Background: an optimization exercise with open tools, aiming at small area. Do not read the settings as production practice. In this exercise RTL edits were held to simulation tests only and were not proved equivalent to the original. Some runs may be left out. An edit can pass the tests and still lose a function that they never use. No activity file was given, so power comes from the tool's default toggle rates.

==> run.sh <==
#!/bin/bash
# synth_recipe.tcl (not shown) runs the flow's synth.tcl, then flattens the netlist and writes it again
# the make line also repeats each setting of config.mk as NAME=value (left out here)
make -C /OpenROAD-flow-scripts/flow DESIGN_CONFIG=/design/flow/config.mk WORK_HOME=/design/flow/orfs CLKGATE_MAP_FILE= SYNTH_SCRIPT=/design/flow/synth_recipe.tcl finish
==> config.mk <==
export PLATFORM = sky130hd
export DESIGN_NAME = f_to_f
export DESIGN_NICKNAME = f_to_f
export VERILOG_FILES = /design/flow/design.v
export SDC_FILE = /design/flow/constraint.sdc
export NUM_CORES = 4
export LEC_CHECK = 0
export CAP_MARGIN = 20
export CORE_MARGIN = 2
export CORE_UTILIZATION = 45
export SLEW_MARGIN = 20
==> constraint.sdc <==
create_clock -name core_clock -period 10.0 [get_ports {clk}]
set_input_delay 2.0000 -clock core_clock [delete_from_list [all_inputs] [get_ports {clk}]]
set_output_delay 2.0000 -clock core_clock [all_outputs]
set_load 0.01 [all_outputs]
==> design.v <==
module collector (
    input                      clk,
    input                      rstn,
    input [DATAIN-1:0]         datain,
    output reg [INT_WID-1:0]   int_o,
    output reg [FREC_WID-1:0]  frec_o,
    output reg [FLOAT_WID-1:0] float_o,
    output reg [APP-1:0]       app,
    output reg [SIZE-1:0]      size,
    output reg                 clk_en_1,
    output reg                 clk_en_2,
    output reg                 clk_en_3,
    output reg                 clk_en_4,
    output reg                 clk_en_5,
    output reg                 clk_en_6
);
parameter INT_WID = 40;
parameter FREC_WID = 40;
parameter FLOAT_WID = 80;
parameter DATAIN = 48;
parameter APP = 2;
parameter SIZE = 3;
reg [2:0] packet;
reg [39:0] data;
always @(posedge clk or negedge rstn) begin
  if (~rstn) begin
    int_o <= 0;
    frec_o <= 0;
    float_o <= 0;
    app <= 0;
    size <= 0;
    packet <= 0;
    data <= 0;
    clk_en_1 <= 1'b0;
    clk_en_2 <= 1'b0;
    clk_en_3 <= 1'b0;
    clk_en_4 <= 1'b0;
    clk_en_5 <= 1'b0;
    clk_en_6 <= 1'b0;
  end else begin
    app <= datain[47:46];
    size <= datain[45:43];
    packet <= datain[42:40];
    data <= datain[39:0];
    if (app == 2'b01) begin
        if (size == 3'b001 && packet == 3'b000) begin
            float_o <= data[39:8];
            clk_en_1 <= 1'b1;
            clk_en_2 <= 1'b0;
            clk_en_3 <= 1'b0;
            clk_en_4 <= 1'b0;
            clk_en_5 <= 1'b0;
            clk_en_6 <= 1'b0;
        end else if (size == 3'b010) begin
            if (packet == 3'b001) begin
                float_o[79:40] <= data[39:0];
                clk_en_1 <= 1'b0;
                clk_en_2 <= 1'b1;
                clk_en_3 <= 1'b0;
                clk_en_4 <= 1'b0;
                clk_en_5 <= 1'b0;
                clk_en_6 <= 1'b0;
            end else if (packet == 3'b010) begin
                float_o[39:0] <= data[39:0];
                clk_en_1 <= 1'b0;
                clk_en_2 <= 1'b1;
                clk_en_3 <= 1'b0;
                clk_en_4 <= 1'b0;
                clk_en_5 <= 1'b0;
                clk_en_6 <= 1'b0;
            end
        end else if (size == 3'b011) begin
            if (packet == 3'b001) begin
                float_o[79:40] <= data[39:0];
                clk_en_1 <= 1'b0;
                clk_en_2 <= 1'b0;
                clk_en_3 <= 1'b0;
                clk_en_4 <= 1'b0;
                clk_en_5 <= 1'b0;
                clk_en_6 <= 1'b1;
            end else if (packet == 3'b010) begin
                float_o[39:0] <= data[39:0];
                clk_en_1 <= 1'b0;
                clk_en_2 <= 1'b0;
                clk_en_3 <= 1'b0;
                clk_en_4 <= 1'b0;
                clk_en_5 <= 1'b0;
                clk_en_6 <= 1'b1;
            end
        end else begin
            clk_en_1 <= 1'b0;
            clk_en_2 <= 1'b0;
            clk_en_6 <= 1'b0;
        end
    end else if (app == 2'b10) begin
        if (size == 3'b001 && packet == 3'b000) begin
            int_o <= data[39:24];
            frec_o <= data[23:8];
            clk_en_1 <= 1'b0;
            clk_en_2 <= 1'b0;
            clk_en_3 <= 1'b1;
            clk_en_4 <= 1'b0;
            clk_en_5 <= 1'b0;
            clk_en_6 <= 1'b0;
        end else if (size == 3'b010) begin
            if (packet == 3'b001) begin
                int_o <= data[39:8];
                clk_en_1 <= 1'b0;
                clk_en_2 <= 1'b0;
                clk_en_3 <= 1'b0;
                clk_en_4 <= 1'b1;
                clk_en_5 <= 1'b0;
                clk_en_6 <= 1'b0;
            end else if (packet == 3'b010) begin
                frec_o <= data[39:8];
                clk_en_1 <= 1'b0;
                clk_en_2 <= 1'b0;
                clk_en_3 <= 1'b0;
                clk_en_4 <= 1'b1;
                clk_en_5 <= 1'b0;
                clk_en_6 <= 1'b0;
            end
        end else if (size == 3'b011) begin
            if (packet == 3'b001) begin
                int_o <= data[39:0];
                clk_en_1 <= 1'b0;
                clk_en_2 <= 1'b0;
                clk_en_3 <= 1'b0;
                clk_en_4 <= 1'b0;
                clk_en_5 <= 1'b1;
                clk_en_6 <= 1'b0;
            end else if (packet == 3'b010) begin
                frec_o <= data[39:0];
                clk_en_1 <= 1'b0;
                clk_en_2 <= 1'b0;
                clk_en_3 <= 1'b0;
                clk_en_4 <= 1'b0;
                clk_en_5 <= 1'b1;
                clk_en_6 <= 1'b0;
            end
        end else begin
            clk_en_3 <= 1'b0;
            clk_en_4 <= 1'b0;
            clk_en_5 <= 1'b0;
        end
    end else begin
        clk_en_3 <= 1'b0;
        clk_en_4 <= 1'b0;
        clk_en_1 <= 1'b0;
        clk_en_2 <= 1'b0;
        clk_en_5 <= 1'b0;
        clk_en_6 <= 1'b0;
    end
  end
end
endmodule
module float_to_fixed#(
    parameter FLOAT_FMT ="byte_10" ,
    parameter INT_WID =40  ,
    parameter FRA_WID =40 ,
    parameter FLOAT_WID = FLOAT_FMT == "float" ? 32 : FLOAT_FMT == "double" ? 64 :FLOAT_FMT == "byte_10" ? 80 : 0
) (
    input                             clk,
    input                             rstn,
    input                             clk_en,
    input             [FLOAT_WID-1:0] float_val,
    output reg                        overflow,
    output reg                        underflow,
    output reg                        nan,
    output reg                        infinity,
    output reg                        denorm,
    output reg                        zero,
    output reg        [  FRA_WID-1:0] fixed_fraction,
    output reg signed [  INT_WID-1:0] fixed_integer,
    output reg                        done
);
reg [3:0] count;
localparam SIGN_BIT = FLOAT_FMT == "float" ? 31 : FLOAT_FMT == "double" ? 63 : FLOAT_FMT == "byte_10" ? 79 :0;
localparam EXP_WID = FLOAT_FMT == "float" ? 8 : FLOAT_FMT == "double" ? 11 : FLOAT_FMT == "byte_10" ? 15 : 0;
localparam MANT_WID = FLOAT_FMT == "float" ? 23 : FLOAT_FMT == "double" ? 52 :FLOAT_FMT == "byte_10" ? 64 : 0;
localparam EXP_BIAS = FLOAT_FMT == "float" ? 8'd127 : FLOAT_FMT == "double" ? 11'd1023 : FLOAT_FMT == "byte_10" ? 15'd16383 : 0;
localparam EXP_UPPER_BOUND = INT_WID-1-1;  
localparam EXP_LOWER_BOUND = FRA_WID + 1;   
localparam SHIFT_RNG = EXP_UPPER_BOUND + EXP_LOWER_BOUND;
localparam SHIFT_RNG_WID = $clog2(SHIFT_RNG + 1);
localparam [0:0] MIN_FLOAT_SIGN = 1'd1;
localparam [7:0] MIN_FLOAT_EXPONENT = EXP_BIAS - 1'b1 + INT_WID;
localparam [22:0] MIN_FLOAT_MANTISSA = 23'd0;
localparam [31:0] MIN_FLOAT_VALUE = {MIN_FLOAT_SIGN, MIN_FLOAT_EXPONENT, MIN_FLOAT_MANTISSA};
localparam [0:0] MIN_DOUBLE_SIGN = 1'd1;
localparam [10:0] MIN_DOUBLE_EXPONENT = EXP_BIAS - 1'b1 + INT_WID;
localparam [51:0] MIN_DOUBLE_MANTISSA = 52'd0;
localparam [63:0] MIN_DOUBLE_VALUE = {
    MIN_DOUBLE_SIGN, MIN_DOUBLE_EXPONENT, MIN_DOUBLE_MANTISSA
};
localparam MIN_VALUE = FLOAT_FMT == "float" ? MIN_FLOAT_VALUE : 
                    FLOAT_FMT == "double" ? MIN_DOUBLE_VALUE :
                    0;
localparam NUM_SHIFT_WID_1ST = (SHIFT_RNG_WID / 3);
localparam SHIFT_BIT_WID_2ND = SHIFT_RNG_WID - NUM_SHIFT_WID_1ST;
localparam NUM_SHIFT_WID_2ND = ((SHIFT_RNG_WID - NUM_SHIFT_WID_1ST) / 2);
localparam SHIFT_BIT_WID_LAST = SHIFT_BIT_WID_2ND - NUM_SHIFT_WID_2ND;
localparam DATA_SHIFT_WID_1ST = (1 << NUM_SHIFT_WID_1ST) - 1;
localparam DATA_SHIFT_WID_2ND = (1 << (NUM_SHIFT_WID_1ST + NUM_SHIFT_WID_2ND)) - 1 - DATA_SHIFT_WID_1ST;
localparam DATA_SHIFT_WID_LAST = (1 << SHIFT_RNG_WID) - 1 - DATA_SHIFT_WID_1ST - DATA_SHIFT_WID_2ND;
localparam REM_WID = MANT_WID + 1;
localparam STORE_WID_R1 = REM_WID + DATA_SHIFT_WID_1ST;
localparam STORE_WID_R2 = STORE_WID_R1 + DATA_SHIFT_WID_2ND;
localparam STORE_WID_LAST = STORE_WID_R2 + DATA_SHIFT_WID_LAST;
localparam FRA_PART_WID_R3 = (FRA_WID / 4);
wire sign;
wire [EXP_WID-1:0] exponent;
wire [MANT_WID-1:0] mantissa;
assign sign     = float_val[SIGN_BIT];
assign exponent = float_val[MANT_WID+:EXP_WID];
assign mantissa = float_val[0+:MANT_WID];
reg [STORE_WID_R1-1:0]      mantissa_r1;
reg [SHIFT_BIT_WID_2ND-1:0] shift_bit_r1;
reg                         sign_r1;   
reg                         overflow_r1;
reg                         underflow_r1;
reg                         nan_r1;
reg                         zero_r1;
reg                         inf_r1;
reg                         denorm_r1;
reg                         min_r1;
wire [SHIFT_RNG_WID-1:0] shift_range;
assign shift_range = exponent - (EXP_BIAS - EXP_LOWER_BOUND);
reg  [       STORE_WID_R2-1:0] mantissa_r2;
reg  [ SHIFT_BIT_WID_LAST-1:0] shift_bit_r2;
reg                            sign_r2;
reg                            nan_r2;
reg                            inf_r2;
reg                            denorm_r2;
reg                            zero_r2;
reg                            result_clr_r2;
reg                            result_set_r2;
reg                            overflow_r2;
reg                            underflow_r2;
reg                             overflow_r3;
reg                             underflow_r3;
reg                             sign_r3;
reg                             nan_r3;
reg                             inf_r3;
reg                             denorm_r3;
reg                             zero_r3;
reg                             result_clr_r3;
reg                             result_set_r3;
reg [FRA_PART_WID_R3+1-1:0]     fraction_part_r3;
reg [INT_WID+(FRA_WID+1)-1:0]   mantissa_r3;
wire  [     STORE_WID_LAST-1:0] mantissa_shift_r3;
wire [INT_WID+(FRA_WID+1)-1:0]  mantissa_cut_r3;
assign mantissa_shift_r3 = {{DATA_SHIFT_WID_LAST{1'b0}}, mantissa_r2} << {shift_bit_r2[0+:SHIFT_BIT_WID_LAST], {(NUM_SHIFT_WID_2ND+NUM_SHIFT_WID_1ST){1'b0}}};
assign mantissa_cut_r3 = {1'b0, mantissa_shift_r3[REM_WID-1+:(INT_WID-1)+(FRA_WID+1)]};
reg                 overflow_r4;
reg                 underflow_r4;
reg                 sign_r4;
reg                 nan_r4;
reg                 inf_r4;
reg                 denorm_r4;
reg                 zero_r4;
reg                 result_clr_r4;
reg                 result_set_r4;
reg [  INT_WID-1:0] fixed_integer_r4;
reg [  FRA_WID-1:0] fixed_fraction_r4;
reg [    FRA_WID:0] fixed_fraction_r4_twos;
reg [    FRA_WID:0] fraction_round_comb_r4;
reg [  INT_WID-1:0] integer_comb_r4;
reg [  FRA_WID-1:0] fixed_fraction_r5_comb;
reg [  INT_WID-1:0] fixed_integer_r5_comb;
generate
    if (NUM_SHIFT_WID_1ST == 0) begin
        always @(posedge clk or negedge rstn) begin : stage_1_mantissa
            if (~rstn) begin
                mantissa_r1 <= 0;
            end else if (clk_en) begin
                mantissa_r1 <= {1'b1, mantissa};
            end
        end
    end else begin
        always @(posedge clk or negedge rstn) begin : stage_1_mantissa
            if (~rstn) begin
                mantissa_r1 <= 0;
            end else if (clk_en) begin
                mantissa_r1  <= {{DATA_SHIFT_WID_1ST{1'b0}}, 1'b1, mantissa} << shift_range[0+:NUM_SHIFT_WID_1ST];
            end
        end
    end
endgenerate
always @(posedge clk or negedge rstn) begin : stage_1
    if (~rstn) begin
        shift_bit_r1 <= 0;
        count <= 0;
        done <= 0;
        sign_r1 <= 0;
        overflow_r1 <= 0;
        underflow_r1 <= 0;
        nan_r1 <= 0;
        zero_r1 <= 0;
        inf_r1 <= 0;
        denorm_r1 <= 0;
        min_r1 <= 0;
    end else if (clk_en) begin
        if (exponent == {EXP_WID{1'b0}} && mantissa == {MANT_WID{1'b0}}) zero_r1 <= 1;
        else zero_r1 <= 0;
        if (exponent == {EXP_WID{1'b0}} && mantissa != {MANT_WID{1'b0}}) denorm_r1 <= 1;
        else denorm_r1 <= 0;
        if (exponent == {EXP_WID{1'b1}} && mantissa != {MANT_WID{1'b0}}) nan_r1 <= 1;
        else nan_r1 <= 0;
        if (exponent == {EXP_WID{1'b1}} && mantissa == {MANT_WID{1'b0}}) inf_r1 <= 1;
        else inf_r1 <= 0;
        sign_r1      <= sign;
        shift_bit_r1 <= shift_range[NUM_SHIFT_WID_1ST+:SHIFT_BIT_WID_2ND];
        min_r1       <= 0;
        if (exponent > EXP_UPPER_BOUND + EXP_BIAS) begin
            if (float_val == MIN_VALUE) begin
                overflow_r1 <= 0;
                min_r1      <= 1;
            end else begin
                overflow_r1 <= 1;
            end
        end else begin
            overflow_r1 <= 0;
        end
        if (EXP_BIAS - EXP_LOWER_BOUND > exponent) underflow_r1 <= 1;
        else underflow_r1 <= 0;
        if(count<7)begin
            done <= 0;
            count <= count+1;
        end
         else if(count==7)begin
             done <= 1;
             count <= count+1;
        end
        else if(INT_WID==16 && count==8)begin
            done <= 0;
            count <= count+1;
        end
        else if((INT_WID==32 ||INT_WID==40) && count==8)begin
            done <= 1;
            count <= count+1;
        end
        else if(count>8)begin
            done <= 0;
        end
    end
    else if(!clk_en)count <= 0;
end
generate
    if (NUM_SHIFT_WID_2ND == 0) begin
        always @(posedge clk or negedge rstn) begin : stage_2_mantissa
            if (~rstn) begin
                mantissa_r2 <= 0;
            end else if (clk_en) begin
                mantissa_r2 <= mantissa_r2;
            end
        end
    end else begin
        always @(posedge clk or negedge rstn) begin : stage_2_mantissa
            if (~rstn) begin
                mantissa_r2 <= 0;
            end else if (clk_en) begin
                mantissa_r2  <= {{DATA_SHIFT_WID_2ND{1'b0}}, mantissa_r1} << {shift_bit_r1[0+:NUM_SHIFT_WID_2ND], {NUM_SHIFT_WID_1ST{1'b0}}};
            end
        end
    end
endgenerate
always @(posedge clk or negedge rstn) begin : stage_2
    if (~rstn) begin
        shift_bit_r2 <= 0;
        sign_r2 <= 0;
        nan_r2 <= 0;
        inf_r2 <= 0;
        denorm_r2 <= 0;
        zero_r2 <= 0;
        result_clr_r2 <= 0;
        result_set_r2 <= 0;
        overflow_r2 <= 0;
        underflow_r2 <= 0;
    end else if (clk_en) begin
        nan_r2            <= nan_r1;
        zero_r2           <= zero_r1;
        inf_r2            <= inf_r1;
        sign_r2           <= sign_r1;
        denorm_r2         <= denorm_r1;
        overflow_r2       <= overflow_r1;
        underflow_r2      <= underflow_r1;
        if (zero_r1 | nan_r1 | denorm_r1 | underflow_r1)   
            result_clr_r2 <= 1;
        else result_clr_r2 <= 0;
        if (inf_r1 | overflow_r1 | min_r1) result_set_r2 <= 1;
        else result_set_r2 <= 0;
        shift_bit_r2 <= shift_bit_r1[NUM_SHIFT_WID_2ND+:SHIFT_BIT_WID_LAST];
    end
end
generate
    if (FRA_PART_WID_R3 == 0) begin
        always @(posedge clk or negedge rstn) begin : stage_3_fraction
            if (~rstn)
                fraction_part_r3 <= 0;
            else 
                fraction_part_r3 <= {1'b0, mantissa_cut_r3[0]};
        end
    end else begin
        always @(posedge clk or negedge rstn) begin : stage_3_fraction
            if (~rstn)
                fraction_part_r3 <= 0;
            else 
                fraction_part_r3 <= {1'b0, mantissa_cut_r3[1+:FRA_PART_WID_R3]} + mantissa_cut_r3[0];
        end
    end
endgenerate
always @(posedge clk or negedge rstn) begin : stage_3
    if (~rstn) begin
        overflow_r3 <= 0;
        underflow_r3 <= 0;
        sign_r3 <= 0;
        nan_r3 <= 0;
        inf_r3 <= 0;
        denorm_r3 <= 0;
        zero_r3 <= 0;
        result_clr_r3 <= 0;
        result_set_r3 <= 0;
        mantissa_r3 <= 0;
    end else if (clk_en) begin
        overflow_r3 <= overflow_r2;
        underflow_r3 <= underflow_r2;
        sign_r3 <= sign_r2;
        nan_r3 <= nan_r2;
        zero_r3 <= zero_r2;
        inf_r3 <= inf_r2;
        denorm_r3 <= denorm_r2;
        result_clr_r3 <= result_clr_r2;
        result_set_r3 <= result_set_r2;
        mantissa_r3 <= mantissa_cut_r3;
    end
end
generate
    if (FRA_PART_WID_R3 != 0) begin
        always @(*) begin : stage_4_comb
            fraction_round_comb_r4  = {{1'b0, mantissa_r3[FRA_PART_WID_R3+1 +: (FRA_WID-FRA_PART_WID_R3)] } + fraction_part_r3[FRA_PART_WID_R3], 
                                    fraction_part_r3[0+:FRA_PART_WID_R3]};
            integer_comb_r4 = mantissa_r3[FRA_WID+1 +: INT_WID];
        end
    end else begin
        always @(*) begin : stage_4_comb
            fraction_round_comb_r4  = {{1'b0, mantissa_r3[FRA_PART_WID_R3+1 +: (FRA_WID-FRA_PART_WID_R3)] } + fraction_part_r3[FRA_PART_WID_R3]};
            integer_comb_r4 = mantissa_r3[FRA_WID+1 +: INT_WID];
        end
    end
endgenerate
always @(posedge clk or negedge rstn) begin : stage_4
    if (~rstn) begin
        overflow_r4 <= 0;
        underflow_r4 <= 0;
        sign_r4 <= 0;
        nan_r4 <= 0;
        inf_r4 <= 0;
        denorm_r4 <= 0;
        zero_r4 <= 0;
        result_clr_r4 <= 0;
        result_set_r4 <= 0;
        fixed_integer_r4 <= 0;
        fixed_fraction_r4 <= 0;
        fixed_fraction_r4_twos <= 0;
    end else if (clk_en) begin
        overflow_r4 <= overflow_r3;
        underflow_r4 <= underflow_r3;
        sign_r4 <= sign_r3;
        nan_r4 <= nan_r3;
        zero_r4 <= zero_r3;
        inf_r4 <= inf_r3;
        denorm_r4 <= denorm_r3;
        result_clr_r4 <= result_clr_r3;
        result_set_r4 <= result_set_r3;
        fixed_integer_r4 <= integer_comb_r4 + fraction_round_comb_r4[FRA_WID];  
        fixed_fraction_r4 <= fraction_round_comb_r4[0+:FRA_WID];
        fixed_fraction_r4_twos <= {1'b0, ~(fraction_round_comb_r4[0+:FRA_WID])} + 1'b1;
    end
end
always @(*) begin : stage_5_comb
    if (sign_r4)
        fixed_integer_r5_comb = ~(fixed_integer_r4) + fixed_fraction_r4_twos[FRA_WID];
    else fixed_integer_r5_comb = (fixed_integer_r4);
    if (sign_r4) fixed_fraction_r5_comb = fixed_fraction_r4_twos[0+:FRA_WID];
    else fixed_fraction_r5_comb = (fixed_fraction_r4[0+:FRA_WID]);
end
always @(posedge clk or negedge rstn) begin : stage_5
    if (~rstn) begin
        overflow       <= 0;
        underflow      <= 0;
        nan            <= 0;
        infinity       <= 0;
        denorm         <= 0;
        zero           <= 0;
        fixed_fraction <= 0;
        fixed_integer  <= 0;
    end else if (clk_en) begin
        nan            <= nan_r4;
        infinity       <= inf_r4;
        denorm         <= denorm_r4;
        zero           <= zero_r4;
        if (inf_r4) begin
            overflow  <= 1;
            underflow <= 0;
        end else if (zero_r4 | nan_r4 | denorm_r4) begin
            overflow  <= 0;
            underflow <= 0;
        end else begin
            overflow  <= overflow_r4;
            underflow <= underflow_r4;
        end
        if (result_clr_r4) begin
            fixed_integer  <= 0;
            fixed_fraction <= 0;
        end else if (result_set_r4) begin   
            fixed_integer  <= {1'b0, {(INT_WID - 1) {1'b1}}} + sign_r4;
            fixed_fraction <= {FRA_WID{1'b1}} + sign_r4;
        end else begin
            if (!sign_r4 && fixed_integer_r5_comb[INT_WID-1]) begin   
                fixed_integer  <= {1'b0, {(INT_WID - 1) {1'b1}}};
                fixed_fraction <= {FRA_WID{1'b1}};
            end else begin
                fixed_integer  <= fixed_integer_r5_comb;
                fixed_fraction <= fixed_fraction_r5_comb;
            end
        end
    end
end
endmodule
module fixed_to_float#(
    parameter FLOAT_FMT ="byte_10" ,
    parameter INT_WID =40  ,
    parameter FRA_WID =40 ,
    parameter FLOAT_WID = FLOAT_FMT == "float" ? 32 : FLOAT_FMT == "double" ? 64 :FLOAT_FMT == "byte_10" ? 80 : 0
) (
    input                          clk,
    input                          rstn,
    input                          clk_en,
    input        [FRA_WID-1:0] fixed_fraction,
    input signed [INT_WID-1:0] fixed_integer,
    output [FLOAT_WID-1:0] float_val,
    output reg             done
);
reg [3:0] count;
localparam SIGN_BIT = FLOAT_FMT == "float" ? 31 : FLOAT_FMT == "double" ? 63 : FLOAT_FMT == "byte_10" ? 79 :0;
localparam EXP_WID = FLOAT_FMT == "float" ? 8 : FLOAT_FMT == "double" ? 11 : FLOAT_FMT == "byte_10" ? 15 : 0;
localparam MANT_WID = FLOAT_FMT == "float" ? 23 : FLOAT_FMT == "double" ? 52 :FLOAT_FMT == "byte_10" ? 64 : 0;
localparam EXP_BIAS = FLOAT_FMT == "float" ? 8'd127 : FLOAT_FMT == "double" ? 11'd1023 : FLOAT_FMT == "byte_10" ? 15'd16383 : 0;
localparam FLOAT_EXP_START_PT = EXP_BIAS - (FRA_WID);
localparam SHIFT_RNG = INT_WID + FRA_WID;
localparam SHIFT_RNG_WID = $clog2(SHIFT_RNG);
localparam EXTEND_RNG = (1 << SHIFT_RNG_WID);
localparam MAX_SHIFT_RNG = EXTEND_RNG - 1;
localparam NUM_PAD = EXTEND_RNG - SHIFT_RNG;
localparam NUM_SHIFT_WID_1ST = (SHIFT_RNG_WID / 3);
localparam NUM_SHIFT_REM_WID_1ST = SHIFT_RNG_WID - NUM_SHIFT_WID_1ST;
localparam NUM_BLK_1ST = 1 << NUM_SHIFT_WID_1ST;
localparam BLOCK_WID_1ST = 1 << NUM_SHIFT_REM_WID_1ST;
localparam ACC_SHIFT_RNG_1ST = (1 << SHIFT_RNG_WID) - (1 << (NUM_SHIFT_REM_WID_1ST));
localparam MAX_SHIFT_BLK_1ST = (SHIFT_RNG - 1) / BLOCK_WID_1ST;
localparam NUM_SHIFT_WID_2ND = ((SHIFT_RNG_WID - NUM_SHIFT_WID_1ST) / 2);
localparam NUM_SHIFT_REM_WID_2ND = NUM_SHIFT_REM_WID_1ST - NUM_SHIFT_WID_2ND;
localparam NUM_BLK_2ND = 1 << NUM_SHIFT_WID_2ND;
localparam BLOCK_WID_2ND = 1 << NUM_SHIFT_REM_WID_2ND;
localparam ACC_SHIFT_RNG_2ND = ACC_SHIFT_RNG_1ST + (1<<NUM_SHIFT_REM_WID_1ST) - (1<<NUM_SHIFT_REM_WID_2ND);
localparam NUM_SHIFT_WID_LAST = NUM_SHIFT_REM_WID_2ND;
localparam NUM_BLK_LAST = 1 << NUM_SHIFT_WID_LAST;
localparam BLOCK_WID_LAST = 1 << 0;
localparam ADD_PARTIAL = 16;
localparam NUM_PAD_BACK = (MANT_WID - MAX_SHIFT_RNG) >= 0 ? MANT_WID - MAX_SHIFT_RNG + 1 : 0;
wire [EXTEND_RNG-1:0] fixed;
wire                  sign;
wire                  zero;
assign fixed = {{NUM_PAD{sign}}, fixed_integer, fixed_fraction};
assign sign  = fixed_integer[INT_WID-1];
assign zero  = (fixed_fraction == 0 && fixed_integer == 0) ? 1 : 0;
reg        [                    NUM_SHIFT_WID_1ST-1:0] shift_bit_r1_comb;
reg        [                           EXTEND_RNG-1:0] fixed_r1;
reg                                                    zero_r1;
reg                                                    sign_r1;
reg        [                    NUM_SHIFT_WID_1ST-1:0] shift_bit_r1;
reg        [                          NUM_BLK_2ND-1:0] shift_flag_r2_comb;
reg        [         EXTEND_RNG+ACC_SHIFT_RNG_1ST-1:0] mantissa_r2_comb;
reg        [         EXTEND_RNG+ACC_SHIFT_RNG_1ST-1:0] mantissa_r2_again_comb;
reg        [                    NUM_SHIFT_WID_2ND-1:0] shift_bit_r2_comb;
reg                                                    shift_again_r2_comb;
reg        [                          NUM_BLK_2ND-1:0] shift_flag_r2;
reg                                                    sign_r2;
reg        [         EXTEND_RNG+ACC_SHIFT_RNG_1ST-1:0] mantissa_r2;
reg        [                              EXP_WID-1:0] float_exp_r2;
reg        [       EXTEND_RNG + ACC_SHIFT_RNG_2ND-1:0] mantissa_r3_comb;
reg        [                   NUM_SHIFT_WID_LAST-1:0] shift_bit_r3_comb;
reg                                                    sign_r3;
reg        [       EXTEND_RNG + ACC_SHIFT_RNG_2ND-1:0] mantissa_r3;
reg        [                   NUM_SHIFT_WID_LAST-1:0] shift_bit_r3;
reg        [                              EXP_WID-1:0] float_exp_r3;
reg        [EXTEND_RNG+MAX_SHIFT_RNG+NUM_PAD_BACK-1:0] mantissa_r4_comb;
reg        [EXTEND_RNG+MAX_SHIFT_RNG+NUM_PAD_BACK-1:0] mantissa_r4_inv_comb;
reg                                                    sign_r4;
reg        [                 MANT_WID-ADD_PARTIAL-1:0] mantissa_r4_msb;
reg        [                            ADD_PARTIAL:0] mantissa_r4_lsb;
reg        [                              EXP_WID-1:0] float_exp_r4;
reg        [                               MANT_WID:0] mantissa_round_r5_comb;
reg                                                    float_sign_r5;
reg        [                              EXP_WID-1:0] float_exp_r5;
reg        [                             MANT_WID-1:0] float_mant_r5;
assign float_val = {float_sign_r5, float_exp_r5, float_mant_r5};
always @(*) begin : stage_1_comb
    shift_bit_r1_comb = 0;
    for (integer i = 1; i < NUM_BLK_1ST; i = i + 1) begin
        if (fixed[i*BLOCK_WID_1ST+:BLOCK_WID_1ST] != {BLOCK_WID_1ST{sign}}) begin
            shift_bit_r1_comb = i;
        end
    end
end
always @(posedge clk or negedge rstn) begin : stage_1
    if (~rstn) begin
        fixed_r1               <= 0;
        count <= 0;
        done <= 0;
        zero_r1                <= 1;
        sign_r1                <= 0;
        shift_bit_r1           <= 0;
    end else if (clk_en) begin
        zero_r1                <= zero;
        sign_r1                <= sign;
        fixed_r1               <= fixed - sign;
        shift_bit_r1           <= shift_bit_r1_comb;
        if(count<7)begin
            done <= 0;
            count <= count+1;
        end
        else if(count==7)begin
            done <= 1;
            count <= count+1;
        end
        else if(INT_WID==16 && count==8)begin
            done <= 0;
            count <= count+1;
        end
        else if((INT_WID==32 ||INT_WID==40) && count==8)begin
            done <= 1;
            count <= count+1;
        end
        else if(count>8)begin
            done <= 0;
        end
    end
    else if(!clk_en)count <= 0;
end
always @(*) begin : stage_2_comb
    mantissa_r2_comb = ({fixed_r1, {ACC_SHIFT_RNG_1ST{sign_r1}}}) >> 
                        {shift_bit_r1, {NUM_SHIFT_REM_WID_1ST{1'd0}}};
    if (sign_r1 != mantissa_r2_comb[ACC_SHIFT_RNG_1ST + NUM_BLK_2ND*BLOCK_WID_2ND] && shift_bit_r1 != MAX_SHIFT_BLK_1ST) begin
        mantissa_r2_again_comb = mantissa_r2_comb >> {1'b1, {NUM_SHIFT_REM_WID_1ST{1'd0}}};
        shift_again_r2_comb = 1;
    end else begin
        mantissa_r2_again_comb = mantissa_r2_comb;
        shift_again_r2_comb = 0;
    end
    for (integer i = 1; i < NUM_BLK_2ND; i = i + 1) begin
        if (mantissa_r2_again_comb[ACC_SHIFT_RNG_1ST + i*BLOCK_WID_2ND+:BLOCK_WID_2ND] != {BLOCK_WID_2ND{sign_r1}}) begin
            shift_flag_r2_comb[i] = 1;
        end else begin
            shift_flag_r2_comb[i] = 0;
        end
    end
end
always @(posedge clk or negedge rstn) begin : stage_2
    if (~rstn) begin
        shift_flag_r2          <= 0;
        sign_r2                <= 0;
        mantissa_r2            <= 0;
        float_exp_r2           <= 0;
    end else if (clk_en) begin
        sign_r2                 <= sign_r1;
        mantissa_r2             <= mantissa_r2_again_comb;
        float_exp_r2            <= zero_r1 ? {shift_bit_r1, {NUM_SHIFT_REM_WID_1ST{1'd0}}} : 
                                    FLOAT_EXP_START_PT + {shift_bit_r1 + shift_again_r2_comb, {NUM_SHIFT_REM_WID_1ST{1'd0}}};
        shift_flag_r2           <= shift_flag_r2_comb;
    end
end
always @(*) begin : stage_3_comb
    shift_bit_r2_comb = 0;
    for (integer i = 1; i < NUM_BLK_2ND; i = i + 1) begin
        if (shift_flag_r2[i]) begin
            shift_bit_r2_comb = i;
        end
    end
    mantissa_r3_comb = {
        (mantissa_r2), 
        {(ACC_SHIFT_RNG_2ND - ACC_SHIFT_RNG_1ST){sign_r2}}
    } >> {shift_bit_r2_comb, {{NUM_SHIFT_REM_WID_2ND{1'd0}}}};
    shift_bit_r3_comb = 0;
    for (integer i = 1; i < NUM_BLK_LAST; i = i + 1) begin
        if (mantissa_r3_comb[ACC_SHIFT_RNG_2ND+i*BLOCK_WID_LAST+:BLOCK_WID_LAST] != sign_r2) begin
            shift_bit_r3_comb = i;
        end
    end
end
always @(posedge clk or negedge rstn) begin : stage_3
    if (~rstn) begin
        sign_r3                <= 0;
        mantissa_r3            <= 0;
        shift_bit_r3           <= 0;
        float_exp_r3           <= 0;
    end else if (clk_en) begin
        sign_r3                 <= sign_r2;
        mantissa_r3             <= mantissa_r3_comb;
        float_exp_r3            <= float_exp_r2 + {shift_bit_r2_comb, {NUM_SHIFT_REM_WID_2ND{1'd0}}};
        shift_bit_r3            <= shift_bit_r3_comb;
    end
end
always @(*) begin : stage_4_comb
    mantissa_r4_comb = ({mantissa_r3, {(MAX_SHIFT_RNG - ACC_SHIFT_RNG_2ND + NUM_PAD_BACK){sign_r3}} }) >> {shift_bit_r3};
    if (sign_r3) mantissa_r4_inv_comb = ~mantissa_r4_comb;
    else         mantissa_r4_inv_comb = mantissa_r4_comb;
end
always @(posedge clk or negedge rstn) begin : stage_4
    if (~rstn) begin
        sign_r4                <= 0;
        mantissa_r4_msb        <= 0;
        mantissa_r4_lsb        <= 0;
        float_exp_r4           <= 0;
    end else if (clk_en) begin
        sign_r4                 <= sign_r3;
        float_exp_r4            <= float_exp_r3 + shift_bit_r3;
        mantissa_r4_lsb <= {
        1'b0, 
        mantissa_r4_inv_comb[NUM_PAD_BACK + MAX_SHIFT_RNG-1 - MANT_WID + ADD_PARTIAL -: ADD_PARTIAL]
    } + mantissa_r4_inv_comb[NUM_PAD_BACK + MAX_SHIFT_RNG-1-MANT_WID] ;
        mantissa_r4_msb <= mantissa_r4_inv_comb[NUM_PAD_BACK + MAX_SHIFT_RNG-1 -: (MANT_WID - ADD_PARTIAL)];
    end
end
always @(*) begin : stage_5_comb
    mantissa_round_r5_comb = {
        {1'b0, mantissa_r4_msb} + mantissa_r4_lsb[ADD_PARTIAL], 
        mantissa_r4_lsb[0 +: ADD_PARTIAL]
    };
end
always @(posedge clk or negedge rstn) begin : stage_5
    if (~rstn) begin
        float_sign_r5 <= 0;
        float_exp_r5  <= 0;
        float_mant_r5 <= 0;
    end else if (clk_en) begin
        float_sign_r5       <= sign_r4;
        float_exp_r5        <= float_exp_r4 + mantissa_round_r5_comb[MANT_WID];
        float_mant_r5       <= mantissa_round_r5_comb[0 +: MANT_WID];
    end
end
endmodule
module dout (
    input                    clk,
    input                    rstn,
    input [INT_WID-1:0]      int_1,
    input [INT_WID-1:0]      int_2,
    input [INT_WID-1:0]      int_3,
    input [FREC_WID-1:0]     frec_1,
    input [FREC_WID-1:0]     frec_2,
    input [FREC_WID-1:0]     frec_3,
    input [FLOAT_WID-1:0]    float_1,
    input [FLOAT_WID-1:0]    float_2,
    input [FLOAT_WID-1:0]    float_3,
    input [APP-1:0]          app,
    input [SIZE-1:0]         size,
    input                    done_1,
    input                    done_2,
    input                    done_3,
    input                    done_4,
    input                    done_5,
    input                    done_6,
    output reg [DATAOUT-1:0] dataout,
    output reg               wren
);
parameter INT_WID = 40;
parameter FREC_WID = 40;
parameter FLOAT_WID = 80;
parameter APP = 2;
parameter SIZE = 3;
parameter DATAOUT = 48;
reg [2:0] count;
always @(posedge clk or negedge rstn) begin
  if (~rstn) begin
    wren <= 0;
    dataout <= 48'b0;
    count <= 0;
  end else begin
    case (app)  
    	1: begin
    	    case (size) 
    		    1: begin
    	            if (done_1 == 1) begin
                        wren <= 1;
                        dataout <= {2'b01,3'b001,3'b000,
                    	            int_1[15:0],frec_1[15:0],
                    	            8'b0};
                    end else begin
                        wren <= 0;
                        dataout <= {2'b01,3'b001,3'b000,
                                    39'b0};
            	    end
    		    end
    		    2: begin
                    if (done_2 == 1) begin
                	    if (count == 2'b00) begin
                    	    wren <= 1;
                            dataout <= {2'b01,3'b010,3'b001,
                                        int_2[31:0],8'b0};
                            count <= count + 1;
                        end else if (count == 2'b01) begin
                    	    wren <= 1;
                    	    dataout <= {2'b01,3'b010,3'b010,
                                        frec_2[31:0],8'b0};
                    	    count <= 0;
                	    end
                    end else begin
                        wren <= 0;
                        dataout <= {2'b01,3'b010,3'b000,
                                 39'b0};
                    end
    		    end
    		    3: begin
    		        if (done_6 == 1) begin
                	    if (count == 2'b00) begin
                    	    wren <= 1;
                    	    dataout <= {2'b01,3'b011,3'b001,
                                        int_3};
                    	    count <= count + 1;
                	    end else if (count == 2'b01) begin
                    	    wren <= 1;
                    	    dataout <= {2'b01,3'b011,3'b010,
                    		            frec_3};
                    	    count <= 0;
                	    end
                    end else begin
                	    wren <=0;
                	    dataout <= {2'b01,3'b011,3'b000,
                	                39'b0};
            	    end
    		    end
    	    endcase
    	end
    	2: begin
    	    case (size) 
    	    	1: begin
    	    	    if (done_3 == 1) begin
                        wren <= 1;
                        dataout <= {2'b10,3'b001,3'b000,
                                    float_1[31:0],8'b0};
                    end else begin
                        wren <= 0;
                        dataout <= {2'b10,3'b001,3'b000,
                                    39'b0};
                    end
    	    	end
    	    	2: begin
    	    	    if (done_4 == 1) begin
                	if (count == 2'b00) begin
                    	wren <= 1;
                    	dataout <= {2'b10,3'b010,3'b001,
                    		        float_2[63:24]};
                    	count <= count + 1;
                	end else if (count == 2'b01) begin
                        wren <= 1;
                	    dataout <= {2'b10,3'b010,3'b010,
                	    	        float_2[23:0],16'b0};
                	    count <= 0;
                	end
            	    end else begin
                	    wren <= 0;
                	    dataout <= {2'b10,3'b010,3'b000,
                                    39'b0};
            	    end
    	    	end
    	    	3: begin
    	    	    if (done_5 == 1) begin
                	if (count == 2'b00) begin
                    	wren <= 1;
                    	dataout <= {2'b10,3'b011,3'b001,
                    	            float_3[79:40]};
                    	count <= count + 1;
                	end else if (count == 2'b01) begin
                    	wren <= 1;
                    	dataout <= {2'b10,3'b011,3'b010,
                        	        float_3[39:0]};
                	    count <= 0;
                	end
            	    end else begin
                	    wren <= 0;
                	    dataout <= {2'b11,3'b011,3'b000,
                                    39'b0};
            	    end
    	    	end
    	    endcase
    	end
    	default:begin
    	    wren <= 0;
            dataout <= 48'b0;
    	end
    endcase
  end
end
endmodule
module f_to_f (
    input                clk,
    input                rstn,
    input [DATAIN-1:0]   datain,
    input                empty,
    output [DATAOUT-1:0] dataout,
    output reg           rden,
    output               wren
);
parameter DATAIN = 48;
parameter DATAOUT = 48;
wire [39:0] int_in;
wire [39:0] frec_in;
wire [79:0] float_in;
wire [15:0] int_out_1;
wire [15:0] frec_out_1;
wire [31:0] float_out_1;
wire [31:0] int_out_2;
wire [31:0] frec_out_2;
wire [63:0] float_out_2;
wire [39:0] int_out_3;
wire [39:0] frec_out_3;
wire [79:0] float_out_3;
wire [1:0]  app;
wire [2:0]  size;
wire        clk_en_1;
wire        clk_en_2;
wire        clk_en_3;
wire        clk_en_4;
wire        clk_en_5;
wire        clk_en_6;
wire        done_1;
wire        done_2;
wire        done_3;
wire        done_4;
wire        done_5;
wire        done_6;
always @(posedge clk or negedge rstn) begin
    if (~rstn) rden <= 0;
    else if (empty == 0) rden <= 1;
    else if (empty == 1) rden <= 0;
end
collector uc (
    .clk      (clk),
    .rstn     (rstn),
    .datain   (datain),
    .int_o    (int_in),
    .frec_o   (frec_in),
    .float_o  (float_in),
    .app      (app),
    .size     (size),
    .clk_en_1 (clk_en_1),
    .clk_en_2 (clk_en_2),
    .clk_en_3 (clk_en_3),
    .clk_en_4 (clk_en_4),
    .clk_en_5 (clk_en_5),
    .clk_en_6 (clk_en_6)
);
float_to_fixed #(.FLOAT_FMT("float"), .INT_WID(16), .FRA_WID(16)) ufl1 (  
    .clk            (clk),
    .rstn           (rstn),
    .clk_en         (clk_en_1),
    .float_val      (float_in),
    .fixed_fraction (frec_out_1),
    .fixed_integer  (int_out_1),
    .done           (done_1)
);
float_to_fixed #(.FLOAT_FMT("double"), .INT_WID(32), .FRA_WID(32)) ufl2 (  
    .clk            (clk),
    .rstn           (rstn),
    .clk_en         (clk_en_2),
    .float_val      (float_in[79:16]),
    .fixed_fraction (frec_out_2),
    .fixed_integer  (int_out_2),
    .done           (done_2)
);
float_to_fixed #(.FLOAT_FMT("byte_10"), .INT_WID(40), .FRA_WID(40)) ufl3 (  
    .clk            (clk),
    .rstn           (rstn),
    .clk_en         (clk_en_6),
    .float_val      (float_in),
    .fixed_fraction (frec_out_3),
    .fixed_integer  (int_out_3),
    .done           (done_6)
);
fixed_to_float #(.FLOAT_FMT("float"), .INT_WID(16), .FRA_WID(16)) ufi1 (  
    .clk            (clk),
    .rstn           (rstn),
    .clk_en         (clk_en_3),
    .float_val      (float_out_1),
    .fixed_fraction (frec_in),
    .fixed_integer  (int_in),
    .done           (done_3)
);
fixed_to_float #(.FLOAT_FMT("double"), .INT_WID(32), .FRA_WID(32)) ufi2 (  
    .clk            (clk),
    .rstn           (rstn),
    .clk_en         (clk_en_4),
    .float_val      (float_out_2),
    .fixed_fraction (frec_in),
    .fixed_integer  (int_in),
    .done           (done_4)
);
fixed_to_float #(.FLOAT_FMT("byte_10"), .INT_WID(40), .FRA_WID(40)) ufi3 (  
    .clk            (clk),
    .rstn           (rstn),
    .clk_en         (clk_en_5),
    .float_val      (float_out_3),
    .fixed_fraction (frec_in),
    .fixed_integer  (int_in),
    .done           (done_5)
);
dout ud (
    .clk     (clk),
    .rstn    (rstn),
    .int_1   (int_out_1),
    .frec_1  (frec_out_1),
    .float_1 (float_out_1),
    .int_2   (int_out_2),
    .frec_2  (frec_out_2),
    .float_2 (float_out_2),
    .int_3   (int_out_3),
    .frec_3  (frec_out_3),
    .float_3 (float_out_3),
    .size    (size),
    .app     (app),
    .done_1  (done_1),
    .done_2  (done_2),
    .done_3  (done_3),
    .done_4  (done_4),
    .done_5  (done_5),
    .done_6  (done_6),
    .dataout (dataout),
    .wren    (wren)
);
endmodule
Figure 1. Clock distribution (run 1).
Bar = 200 µm.
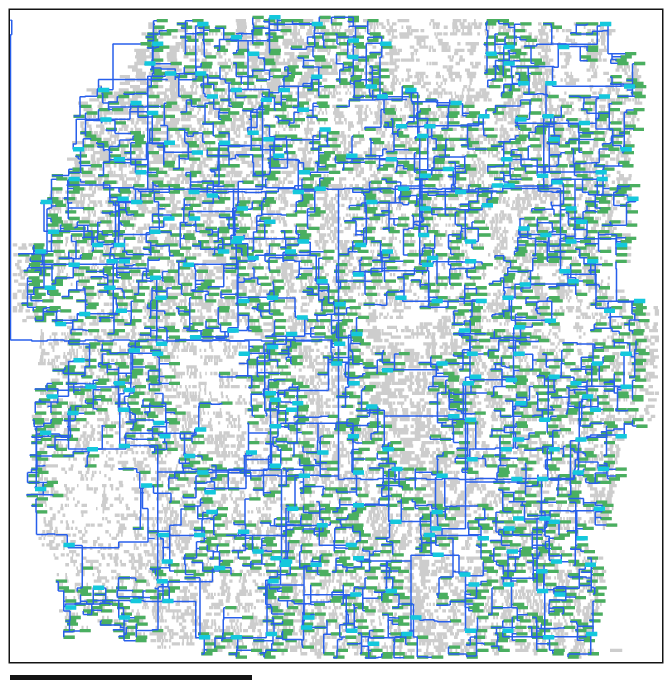
Green marks flip-flops, count 2308. Cyan marks clock drivers, count 271. Blue marks clock wires, length 32.4 mm.
Position of the flops: widely spread.

Figure 2. Wires at chosen ports, followed through buffers (run 1).
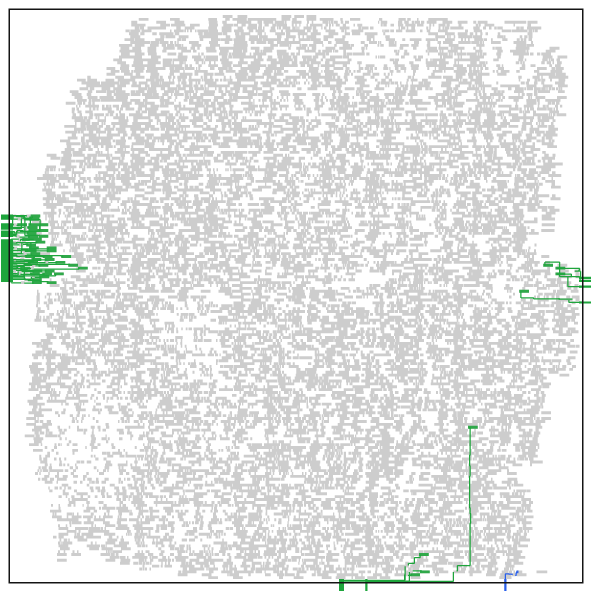
Green marks datain, bits 48, direction input, edge 40 left, 4 bottom, 4 right, end cells 48, buffers 48, wire 1790 µm. Blue marks empty, bits 1, direction input, edge bottom, end cells 1, buffers 1, wire 19.0 µm.

Figure 3. Cell outlines without signal wires (run 1).
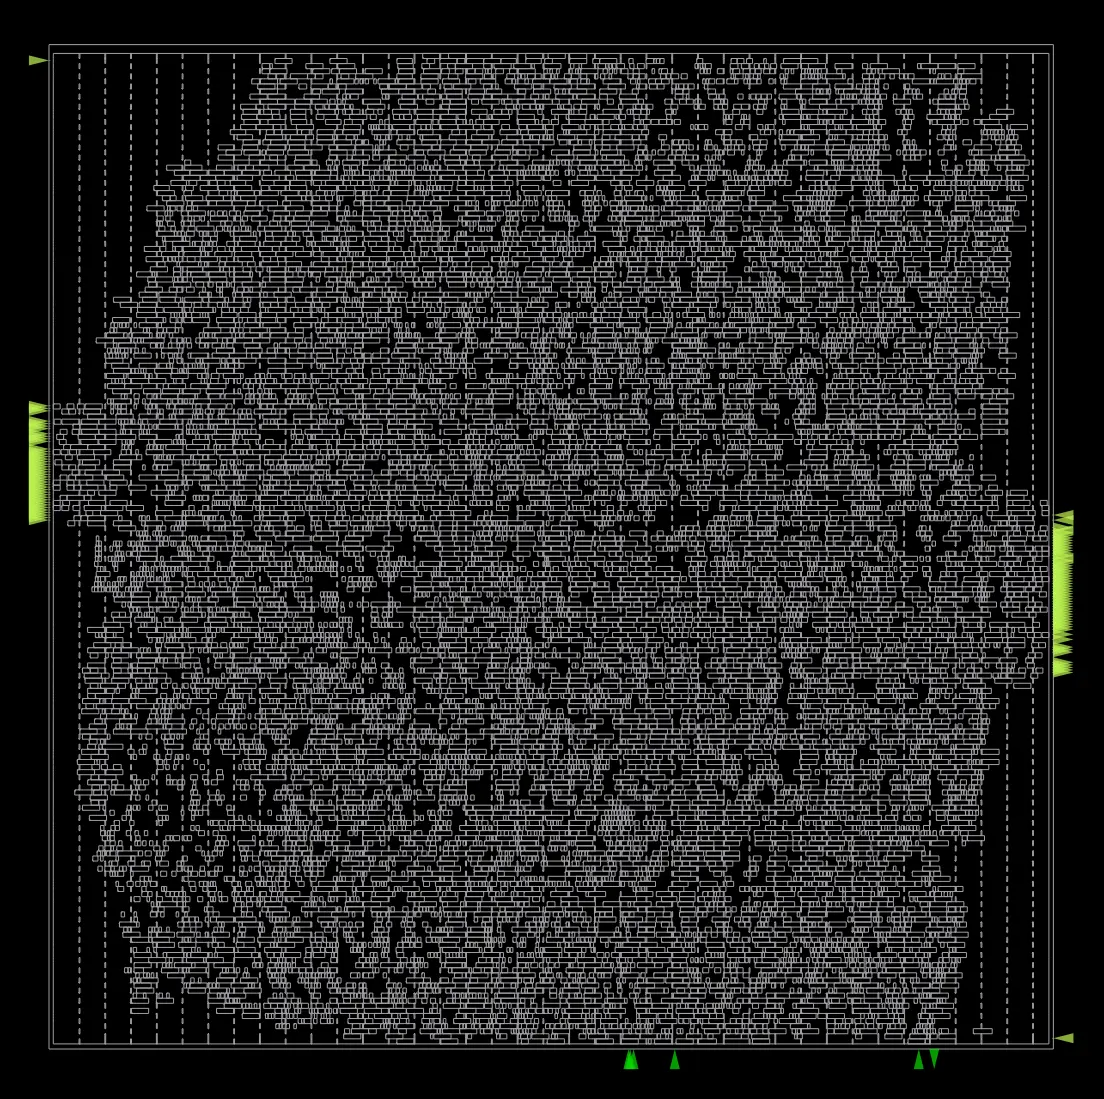
TAP cells: 3743
Seq/total area: 41.07%
Layout Utilization: 49.80%

==> results by group, run 1 <==
Finish
  • Biggest register: ufi3.fixed_r1
  • Non-Filler Instances: 16.63k
  • Commonest non-fill, non-tap cell in the layout: dfrtp_1

Drt
  • Antenna-violating nets left: 0
  • Routed wl met3: 38.05 mm
  • Via count: 101.1k
  • Drt via density: 6.077
  • Highest routed layer: met4
  • Initial drt markers: 11.53k

Global routing
  • Vias in the first global route: 95.61k
  • First-pass GRT wire length: 651.5 mm
  • Largest net degree at the start of global routing: 194
  • Met1 usage: 46.62%

Timing
  • Final Setup Violations: 0
  • Min Tclk post-route: 5.034 ns
  • Min Hold Slack: 0.4702 ns
  • Final Hold Viols: 0

Synthesis
  • Mean post-synth cell area: 9.747 µm²
  • Largest family of logic cells by synthesized area: multiplexers
  • Synth area leader: dfrtp_1
  • Synth unique cells: 97
  • Synth async-reset ratio: 100.0%

Clock network
  • CTS Root Buffer Type: clkbuf_16
  • Post-CTS Setup Repair Bufs: 0

Power
  • P_comb: 10.8 mW
  • Leakage power figure: 59.48 nW

Flow run
  • Maxcap violations: 0

Worst setup path
  • Maximum fanout along the worst path: 8
  • Crit path buf inv count: 0
  • Crit path max-delay cell type: nor4_1
  • R2r endpoint: ufl3.fixed_integer_r4[38]

Placed design
  • # port buffers: 100
  • Global placer's final weighted congestion: 0.9490
  • DP Area: 131700 µm²
  • Dpl hpwl: 320.9 mm
  • DP Worst Slack: 5.028 ns

Status
  • Status: finished clean
## Run 2: files that changed since run 1, shown whole
==> design.v <==
module f_to_f (
    input                clk,
    input                rstn,
    input [DATAIN-1:0]   datain,
    input                empty,
    output [DATAOUT-1:0] dataout,
    output reg           rden,
    output               wren
);
parameter DATAIN = 48;
parameter DATAOUT = 48;
always @(posedge clk or negedge rstn) begin
    if (~rstn) rden <= 0;
    else if (empty == 0) rden <= 1;
    else if (empty == 1) rden <= 0;
end
reg  [3:0]  t;         
reg         wr;        
reg         w2;        
reg         dir;       
reg  [1:0]  sz;        
reg         s;         
reg         clr;       
reg         sat;       
reg  [7:0]  C;         
reg  [79:0] R;
wire idle = ~(datain[47] ^ datain[46]);
wire cap  = (t == 4'd0) & ~idle;
wire ld   = (t == 4'd3);
wire stp  = (t >= 4'd4) & (t <= 4'd9);
wire fin  = (t == 4'd10);
wire s1 = (sz == 2'd1);
wire s2 = (sz == 2'd2);
wire s3 = (sz == 2'd3);
always @(posedge clk or negedge rstn) begin
    if (~rstn) begin
        t  <= 4'd0;
        wr <= 1'b0;
        w2 <= 1'b0;
    end else begin
        t  <= idle ? 4'd0 : (t == 4'd12 ? 4'd12 : t + 4'd1);
        wr <= (t == 4'd10) | ((t == 4'd11) & ~s1);
        w2 <= (t == 4'd11);
    end
end
assign wren = wr;
wire [14:0] e = s1 ? {7'd0, R[78:71]} : s2 ? {4'd0, R[78:68]} : R[78:64];
wire emax  = s1 ? (&R[78:71]) : s2 ? (&R[78:68]) : (&R[78:64]);
wire under = s1 ? (e < 15'd110)   : s2 ? (e < 15'd990)   : (e < 15'd16342);
wire over  = s1 ? (e > 15'd141)   : s2 ? (e > 15'd1053)  : (e > 15'd16421);
wire mnz   = s1 ? (|R[70:48]) : s2 ? ((|R[67:40]) | (|datain[39:16]))
                              : ((|R[63:40]) | (|datain[39:0]));
wire nan   = emax & mnz;
wire [6:0] kf = s1 ? 7'd6 : s2 ? 7'd19 : 7'd23;
wire [6:0] cf = kf + ~e[6:0];
wire [79:0] Rs = R ^ {80{s}};
reg  [3:0] lz;
integer j;
always @(*) begin
    lz = 4'd15;
    for (j = 64; j <= 78; j = j + 1)
        if (Rs[j]) lz = 78 - j;
end
wire [3:0] lzs = lz;
wire       fl  = &C[6:4];                      
wire [3:0] kfl = ~C[3:0] + 4'd1;               
wire [3:0] kfr = (|C[6:4]) ? 4'd15 : C[3:0];   
wire [3:0] k   = ~stp ? 4'd0 : dir ? lzs : (fl ? kfl : kfr);
wire       lft = dir | fl;
wire [79:0] sh0 = R;
wire [79:0] sh1 = k[0] ? (lft ? {sh0[78:0], 1'b0} : {1'b0, sh0[79:1]}) : sh0;
wire [79:0] sh2 = k[1] ? (lft ? {sh1[77:0], 2'b0} : {2'b0, sh1[79:2]}) : sh1;
wire [79:0] sh3 = k[2] ? (lft ? {sh2[75:0], 4'b0} : {4'b0, sh2[79:4]}) : sh2;
wire [79:0] sh4 = k[3] ? (lft ? {sh3[71:0], 8'b0} : {8'b0, sh3[79:8]}) : sh3;
wire [7:0] cn = (~dir & fl) ? 8'd0 : C - {4'd0, k};
wire xz = ~R[79] & ~R[78];
wire [14:0] ex = xz ? 15'd0 :
                 s1 ? {7'd0, C[7:0]} :
                 s2 ? {4'd0, C[7], {3{~C[7]}}, C[6:0]} :
                      {C[7], {7{~C[7]}}, C[6:0]};
wire z13 = ~|R[12:0];
wire z25 = z13 & ~|R[24:13];
wire z54 = z25 & ~|R[53:25];
wire xcin = s1 ? ((s & z54) | Rs[54]) : s2 ? ((s & z25) | Rs[25]) : ((s & z13) | Rs[13]);
wire fcin = s1 ? Rs[48] : s2 ? Rs[16] : Rs[0];
wire cin  = dir ? xcin : fcin;
reg [79:0] ia;
integer i;
always @(*) begin
    for (i = 0; i < 80; i = i + 1) begin
        if (i == 79)
            ia[i] = s;
        else if (~dir)
            ia[i] = Rs[i + 1];
        else if (s1)
            ia[i] = (i >= 71) ? ex[i - 71] : (i + 7 <= 79) ? Rs[i + 7] : 1'b0;
        else if (s2)
            ia[i] = (i >= 68) ? ex[i - 68] : (i + 10 <= 79) ? Rs[i + 10] : 1'b0;
        else
            ia[i] = (i >= 64) ? ex[i - 64] : Rs[i + 14];
    end
end
wire [79:0] inj = s1 ? ({79'd0, cin} << 48) : s2 ? ({79'd0, cin} << 16) : {79'd0, cin};
wire [79:0] io  = ia + inj;
wire hold4 = s3 | (~dir & s2);                
wire d0    = s3 | (~dir & s2);                
wire d8    = dir & s2;                         
reg [79:0] rl;
always @(*) begin
    rl = R;
    rl[47:40] = hold4 ? R[47:40] : d8 ? datain[39:32] : 8'd0;
    rl[39:16] = d0 ? datain[39:16] : d8 ? datain[31:8] : 24'd0;
    rl[15:0]  = s3 ? datain[15:0] : 16'd0;
    if (~dir) begin
        if (s1) begin rl[79:72] = 8'd0;  rl[71] = 1'b1; end
        else if (s2) begin rl[79:69] = 11'd0; rl[68] = 1'b1; end
        else begin rl[79:65] = 15'd0; rl[64] = 1'b1; end
    end
end
always @(posedge clk) begin
    if (cap) begin
        R[79:40] <= datain[39:0];
        dir <= datain[47];
        sz  <= datain[44:43];
    end else if (ld) begin
        R   <= rl;
        s   <= R[79];
        C   <= dir ? (s1 ? 8'd141 : s2 ? 8'd157 : 8'd165) : {1'b0, cf};
        clr <= under | nan;
        sat <= over & ~nan;
    end else if (stp) begin
        R <= sh4;
        C <= cn;
    end else if (fin) begin
        R <= io;
        sat <= sat | (~dir & ~s & io[79]);
    end
end
wire [39:0] base = w2 ? ((~dir & s2) ? R[47:8] : R[39:0]) : R[79:40];
wire        frc  = ~dir & (clr | sat);
wire [39:0] pat  = clr ? 40'd0 : {(~w2 & s) | (w2 & ~s), {39{~s}}};
wire [39:0] pl0  = frc ? pat : base;
wire        m7   = s1 | (~dir & s2) | (dir & s2 & w2);
wire        m15  = dir & s2 & w2;
wire [39:0] pl   = {pl0[39:16], pl0[15:8] & {8{~m15}}, pl0[7:0] & {8{~m7}}};
wire [2:0]  pkt  = s1 ? 3'd0 : w2 ? 3'd2 : 3'd1;
assign dataout = {dir ? 2'b10 : 2'b01, 1'b0, sz, pkt, pl};
endmodule
==> run 2 against run 1 <==
  * Sequential cell count down 2207
  * Area after synthesis fell by 83%
  * Maximum frequency shrank 27%
  * Clock power down 96%
  * Worst hold slack better by 0.10 ns
  * Cell count shrank 78%
==> results by group, run 2 <==
Status
  • Status: finished clean

Synthesis
  • Synth area leader: edfxtp_1
  • Mean post-synth cell area: 6.947 µm² (-29%)
  • Synth unique cells: 114 (+18%)
  • Largest family of logic cells by synthesized area: compound AO/OA/AOI/OAI gates
  • Synth async-reset ratio: 6.931% (-93 points)
  • XOR/XNOR Fraction of Synth Area: 6.528%
  • Sequential area share after synthesis: 13.71%

Drt
  • Via count: 28.32k (-72%)
  • Antenna-violating nets left: 0 (unchanged)
  • Drt via density: 7.833 (+29%)
  • Initial drt markers: 6061 (-47%)
  • Highest routed layer: met5

Finish
  • Non-Filler Instances: 3615 (-78%)
  • Combined flip-flop and latch cell area: 2999 µm²
  • Biggest register: R
  • # nets final: 3063
  • Layout Utilization: 48.49% (-1.3 points)
  • Commonest non-fill, non-tap cell in the layout: nand2_1

Die
  • Row count: 80
  • Die height: 224.4 µm
  • TAP cells: 615 (-84%)

Timing
  • Min Hold Slack: 0.5724 ns (+0.1023 ns)
  • Min Tclk post-route: 6.879 ns (+1.845 ns)
  • Worst-margin pin slew: 1.212 ns
  • Slew Limit Fails: 0
  • Final Cycle Share: 68.79%
  • Final Hold Viols: 0 (unchanged)
  • TNS Setup: 0 ns
  • Final Setup Violations: 0 (unchanged)

Global routing
  • M3 GR Usage: 15.28%
  • GR Util All Layers: 51.00%
  • Vias in the first global route: 25.61k (-73%)
  • First-pass GRT wire length: 186.6 mm (-71%)
  • Most Crowded Layer GR: met2
  • Met1 usage: 61.93% (+15 points)
  • Largest net degree at the start of global routing: 149 (-23%)

Placed design
  • Placed instance count: 3593
  • Dpl hpwl: 94.52 mm (-71%)
  • DP Area: 22860 µm² (-83%)
  • # port buffers: 94 (-6.0%)
  • Global placer's final weighted congestion: 1.075 (+13%)
  • DP Worst Slack: 3.657 ns (-1.372 ns)

Power
  • Logic gate share of total power: 71.1%
  • Pwr/cell area: 214.5 nW/µm²
  • P_comb: 3.54 mW (-67%)
  • Leakage power figure: 7.761 nW (-87%)

Flow run
  • Maxcap violations: 0 (unchanged)

Worst setup path
  • Crit. path cell count: 14
  • CP cell instances: inv_1 -> a2111oi_0 -> nor4_2 -> buf_4 -> o21ai_4 -> buf_4 -> inv_4 -> buf_12 -> mux2i_1 -> o22ai_1 -> a2111oi_0 -> o21ai_0 -> a21oi_1 -> nor3_2
  • Maximum fanout along the worst path: 67 (+59)
  • Crit path buf inv count: 5 (+5)
  • R2r endpoint: R[72]

Clock network
  • CTS Root Buffer Type: clkbuf_16
  • Post-CTS Setup Repair Bufs: 0 (unchanged)
  • Hold-fix buffers, CTS: 0
Figure 4. Wires at chosen ports, followed through buffers (run 2).
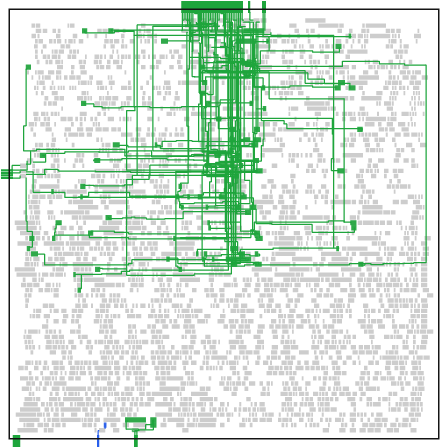
Blue marks empty, bits 1, direction input, edge bottom, end cells 1, buffers 1, wire 6.20 µm. Green marks datain, bits 48, direction input, edge 38 top, 6 bottom, 4 left, end cells 100, buffers 44, wire 7990 µm.

Figure 5. Clock distribution (run 2).
Bar = 50 µm.
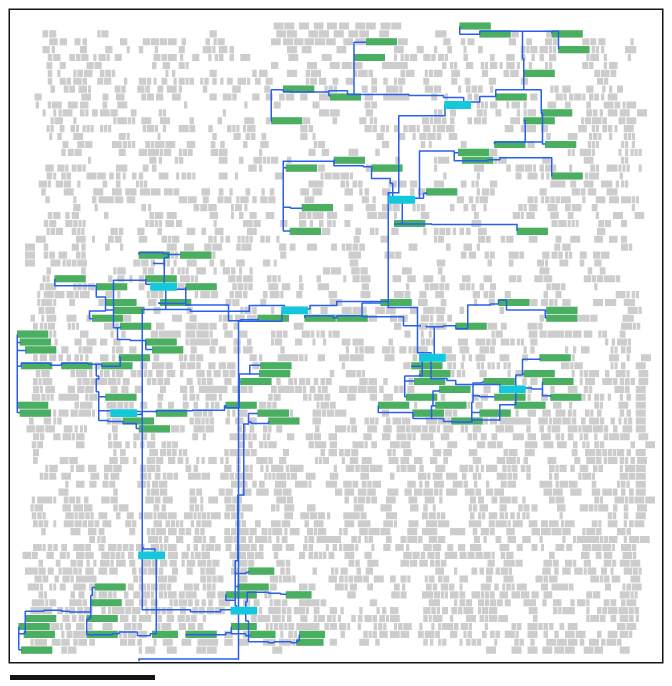
Green marks flip-flops, count 101. Blue marks clock wires, length 2040 µm. Cyan marks clock drivers, count 9.
Position of the flops: widely spread. There are 10 routed clock nets.

Figure 6. Cell outlines without signal wires (run 2).
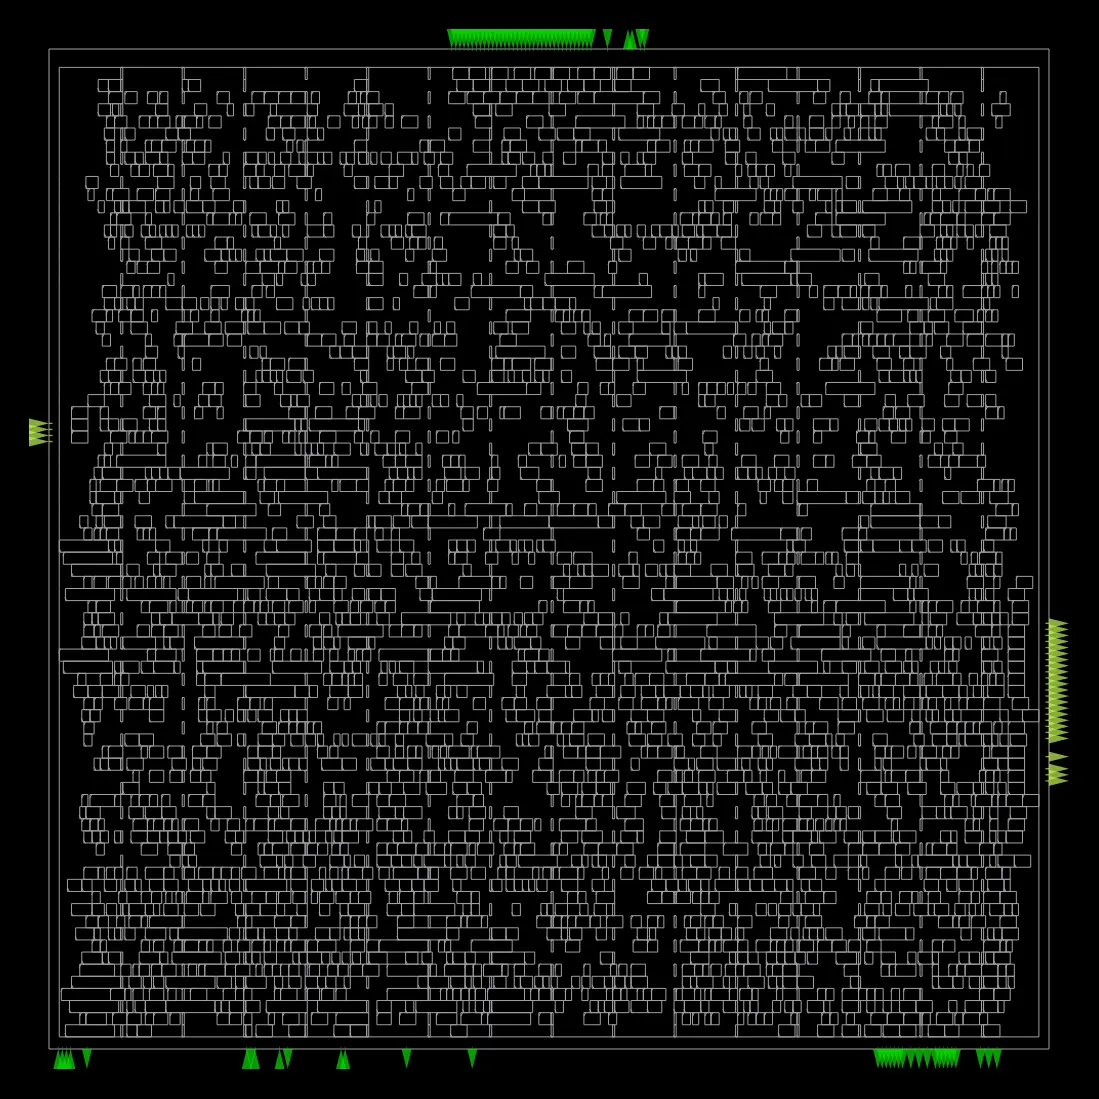
Seq/total area: 12.93%
Filler Cell Count: 4923

Figure 7. Register map, names as in the netlist (run 2).
Other sequential cells in the stronger gray, the rest of the logic in the fainter gray.
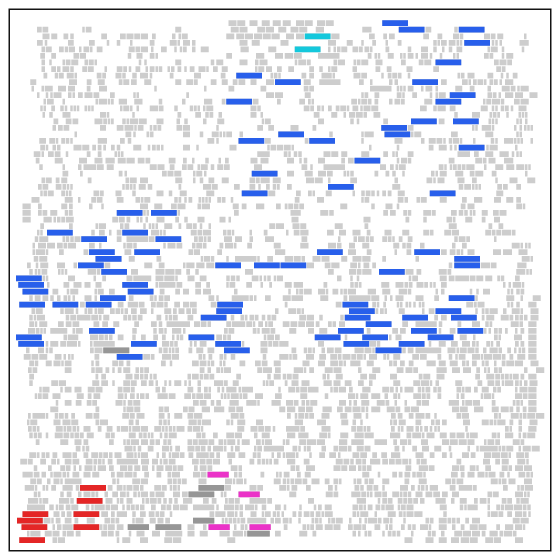
Magenta marks t, placed flops 4, where bottom middle. Blue marks R, placed flops 80. Cyan marks sz, placed flops 2. Red marks C, placed flops 8, where bottom left.
Another 7 sequential cells are not colored.

==> run 3: a larger rewrite; changed files in full <==
removed: run.sh
==> design.v <==
module f_to_f (
    input                clk,
    input                rstn,
    input [DATAIN-1:0]   datain,
    input                empty,
    output [DATAOUT-1:0] dataout,
    output reg           rden,
    output               wren
);
parameter DATAIN = 48;
parameter DATAOUT = 48;
always @(posedge clk or negedge rstn) begin
    if (~rstn) rden <= 0;
    else if (empty == 0) rden <= 1;
    else if (empty == 1) rden <= 0;
end
reg  [3:0]  t;         
reg         wr;        
reg         w2;        
reg         dir;       
reg  [1:0]  sz;        
reg         s;         
reg         clr;       
reg         sat;       
reg  [7:0]  C;         
reg  [79:0] R;
reg  [3:0]  hb;        
wire idle = ~(datain[47] ^ datain[46]);
wire cap  = (t == 4'd0) & ~idle;
wire ld   = (t == 4'd3);
wire stp  = (t >= 4'd4) & (t <= 4'd9);
wire fst  = (t == 4'd4);
wire fin  = (t == 4'd10);
wire s1 = (sz == 2'd1);
wire s2 = (sz == 2'd2);
wire s3 = (sz == 2'd3);
always @(posedge clk or negedge rstn) begin
    if (~rstn) begin
        t  <= 4'd0;
        wr <= 1'b0;
        w2 <= 1'b0;
    end else begin
        t  <= idle ? 4'd0 : (t == 4'd12 ? 4'd12 : t + 4'd1);
        wr <= (t == 4'd10) | ((t == 4'd11) & ~s1);
        w2 <= (t == 4'd11);
    end
end
assign wren = wr;
wire [79:0] Rs = R ^ {80{s}};
wire [14:0] e = s1 ? {7'd0, R[78:71]} : s2 ? {4'd0, R[78:68]} : R[78:64];
wire emax  = s1 ? (&R[78:71]) : s2 ? (&R[78:68]) : (&R[78:64]);
wire under = s1 ? (e < 15'd110)   : s2 ? (e < 15'd990)   : (e < 15'd16342);
wire over  = s1 ? (e > 15'd141)   : s2 ? (e > 15'd1053)  : (e > 15'd16421);
wire mnz   = s1 ? (|R[70:48]) : s2 ? ((|R[67:40]) | (|datain[39:16]))
                              : ((|R[63:40]) | (|datain[39:0]));
wire nan   = emax & mnz;
wire [6:0] kd  = s1 ? 7'd123 : s2 ? 7'd110 : 7'd106;       
wire [6:0] D   = e[6:0] + kd;
wire [6:0] D13 = D + 7'd13;
wire [6:0] cf  = D13[6] ? D13 + 7'd80 : D13;
wire [6:0] H   = (s1 ? 7'd71 : s2 ? 7'd68 : 7'd64) + D;
reg  [3:0] lz;
reg  [14:0] win;
integer j;
always @(*) begin
    win = s3 ? Rs[78:64] : s2 ? {Rs[2:0], Rs[79:68]} : {Rs[5:0], Rs[79:71]};
    lz = 4'd15;
    for (j = 0; j < 15; j = j + 1)
        if (win[j]) lz = 14 - j;
end
wire [3:0] kf = (|C[6:4]) ? 4'd15 : C[3:0];
wire [3:0] kx = (fst & ~s3) ? (s2 ? 4'd4 : 4'd7) : lz;
wire [3:0] k  = ~stp ? 4'd0 : dir ? kx : kf;
wire       w79 = ~(dir & s3);           
wire       z3  = dir & s2;              
wire       z6  = dir & s1;              
wire [79:0] sh [0:4];
assign sh[0] = R;
genvar lv, b;
generate
    for (lv = 0; lv < 4; lv = lv + 1) begin : rot
        for (b = 0; b < 80; b = b + 1) begin : bit_
            localparam integer N   = 1 << lv;
            localparam integer SRC = (b + 80 - N) % 80;
            wire v = sh[lv][SRC];
            localparam C79 = (b < N);
            localparam C3  = (b > 3) && (b - N <= 3);
            localparam C6  = (b > 6) && (b - N <= 6);
            wire r = v & (C79 ? w79 : 1'b1) & (C3 ? ~z3 : 1'b1) & (C6 ? ~z6 : 1'b1);
            assign sh[lv + 1][b] = k[lv] ? r : sh[lv][b];
        end
    end
endgenerate
wire [79:0] sh4 = sh[4];
wire [7:0] cn = C - {4'd0, k};
wire xz = s3 ? ~R[79] & ~R[78] : s2 ? ~R[3] & ~R[2] : ~R[6] & ~R[5];
wire [14:0] ex = xz ? 15'd0 :
                 s1 ? {7'd0, C[7:0]} :
                 s2 ? {4'd0, C[7], {3{~C[7]}}, C[6:0]} :
                      {C[7], {7{~C[7]}}, C[6:0]};
wire za = ~|R[3:0];
wire zb = ~|R[6:4];
wire zc = ~|R[12:7];
wire zd = ~|R[28:13];
wire ze = ~|R[60:29];
wire zr = s1 ? (zc & zd & ze) : s2 ? (zb & zc & zd) : (za & zb & zc);
wire rb = s1 ? Rs[61] : s2 ? Rs[29] : Rs[13];
wire cin = rb | (dir & s & zr);
reg [79:0] ia;
integer i;
always @(*) begin
    for (i = 0; i < 80; i = i + 1) begin
        if (i == 79)
            ia[i] = s;
        else if (dir & s1 & (i >= 71))
            ia[i] = ex[i - 71];
        else if (dir & s2 & (i >= 68))
            ia[i] = ex[i - 68];
        else if (dir & s3 & (i >= 64))
            ia[i] = ex[i - 64];
        else if (~dir & ((i >> 3) > hb))
            ia[i] = s;
        else
            ia[i] = Rs[(i + 14) % 80];
    end
end
wire [79:0] inj = s1 ? ({79'd0, cin} << 48) : s2 ? ({79'd0, cin} << 16) : {79'd0, cin};
wire [79:0] io  = ia + inj;
function [39:0] fix;
    input [39:0] w;
    input a1, a2;
    begin
        fix = w;
        if (a1) begin fix[39:32] = 8'd0; fix[31] = 1'b1; fix[7:0] = 8'd0; end
        else if (a2) begin fix[39:29] = 11'd0; fix[28] = 1'b1; end
        else begin fix[39:25] = 15'd0; fix[24] = 1'b1; end
    end
endfunction
wire [39:0] lo = s3 ? datain[39:0] : s2 ? {datain[39:16], 16'd0} : 40'd0;
reg [79:0] rld;
always @(*) begin
    if (dir) begin
        if (s3) rld = {R[79:40], datain[39:0]};
        else if (s2) rld = {R[79:48], datain[39:8], 16'd0};
        else rld = {R[79:48], 48'd0};
    end else begin
        rld = {fix(R[79:40], s1, s2), lo};
    end
end
wire [7:0] c4 = dir ? (s3 ? 8'd165 : s2 ? 8'd161 : 8'd148)
                    : {1'b0, cf};
always @(posedge clk) begin
    R <= cap ? {datain[39:0], sh4[39:0]} : ld ? rld : fin ? io : sh4;
    if (cap) begin
        dir <= datain[47];
        sz  <= datain[44:43];
        s   <= datain[39];
    end
    if (ld) begin
        clr <= under | nan;
        hb  <= H[6:3];
    end
    if (ld | stp)
        C   <= ld ? c4 : cn;
    if (ld | fin)
        sat <= ld ? (over & ~nan) : (sat | (~dir & ~s & io[79]));
end
wire [39:0] base = w2 ? ((~dir & s2) ? R[47:8] : R[39:0]) : R[79:40];
wire        frc  = ~dir & (clr | sat);
wire [39:0] pat  = clr ? 40'd0 : {(~w2 & s) | (w2 & ~s), {39{~s}}};
wire [39:0] pl0  = frc ? pat : base;
wire        m7   = s1 | (~dir & s2) | (dir & s2 & w2);
wire        m15  = dir & s2 & w2;
wire [39:0] pl   = {pl0[39:16], pl0[15:8] & {8{~m15}}, pl0[7:0] & {8{~m7}}};
wire [2:0]  pkt  = s1 ? 3'd0 : w2 ? 3'd2 : 3'd1;
assign dataout = {dir ? 2'b10 : 2'b01, 1'b0, sz, pkt, pl};
endmodule
==> flow/run.sh <==
#!/bin/bash
# Own flow: the standard layout, with only ABC's area script replaced by
# flow/abc_area.script (an area-oriented &nf mapping). Everything else --
# synthesis script, floorplan, power grid, placement, CTS, routing -- is the
# standard ORFS flow that standard.sh runs.
set -euo pipefail
work=$(pwd)
rm -rf "$work/scripts_own"
cp -r "$FLOW_HOME/scripts" "$work/scripts_own"
cp "$work/flow/abc_area.script" "$work/scripts_own/abc_area.script"
bash "$work/standard.sh" SCRIPTS_DIR="$work/scripts_own" finish > "$work/standard_flow.log" 2>&1
==> flow/abc_area.script <==
strash
&get -n
&fraig -x
&put
scorr
dc2
dretime
strash
&get -n
&dch -f
&nf
&put
strash
&get -n
&dch -f
&nf
&put
==> standard.sh <==
#!/bin/bash
# synth_recipe.tcl (not shown) runs the flow's synth.tcl, then flattens the netlist and writes it again
# the make line also repeats each setting of config.mk as NAME=value (left out here)
make -C /OpenROAD-flow-scripts/flow DESIGN_CONFIG=/design/flow/config.mk WORK_HOME=/design/flow/orfs CLKGATE_MAP_FILE= SYNTH_SCRIPT=/design/flow/synth_recipe.tcl "${@:-finish}"
==> config.mk <==
export PLATFORM = sky130hd
export DESIGN_NAME = f_to_f
export DESIGN_NICKNAME = f_to_f
export VERILOG_FILES = /design/flow/design.v
export SDC_FILE = /design/flow/constraint.sdc
export NUM_CORES = 4
export LEC_CHECK = 0
export ABC_AREA = 1
export CAP_MARGIN = 20
export CORE_MARGIN = 2
export CORE_UTILIZATION = 45
export SLEW_MARGIN = 20
==> run 3 against run 2 <==
  * Register-to-register slack lost 1.5 ns
  * Critical path depth up 15
  * First-iteration DRC count fell by 52%
  * Sequential power is 9.7% higher
  * Global-route usage decreased by 4.8 points
  * Core utilization up 4.0 points
  * Area after synthesis decreased by 38%
  * Maximum frequency down 18%
  * Sequential cell count rose by 4
  * Critical endpoint is now R[74]
  * Highest routed layer unchanged
==> results by group, run 3 <==
Power
  • Leakage power figure: 5.277 nW (-32%)
  • Sequential share of power: 25.4%
  • Logic gate share of total power: 66.0% (-5.1 points)
  • P_comb: 2.93 mW (-17%)

Clock network
  • CTS Root Buffer Type: clkbuf_16
  • Hold-fix buffers, CTS: 0 (unchanged)

Timing
  • Min Tclk post-route: 8.350 ns (+1.470 ns)
  • Min Hold Slack: 0.5735 ns (+0.001066 ns)
  • Final Hold Viols: 0 (unchanged)
  • Final Setup Violations: 0 (unchanged)
  • TNS Setup: 0 ns (unchanged)
  • Final Cycle Share: 83.50% (+15 points)
  • Worst-margin pin slew: 1.194 ns (-0.01765 ns)

Finish
  • Filler Cell Count: 3073 (-38%)
  • Non-Filler Instances: 2425 (-33%)
  • # nets final: 2107 (-31%)
  • Commonest non-fill, non-tap cell in the layout: nand2_1
  • Combined flip-flop and latch cell area: 2719 µm² (-9.3%)

Synthesis
  • Synth Area in Compound Gates: 28.92%
  • Synth async-reset ratio: 6.667% (-0.26 points)
  • Largest family of logic cells by synthesized area: compound AO/OA/AOI/OAI gates
  • Sequential area share after synthesis: 20.10% (+6.4 points)
  • Mean post-synth cell area: 7.166 µm² (+3.2%)
  • XOR/XNOR Fraction of Synth Area: 9.003% (+2.5 points)
  • Synth area leader: mux2i_1
  • Synth unique cells: 64 (-44%)

Placed design
  • DP Area: 15270 µm² (-33%)
  • Global placer's final weighted congestion: 1.076 (+0.10%)
  • Dpl hpwl: 54.57 mm (-42%)
  • # port buffers: 94 (unchanged)
  • DP Worst Slack: 1.887 ns (-1.770 ns)

Die
  • Die height: 177.4 µm (-21%)
  • Row count: 63 (-21%)

Worst hold path
  • Hold endpoint: t[2]

Drt
  • Via count: 17.23k (-39%)
  • Highest routed layer: met5
  • Antenna-violating nets left: 0 (unchanged)

Global routing
  • Vias in the first global route: 15.79k (-38%)
  • Largest net degree at the start of global routing: 101 (-32%)
  • First-pass GRT wire length: 106.3 mm (-43%)
  • Most Crowded Layer GR: met2
  • Met1 usage: 60.49% (-1.4 points)
  • M3 GR Usage: 17.07% (+1.8 points)

Status
  • Status: finished clean

Worst setup path
  • Crit path buf inv count: 2 (-3)
  • Maximum fanout along the worst path: 5 (-93%)
  • R2r endpoint: R[74]

Flow run
  • Maxcap violations: 0 (unchanged)
Figure 8. Register map, names as in the netlist (run 3).
Other sequential cells in the stronger gray, the rest of the logic in the fainter gray.
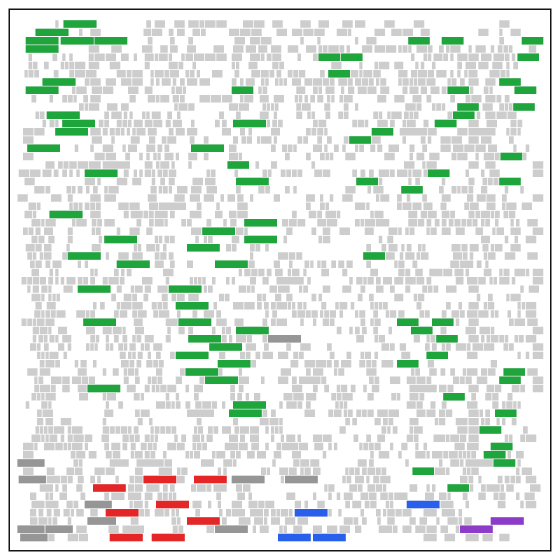
Blue marks hb, placed flops 4, where bottom middle. Red marks C, placed flops 8. Purple marks sz, placed flops 2. Green marks R, placed flops 80, where widely spread.
Another 11 sequential cells are not colored.

Figure 9. Cell outlines without signal wires (run 3).
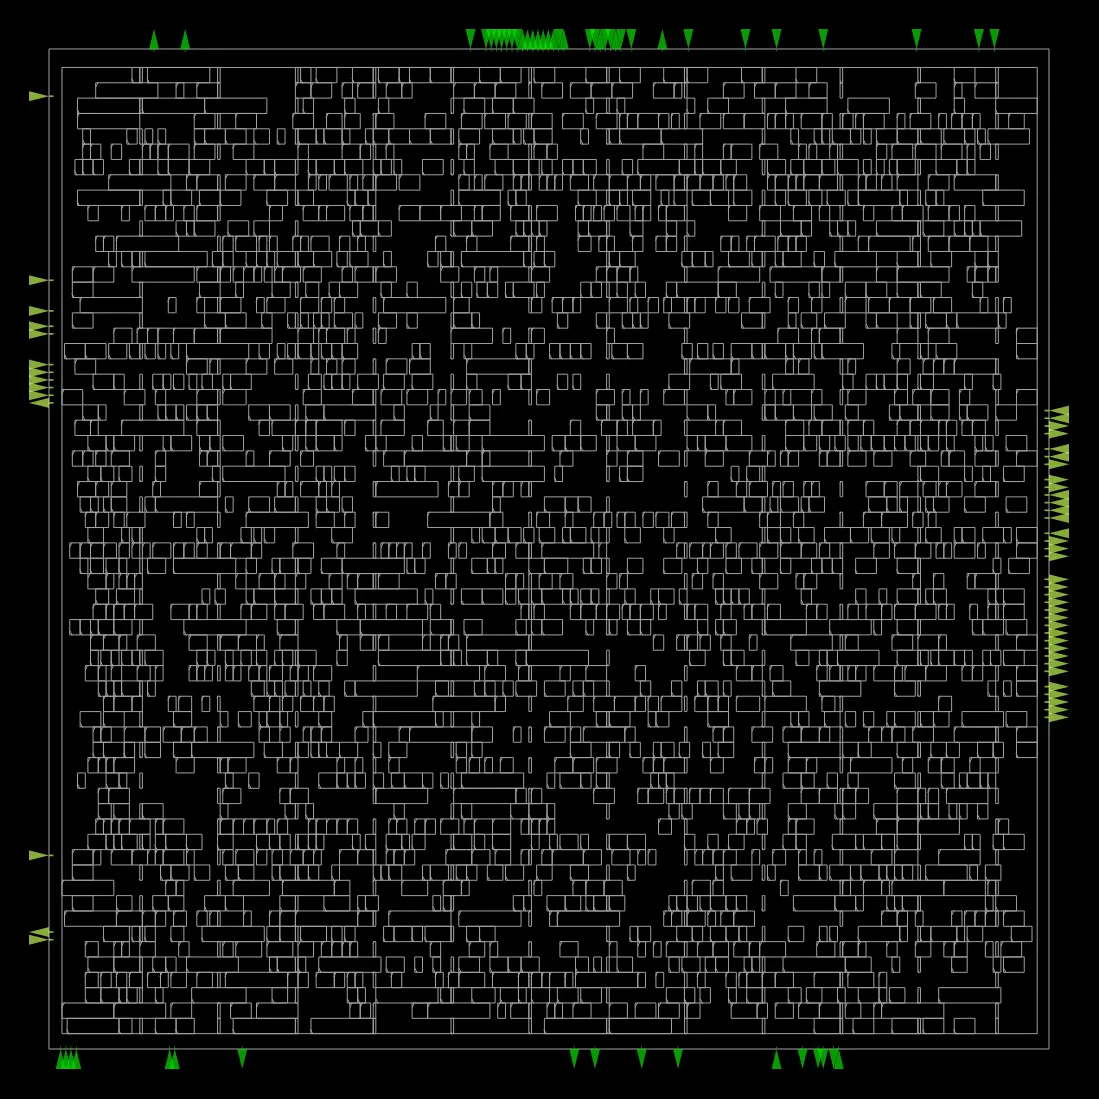
seq_cells: 105
Layout Utilization: 52.52%

Figure 10. Cell classes on the final placement (run 3).
Bar = 50 µm. Fill, decap, tap and diode cells in gray.
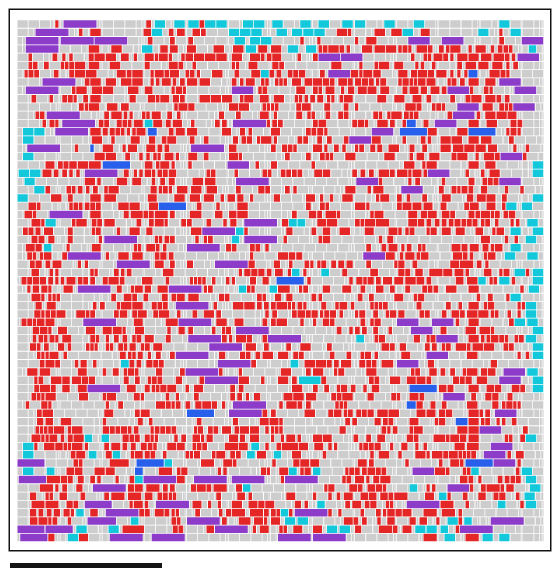
Blue marks clock drivers and dummy loads, cells 16, share of their area 1.9%. Purple marks sequential cells, cells 105, share of their area 18%. Cyan marks remaining buffers and delay cells, cells 134, share of their area 8.3%. Red marks combinational and other logic, cells 1780, share of their area 72%.

Figure 11. Wires at chosen ports, followed through buffers (run 3).
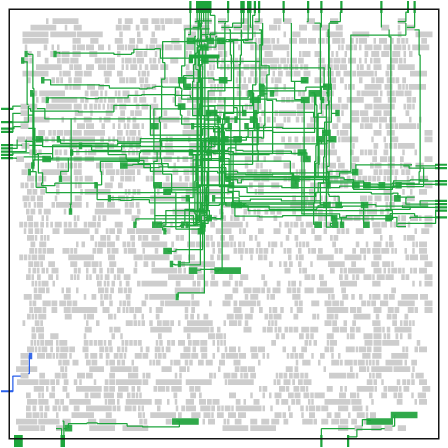
Blue marks empty, bits 1, direction input, edge left, end cells 1, buffers 1, wire 18.1 µm. Green marks datain, bits 48, direction input, edge 22 top, 9 right, 9 left, 8 bottom, end cells 123, buffers 44, wire 6780 µm.

==> run 4, diff against run 3 <==
==> run.sh (new file) <==
#!/bin/bash
# synth_recipe.tcl (not shown) runs the flow's synth.tcl, then flattens the netlist and writes it again
# the make line also repeats each setting of config.mk as NAME=value (left out here)
make -C /OpenROAD-flow-scripts/flow DESIGN_CONFIG=/design/flow/config.mk WORK_HOME=/design/flow/orfs CLKGATE_MAP_FILE= SYNTH_SCRIPT=/design/flow/synth_recipe.tcl finish
removed: flow/run.sh
removed: flow/abc_area.script
removed: standard.sh
==> run 4 against run 3 <==
  * Core utilization is 3.1 points lower
  * Critical endpoint is now dataout[25]
  * Design area up 13%
  * Wire length up 14%
  * Power up 21%
  * Maximum frequency up 26%
  * Clock-buffer cell count is 1 lower
  * Synthesized cell count is 52% higher
  * Non-clock buffer count is 9 lower
  * Via count grew 24%
  * Clock skew increased by 0.0018 ns
  * Highest routed layer is now met4
  * Global-route usage is 3.2 points lower
==> results by group, run 4 <==
Drt
  • Via count: 21.32k (+24%)
  • Antenna-violating nets left: 0 (unchanged)

Timing
  • Min Hold Slack: 0.5363 ns (-0.03726 ns)
  • Final Setup Violations: 0 (unchanged)

Worst hold path
  • Hold endpoint: t[0]

Clock network
  • Hold-fix buffers, CTS: 0 (unchanged)

Synthesis
  • Mean post-synth cell area: 5.685 µm² (-21%)
  • Synth Area in Compound Gates: 20.80% (-8.1 points)
  • XOR/XNOR Fraction of Synth Area: 5.519% (-3.5 points)
  • Largest family of logic cells by synthesized area: simple AND/OR/NAND/NOR gates
  • Sequential area share after synthesis: 16.63% (-3.5 points)

Flow run
  • Maxcap violations: 0 (unchanged)

Die
  • Row count: 69 (+9.5%)

Finish
  • Layout Utilization: 49.39% (-3.1 points)
  • Commonest non-fill, non-tap cell in the layout: nand2_1
  • Seq_cells: 105 (unchanged)
  • Filler Cell Count: 3919 (+28%)

Worst setup path
  • Crit path buf inv count: 6 (+4)

Status
  • Status: finished clean

Global routing
  • Largest net degree at the start of global routing: 95 (-5.9%)
  • Vias in the first global route: 19.13k (+21%)
  • Most Crowded Layer GR: met2

Placed design
  • DP Worst Slack: 4.081 ns (+2.194 ns)
  • DP Area: 17320 µm² (+13%)
  • # port buffers: 94 (unchanged)

Power
  • Leakage power figure: 8.101 nW (+54%)
Figure 12. Wires at chosen ports, followed through buffers (run 4).
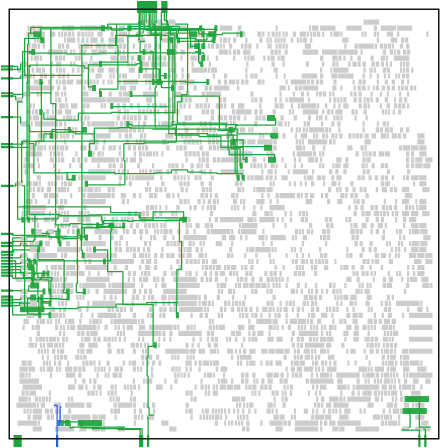
Blue marks empty, bits 1, direction input, edge bottom, end cells 1, buffers 1, wire 24.0 µm. Green marks datain, bits 48, direction input, edge 26 left, 13 top, 9 bottom, end cells 104, buffers 44, wire 3930 µm.

Figure 13. Register map, names as in the netlist (run 4).
Other sequential cells in the stronger gray, the rest of the logic in the fainter gray.
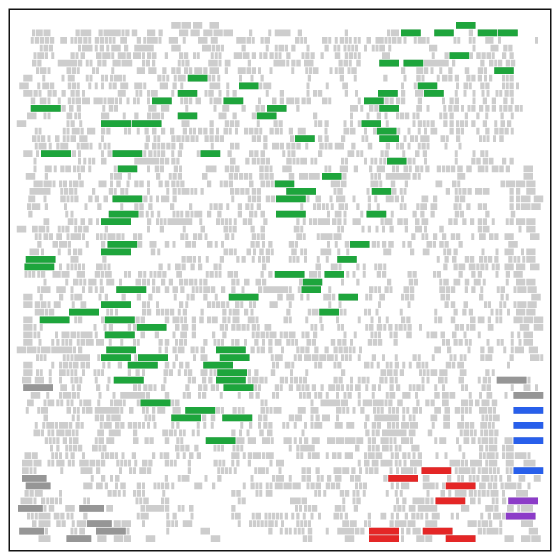
Green marks R, placed flops 80. Blue marks hb, placed flops 4, where bottom right. Purple marks sz, placed flops 2. Red marks C, placed flops 8, where bottom right.
Another 11 sequential cells are not colored.

Figure 14. Clock distribution (run 4).
Bar = 50 µm.
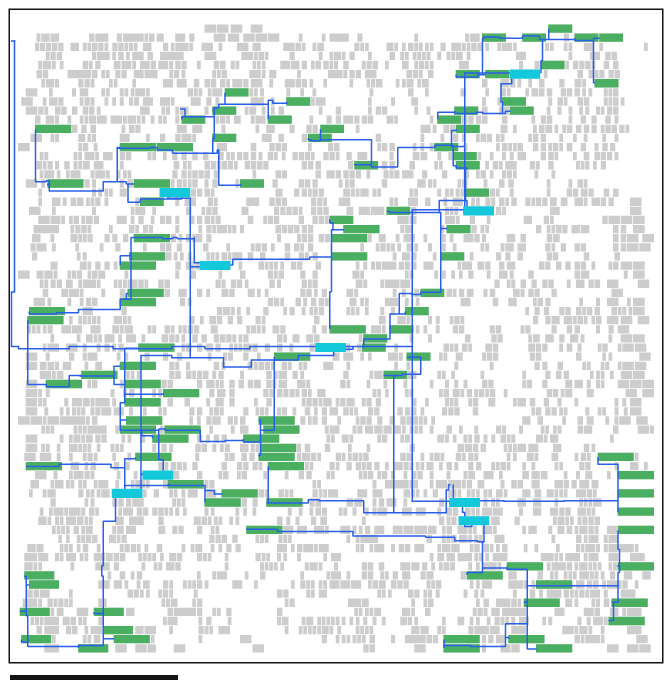
Cyan marks clock drivers, count 9. Blue marks clock wires, length 2140 µm. Green marks flip-flops, count 105.
There are 10 routed clock nets. Position of the flops: widely spread.

Figure 15. Cell classes on the final placement (run 4).
Bar = 50 µm. Fill, decap, tap and diode cells in gray.
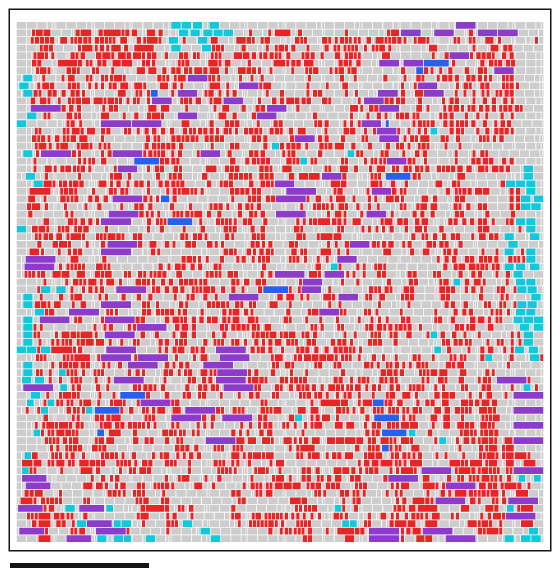
Purple marks sequential cells, cells 105, share of their area 16%. Red marks combinational and other logic, cells 2604, share of their area 76%. Blue marks clock drivers and dummy loads, cells 16, share of their area 1.6%. Cyan marks remaining buffers and delay cells, cells 125, share of their area 6.9%.

==> run 5, diff against run 4 <==
--- a/design.v
+++ b/design.v
@@ -26,4 +26,5 @@
 reg  [79:0] R;
 reg  [3:0]  hb;        
+reg         cr;        
 wire idle = ~(datain[47] ^ datain[46]);
 wire cap  = (t == 4'd0) & ~idle;
@@ -32,4 +33,5 @@
 wire fst  = (t == 4'd4);
 wire fin  = (t == 4'd10);
+wire fn2  = (t == 4'd11);
 wire s1 = (sz == 2'd1);
 wire s2 = (sz == 2'd2);
@@ -57,7 +59,7 @@
 wire [6:0] kd  = s1 ? 7'd123 : s2 ? 7'd110 : 7'd106;       
 wire [6:0] D   = e[6:0] + kd;
-wire [6:0] D13 = D + 7'd13;
+wire [6:0] D13 = D + (s2 ? 7'd5 : 7'd13);
 wire [6:0] cf  = D13[6] ? D13 + 7'd80 : D13;
-wire [6:0] H   = (s1 ? 7'd71 : s2 ? 7'd68 : 7'd64) + D;
+wire [6:0] H   = (s1 ? 7'd71 : s2 ? 7'd60 : 7'd64) + D;
 reg  [3:0] lz;
 reg  [14:0] win;
@@ -105,26 +107,37 @@
 wire ze = ~|R[60:29];
 wire zr = s1 ? (zc & zd & ze) : s2 ? (zb & zc & zd) : (za & zb & zc);
-wire rb = s1 ? Rs[61] : s2 ? Rs[29] : Rs[13];
+wire rb = s1 ? Rs[61] : s2 ? (dir ? Rs[29] : Rs[21]) : Rs[13];
 wire cin = rb | (dir & s & zr);
-reg [79:0] ia;
+wire [5:0] fa = s1 ? 6'd48 : s2 ? (dir ? 6'd16 : 6'd8) : 6'd0;
+wire [39:0] lr = R[53:14];
+wire l0 = &lr[7:0],   n0 = ~|lr[7:0];
+wire l1 = &lr[15:8],  n1 = ~|lr[15:8];
+wire l2 = &lr[39:16], n2 = ~|lr[39:16];
+wire lall = s ? (n2 & (fa[4] | (n1 & (fa[3] | n0)))) : (l2 & (fa[4] | (l1 & (fa[3] | l0))));
+wire lfrc = ~dir & (hb < 4'd4);               
+wire cl   = cin & lall & ~lfrc;
+reg [39:0] ia;
 integer i;
 always @(*) begin
-    for (i = 0; i < 80; i = i + 1) begin
-        if (i == 79)
+    for (i = 0; i < 40; i = i + 1) begin
+        if (fin & (i == 39))
             ia[i] = s;
-        else if (dir & s1 & (i >= 71))
-            ia[i] = ex[i - 71];
-        else if (dir & s2 & (i >= 68))
-            ia[i] = ex[i - 68];
-        else if (dir & s3 & (i >= 64))
-            ia[i] = ex[i - 64];
-        else if (~dir & ((i >> 3) > hb))
+        else if (fin & dir & s1 & (i >= 31))
+            ia[i] = ex[i - 31];
+        else if (fin & dir & s2 & (i >= 28))
+            ia[i] = ex[i - 28];
+        else if (fin & dir & s3 & (i >= 24))
+            ia[i] = ex[i - 24];
+        else if (~dir & ((((i >> 3) + (fin ? 5 : 0))) > hb))
             ia[i] = s;
         else
-            ia[i] = Rs[(i + 14) % 80];
+            ia[i] = Rs[(i + 54) % 80];
     end
 end
-wire [79:0] inj = s1 ? ({79'd0, cin} << 48) : s2 ? ({79'd0, cin} << 16) : {79'd0, cin};
-wire [79:0] io  = ia + inj;
+wire [5:0]  ip  = fin ? (s1 ? 6'd8 : 6'd0) : fa;
+wire        ic  = fin ? (s1 ? cin : cl) : cr;
+wire [39:0] inj = {39'd0, ic} << ip;
+wire [39:0] io  = ia + inj;
+wire [79:0] rf = fin ? {R[39:14], io, R[53:40]} : {R[79:54], io, R[13:0]};
 function [39:0] fix;
     input [39:0] w;
@@ -151,5 +164,5 @@
                     : {1'b0, cf};
 always @(posedge clk) begin
-    R <= cap ? {datain[39:0], sh4[39:0]} : ld ? rld : fin ? io : sh4;
+    R <= cap ? {datain[39:0], sh4[39:0]} : ld ? rld : (fin | fn2) ? rf : sh4;
     if (cap) begin
         dir <= datain[47];
@@ -163,8 +176,11 @@
     if (ld | stp)
         C   <= ld ? c4 : cn;
+    if (fin)
+        cr  <= cin;
     if (ld | fin)
-        sat <= ld ? (over & ~nan) : (sat | (~dir & ~s & io[79]));
+        sat <= ld ? (over & ~nan) : (sat | (~dir & ~s & io[39]));
 end
-wire [39:0] base = w2 ? ((~dir & s2) ? R[47:8] : R[39:0]) : R[79:40];
+wire [39:0] ow   = R[53:14];
+wire [39:0] base = (~dir & s2 & ~w2) ? {ow[31:0], 8'd0} : ow;
 wire        frc  = ~dir & (clr | sat);
 wire [39:0] pat  = clr ? 40'd0 : {(~w2 & s) | (w2 & ~s), {39{~s}}};
==> flow/run.sh (new file) <==
#!/bin/bash
# Own flow: the standard layout, with only ABC's area script replaced by
# flow/abc_area.script (an area-oriented &nf mapping). Everything else --
# synthesis script, floorplan, power grid, placement, CTS, routing -- is the
# standard ORFS flow that standard.sh runs.
set -euo pipefail
work=$(pwd)
rm -rf "$work/scripts_own"
cp -r "$FLOW_HOME/scripts" "$work/scripts_own"
cp "$work/flow/abc_area.script" "$work/scripts_own/abc_area.script"
bash "$work/standard.sh" SCRIPTS_DIR="$work/scripts_own" finish > "$work/standard_flow.log" 2>&1
==> flow/abc_area.script (new file) <==
strash
&get -n
&fraig -x
&put
scorr
dc2
dretime
strash
&get -n
&dch -f
&nf
&put
strash
&get -n
&dch -f
&nf
&put
==> standard.sh (new file) <==
#!/bin/bash
# synth_recipe.tcl (not shown) runs the flow's synth.tcl, then flattens the netlist and writes it again
# the make line also repeats each setting of config.mk as NAME=value (left out here)
make -C /OpenROAD-flow-scripts/flow DESIGN_CONFIG=/design/flow/config.mk WORK_HOME=/design/flow/orfs CLKGATE_MAP_FILE= SYNTH_SCRIPT=/design/flow/synth_recipe.tcl "${@:-finish}"
removed: run.sh
==> run 5 against run 4 <==
  * Still clean
  * Synthesized cell count shrank 43%
  * Design area fell by 18%
  * First-iteration DRC count decreased by 16%
  * Setup slack worse by 1.9 ns
  * Power decreased by 22%
  * Global-route usage decreased by 0.56 points
  * Combinational power is 29% lower
  * Critical path type is now register to register
  * Critical endpoint is now R[53]
  * Highest routed layer is now met5
==> results by group, run 5 <==
Timing
  • Final Setup Violations: 0 (unchanged)
  • Min Hold Slack: 0.6057 ns (+0.06940 ns)
  • Final Hold Viols: 0
  • Max Clock Skew: 0.01048 ns

Finish
  • Share of layout cells above drive strength 1: 3.400%
  • Layout Utilization: 53.46% (+4.1 points)
  • Commonest non-fill, non-tap cell in the layout: nand2_1
  • Filler Cell Count: 2707 (-31%)
  • Seq_cells: 106 (+0.95%)
  • Clk cell area share: 1.952%
  • Combined flip-flop and latch cell area: 2888 µm²

Drt
  • Antenna-violating nets left: 0 (unchanged)
  • Via count: 15.34k (-28%)
  • DRT Pass-1 Iters: 7
  • WL met2: 25.09 mm

Status
  • Status: finished clean

Placed design
  • # port buffers: 94 (unchanged)
  • DP Area: 14190 µm² (-18%)
  • DP Worst Slack: 1.971 ns (-2.110 ns)
  • Dpl hpwl: 46.55 mm

Worst hold path
  • Hold endpoint: t[3]

Worst setup path
  • CP delay by family, top: simple AND/OR/NAND/NOR gates
  • WS Path Type: register to register
  • CP Capture Type: register
  • Crit path buf inv count: 0 (-6)

Synthesis
  • Largest family of logic cells by synthesized area: compound AO/OA/AOI/OAI gates
  • Mean post-synth cell area: 7.556 µm² (+33%)
  • XOR/XNOR Fraction of Synth Area: 5.610% (+0.091 points)
  • Synth Area in Compound Gates: 29.75% (+9.0 points)
  • Sequential area share after synthesis: 23.12% (+6.5 points)

Global routing
  • Most Crowded Layer GR: met2
  • First-pass GRT wire length: 91.16 mm
  • M2 GR Usage: 60.57%
  • Vias in the first global route: 14.00k (-27%)
  • Largest net degree at the start of global routing: 89 (-6.3%)

Clock network
  • Hold-fix buffers, CTS: 0 (unchanged)

Die
  • Initial Util: 46.08%

Power
  • Total power: 4.217 mW
  • Leakage power figure: 4.863 nW (-40%)
Figure 16. Cell classes on the final placement (run 5).
Bar = 50 µm. Fill, decap, tap and diode cells in gray.
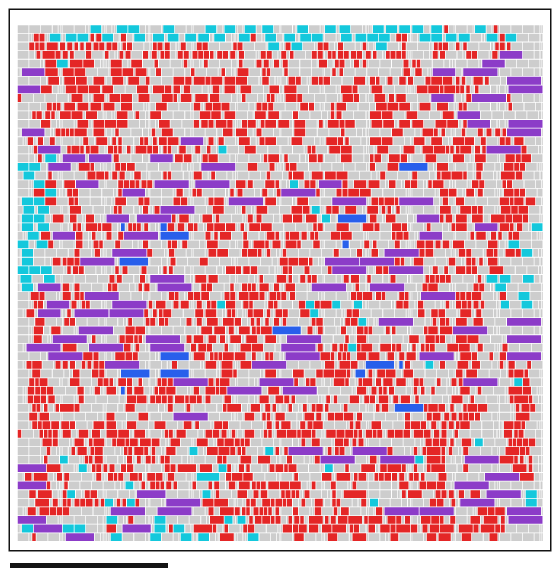
Cyan marks remaining buffers and delay cells, cells 125, share of their area 8.5%. Red marks combinational and other logic, cells 1547, share of their area 69%. Blue marks clock drivers and dummy loads, cells 16, share of their area 2.0%. Purple marks sequential cells, cells 106, share of their area 21%.

Figure 17. Wires at chosen ports, followed through buffers (run 5).
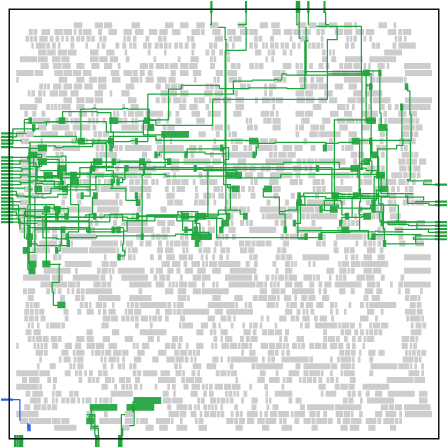
Blue marks empty, bits 1, direction input, edge left, end cells 1, buffers 1, wire 13.8 µm. Green marks datain, bits 48, direction input, edge 25 left, 9 right, 8 bottom, 6 top, end cells 119, buffers 44, wire 4330 µm.

Figure 18. Cell outlines without signal wires (run 5).
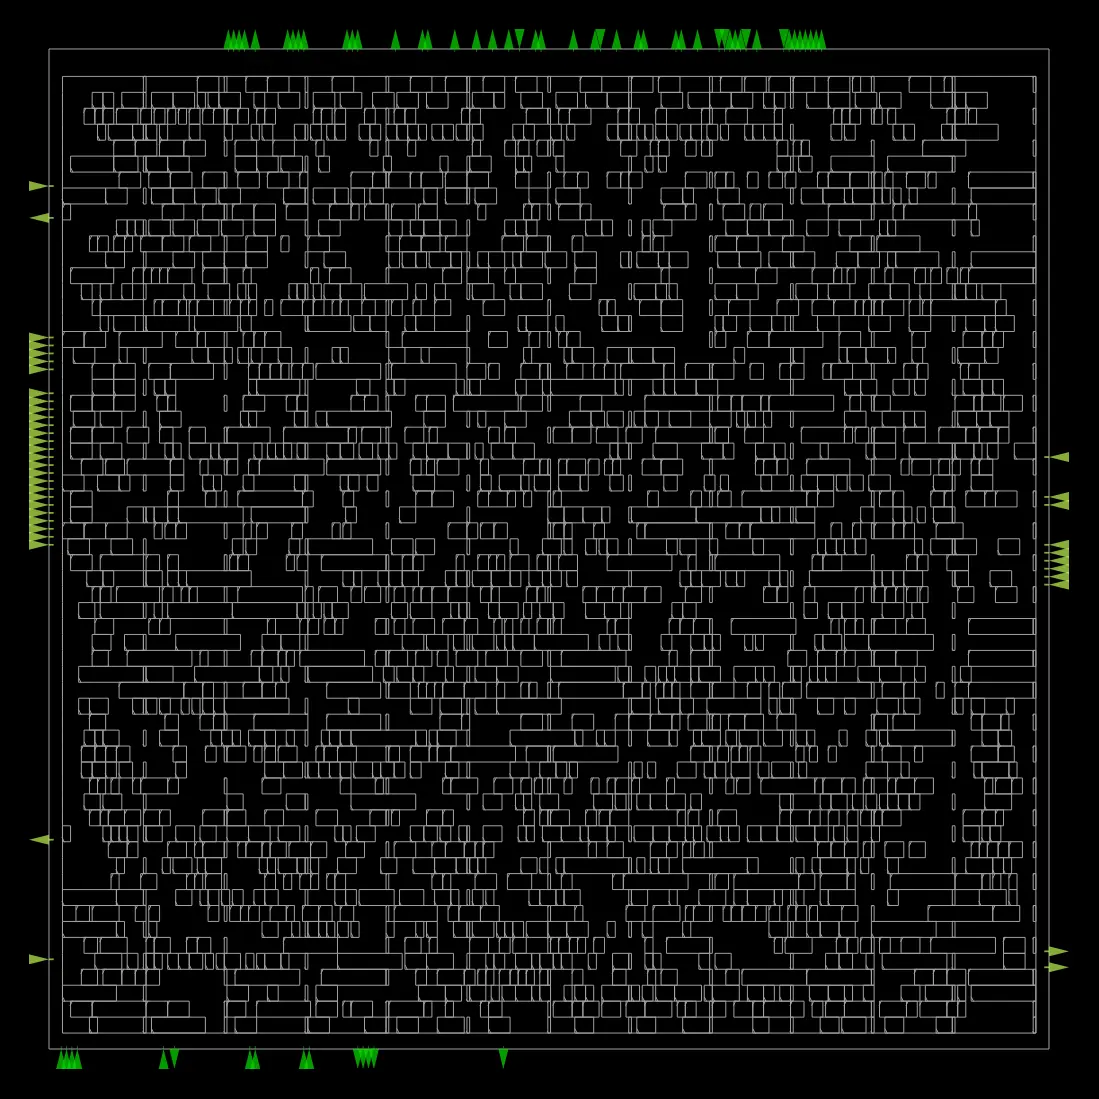
row count: 60
TAP cells: 372
core footprint: 27100 µm²
Seq/total area: 19.93%

Figure 19. Clock distribution (run 5).
Bar = 50 µm.
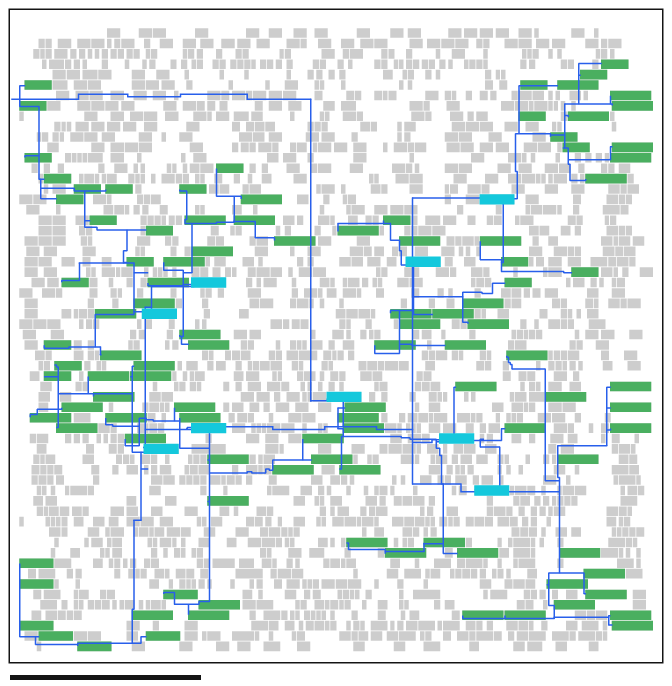
Blue marks clock wires, length 1780 µm. Green marks flip-flops, count 106. Cyan marks clock drivers, count 9.
There are 10 routed clock nets. Position of the flops: widely spread.

==> run 6, diff against run 5 <==
--- a/design.v
+++ b/design.v
@@ -50,13 +50,15 @@
 assign wren = wr;
 wire [79:0] Rs = R ^ {80{s}};
-wire [14:0] e = s1 ? {7'd0, R[78:71]} : s2 ? {4'd0, R[78:68]} : R[78:64];
+wire [6:0] el  = s1 ? R[77:71] : s2 ? R[74:68] : R[70:64];
+wire [14:0] e  = s1 ? {7'd0, R[78:71]} : s2 ? {4'd0, R[78:68]} : R[78:64];
+wire inh   = s1 | (s2 ? (R[78] ? ~|R[77:75] : &R[77:75]) : (R[78] ? ~|R[77:71] : &R[77:71]));
 wire emax  = s1 ? (&R[78:71]) : s2 ? (&R[78:68]) : (&R[78:64]);
-wire under = s1 ? (e < 15'd110)   : s2 ? (e < 15'd990)   : (e < 15'd16342);
-wire over  = s1 ? (e > 15'd141)   : s2 ? (e > 15'd1053)  : (e > 15'd16421);
+wire under = ~R[78] & (~inh | (el < (s1 ? 7'd110 : s2 ? 7'd94 : 7'd86)));
+wire over  =  R[78] & (~inh | (el > (s1 ? 7'd13  : s2 ? 7'd29 : 7'd37)));
 wire mnz   = s1 ? (|R[70:48]) : s2 ? ((|R[67:40]) | (|datain[39:16]))
                               : ((|R[63:40]) | (|datain[39:0]));
 wire nan   = emax & mnz;
 wire [6:0] kd  = s1 ? 7'd123 : s2 ? 7'd110 : 7'd106;       
-wire [6:0] D   = e[6:0] + kd;
+wire [6:0] D   = el + kd;
 wire [6:0] D13 = D + (s2 ? 7'd5 : 7'd13);
 wire [6:0] cf  = D13[6] ? D13 + 7'd80 : D13;
@@ -66,5 +68,5 @@
 integer j;
 always @(*) begin
-    win = s3 ? Rs[78:64] : s2 ? {Rs[2:0], Rs[79:68]} : {Rs[5:0], Rs[79:71]};
+    win = Rs[78:64];
     lz = 4'd15;
     for (j = 0; j < 15; j = j + 1)
@@ -72,9 +74,8 @@
 end
 wire [3:0] kf = (|C[6:4]) ? 4'd15 : C[3:0];
-wire [3:0] kx = (fst & ~s3) ? (s2 ? 4'd4 : 4'd7) : lz;
+wire       lst = (t == 4'd9);
+wire [3:0] kx = (lst & ~s3) ? (s2 ? 4'd4 : 4'd7) : lz;
 wire [3:0] k  = ~stp ? 4'd0 : dir ? kx : kf;
-wire       w79 = ~(dir & s3);           
-wire       z3  = dir & s2;              
-wire       z6  = dir & s1;              
+wire       w79 = ~dir | (lst & ~s3);    
 wire [79:0] sh [0:4];
 assign sh[0] = R;
@@ -86,8 +87,5 @@
             localparam integer SRC = (b + 80 - N) % 80;
             wire v = sh[lv][SRC];
-            localparam C79 = (b < N);
-            localparam C3  = (b > 3) && (b - N <= 3);
-            localparam C6  = (b > 6) && (b - N <= 6);
-            wire r = v & (C79 ? w79 : 1'b1) & (C3 ? ~z3 : 1'b1) & (C6 ? ~z6 : 1'b1);
+            wire r = (b < N) ? v & w79 : v;
             assign sh[lv + 1][b] = k[lv] ? r : sh[lv][b];
         end
@@ -117,4 +115,12 @@
 wire lfrc = ~dir & (hb < 4'd4);               
 wire cl   = cin & lall & ~lfrc;
+wire [3:0] bo = fin ? 4'd5 : 4'd0;
+wire [4:0] fb;
+genvar q;
+generate
+    for (q = 0; q < 5; q = q + 1) begin : fblk
+        assign fb[q] = ~dir & ((bo + q) > hb);
+    end
+endgenerate
 reg [39:0] ia;
 integer i;
@@ -129,8 +135,6 @@
         else if (fin & dir & s3 & (i >= 24))
             ia[i] = ex[i - 24];
-        else if (~dir & ((((i >> 3) + (fin ? 5 : 0))) > hb))
-            ia[i] = s;
         else
-            ia[i] = Rs[(i + 54) % 80];
+            ia[i] = (R[(i + 54) % 80] & ~fb[i >> 3]) ^ s;
     end
 end
==> flow/run.sh (replaced) <==
#!/bin/bash
# Own flow: the standard layout (standard.sh) with two changes:
#  - ABC's area script is flow/abc_area.script (an area-oriented &nf mapping);
#  - every input and output port still gets its buffer, but a buf_1 cell is
#    asked for instead of the resizer's default pick.
# Everything else -- synthesis script, floorplan, power grid, placement, CTS,
# routing -- is the standard ORFS flow. Each ORFS step writes its own log under
# orfs/logs; make's output goes to standard_flow.log.
set -euo pipefail
work=$(pwd)
rm -rf "$work/scripts_own"
cp -r "$FLOW_HOME/scripts" "$work/scripts_own"
cp "$work/flow/abc_area.script" "$work/scripts_own/abc_area.script"
bash "$work/standard.sh" SCRIPTS_DIR="$work/scripts_own" \
    "BUFFER_PORTS_ARGS=-buffer_cell sky130_fd_sc_hd__buf_1" finish > "$work/standard_flow.log" 2>&1
--- a/config.mk
+++ b/config.mk
@@ -7,6 +7,6 @@
 export LEC_CHECK = 0
 export ABC_AREA = 1
-export CAP_MARGIN = 20
+export CAP_MARGIN = 0
 export CORE_MARGIN = 2
-export CORE_UTILIZATION = 45
-export SLEW_MARGIN = 20
+export CORE_UTILIZATION = 40
+export SLEW_MARGIN = 0
==> run 6 against run 5 <==
  * Critical path depth down 2
  * Wire length rose by 2.7%
  * First-iteration DRC count decreased by 6.0%
  * Clock power grew 1%
  * Combinational power down 4%
  * Clock skew increased by 0.0057 ns
  * Global-route usage is 4.0 points lower
  * Sequential power about the same
  * Via count shrank 2.4%
  * Critical path type unchanged
==> results by group, run 6 <==
Global routing
  • Most Crowded Layer GR: met2
  • M2 GR Usage: 56.17% (-4.4 points)
  • First-pass GRT wire length: 93.55 mm (+2.6%)
  • Vias in the first global route: 13.82k (-1.3%)
  • Largest net degree at the start of global routing: 75 (-16%)

Synthesis
  • Sequential area share after synthesis: 23.22% (+0.095 points)
  • Mean post-synth cell area: 7.493 µm² (-0.83%)
  • XOR/XNOR Fraction of Synth Area: 5.915% (+0.30 points)
  • Largest family of logic cells by synthesized area: compound AO/OA/AOI/OAI gates
  • Synth Area in Compound Gates: 26.80% (-3.0 points)

Drt
  • Antenna-violating nets left: 0 (unchanged)
  • Routed wl met3: 7.992 mm
  • DRT Pass-1 Iters: 7 (unchanged)
  • WL met2: 26.99 mm (+7.6%)
  • Via count: 14.98k (-2.4%)

Worst hold path
  • Hold endpoint: t[2]

Status
  • Status: finished clean

Die
  • Initial Util: 40.66% (-5.4 points)
  • Core footprint: 30590 µm² (+13%)
  • Row count: 64 (+6.7%)

Placed design
  • DP Worst Slack: 2.142 ns (+0.1713 ns)
  • # port buffers: 94 (unchanged)
  • Dpl hpwl: 47.50 mm (+2.0%)
  • DP Area: 13580 µm² (-4.4%)

Worst setup path
  • CP cell instances: clkinv_1 -> ha_1 -> nand2_1 -> clkinv_1 -> ha_1 -> nor2b_1 -> o211ai_1 -> nand2_1 -> xnor2_1 -> ha_1 -> nand3_1 -> nor4bb_1 -> a41oi_1 -> nor3_1 -> a41o_1 -> a21o_1 -> nand4_1 -> o41ai_1 -> nand4_1 -> nor3b_1 -> xnor2_1 -> nor2_1 -> o21ai_0
  • Crit path buf inv count: 2 (+2)
  • CP Capture Type: register
  • Crit. path cell count: 23
  • R2r endpoint: R[53]
  • CP delay by family, top: simple AND/OR/NAND/NOR gates

Flow run
  • Maxcap violations: 0

Power
  • Total power: 4.159 mW (-1.4%)
  • Leakage power figure: 4.797 nW (-1.4%)
  • Pint: 1.784 mW

Timing
  • Final Setup Violations: 0 (unchanged)
  • Max Clock Skew: 0.01617 ns (+0.005689 ns)
  • Final Hold Viols: 0 (unchanged)
  • Min Hold Slack: 0.5938 ns (-0.01182 ns)

Finish
  • Layout Utilization: 45.28% (-8.2 points)
  • Design area: 13850 µm²
  • Combined flip-flop and latch cell area: 2888 µm² (unchanged)
  • Seq/total area: 20.85% (+0.91 points)
  • Clk cell area share: 1.996% (+0.044 points)
  • Share of layout cells above drive strength 1: 3.381% (-0.019 points)
  • Clkbuf count: 9
  • Commonest non-fill, non-tap cell in the layout: nand2_1
Figure 20. Register map, names as in the netlist (run 6).
Other sequential cells in the stronger gray, the rest of the logic in the fainter gray.
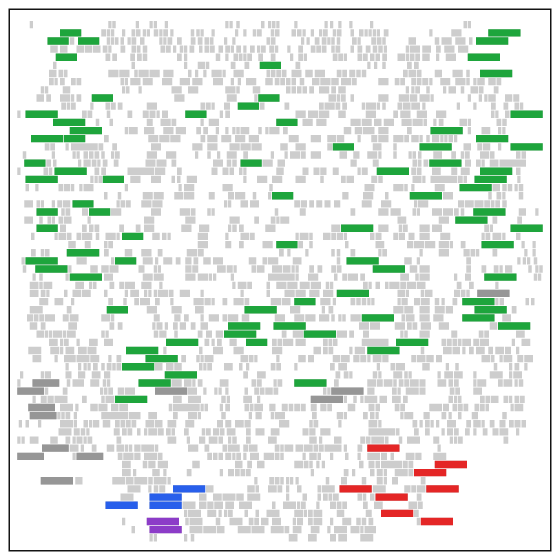
Red marks C, placed flops 8, where bottom right. Green marks R, placed flops 80. Purple marks sz, placed flops 2. Blue marks hb, placed flops 4.

Figure 21. Clock distribution (run 6).
Bar = 50 µm.
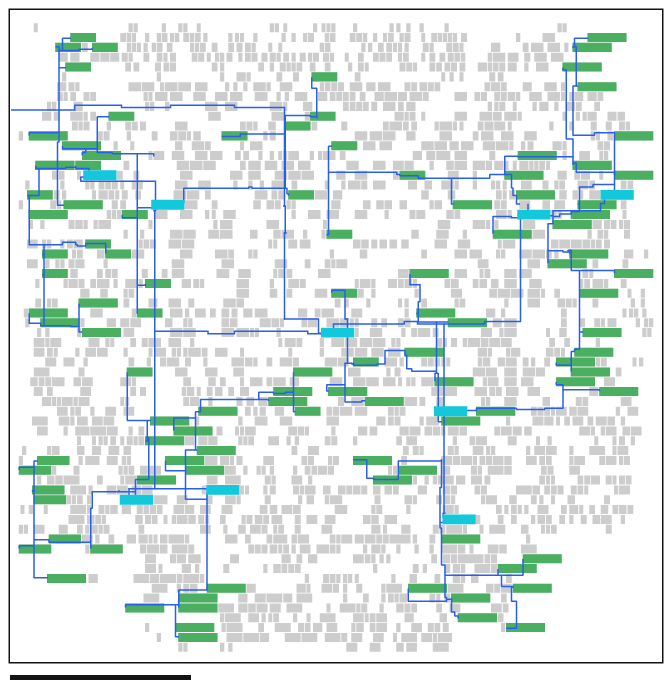
Blue marks clock wires, length 1950 µm. Cyan marks clock drivers, count 9. Green marks flip-flops, count 106.
There are 10 routed clock nets.

Figure 22. Cell outlines without signal wires (run 6).
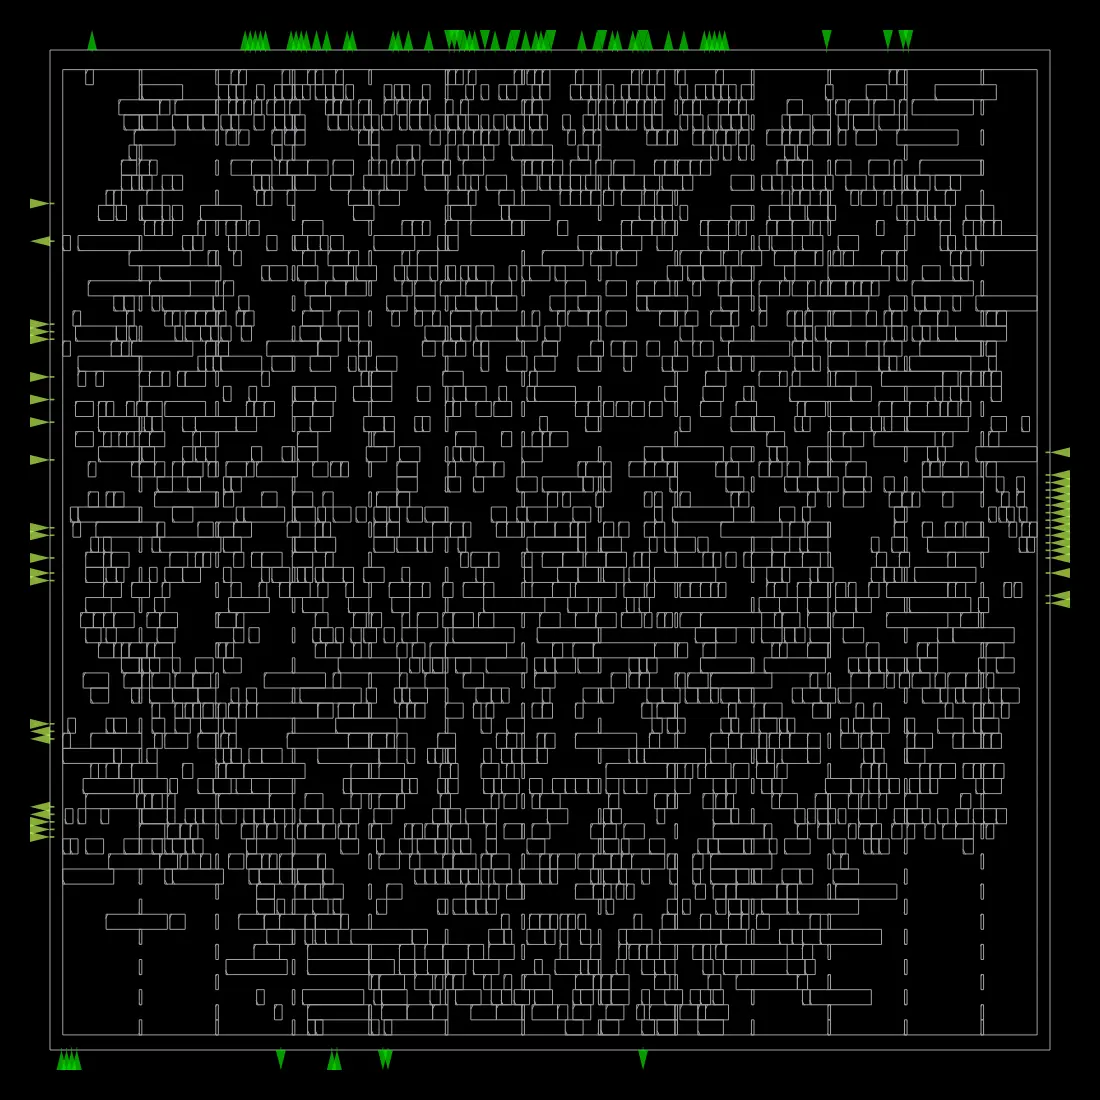
Non-Filler Instances: 2200
Filler Cell Count: 3235
seq_cells: 106
TAP cells: 396

Figure 23. Wires at chosen ports, followed through buffers (run 6).
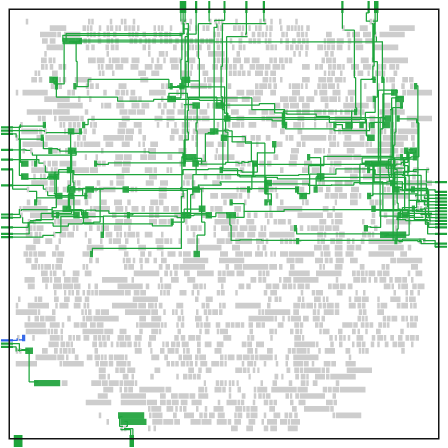
Blue marks empty, bits 1, direction input, edge left, end cells 1, buffers 1, wire 4.80 µm. Green marks datain, bits 48, direction input, edge 16 right, 14 left, 12 top, 6 bottom, end cells 116, buffers 45, wire 4890 µm.


==> gallery <==
Cell classes on the final placement.
(a)
Bar = 200 µm. Fill, decap, tap and diode cells in gray.
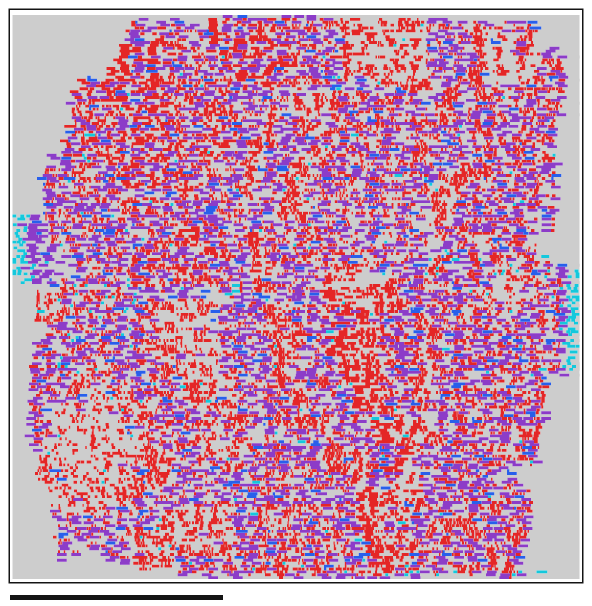
(b)
Bar = 50 µm. Fill, decap, tap and diode cells in gray.
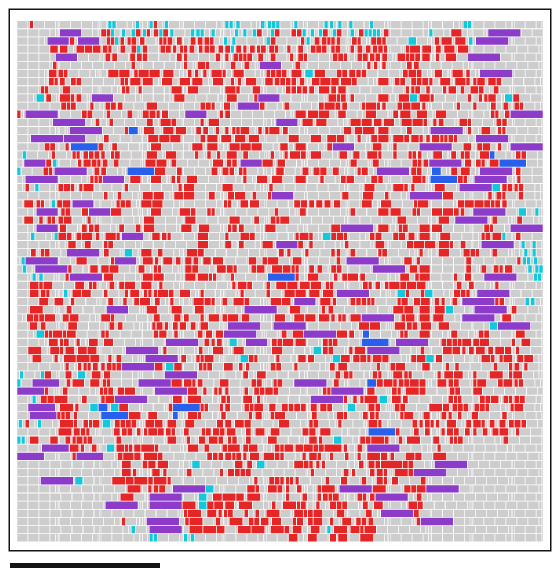
(c)
Bar = 50 µm. Fill, decap, tap and diode cells in gray.
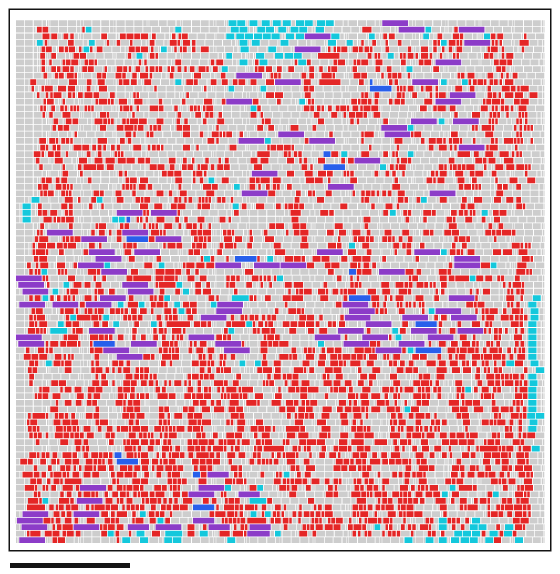
- largest die: (a)
Run 6 is (b).
Run 2 is (c).
Run 1 is (a).

## afterwards: timing with drivers on the ports
The flow's constraints put no driver on any port. The routed layouts listed below were extracted and timed again, unchanged, in two steps.
Step 1 (the two cells are an assumption about what drives the block):
set clk [get_ports {clk}]
set_driving_cell -lib_cell sky130_fd_sc_hd__clkbuf_16 $clk
set_driving_cell -lib_cell sky130_fd_sc_hd__buf_2 [delete_from_list [all_inputs] $clk]
Step 2 adds t to the input delays and takes it off the output delays; t is the mean of the earliest and latest rising clock arrival at the registers after step 1. Input paths then give back, and output paths get back, about the clock's delay inside the block.
Slacks: ideal / step 1 / step 2; pairs: ideal / step 1.
run | t (ns) | slack for setup (ns) | clock arrival spread, ns | cell pins on the clock port's net
run 1 | 0.986 | 4.966 / 4.966 / 4.966 | 0.067 / 0.066 | 1
run 2 | 0.451 | 3.121 / 3.121 / 3.121 | 0.021 / 0.020 | 1
run 3 | 0.450 | 1.650 / 1.650 / 1.650 | 0.016 / 0.015 | 1
run 4 | 0.448 | 3.386 / 3.332 / 3.780 | 0.017 / 0.017 | 1
run 5 | 0.422 | 1.436 / 1.436 / 1.436 | 0.011 / 0.011 | 1
run 6 | 0.441 | 1.956 / 1.956 / 1.956 | 0.016 / 0.016 | 1
After both steps setup and hold are still met in every run listed.
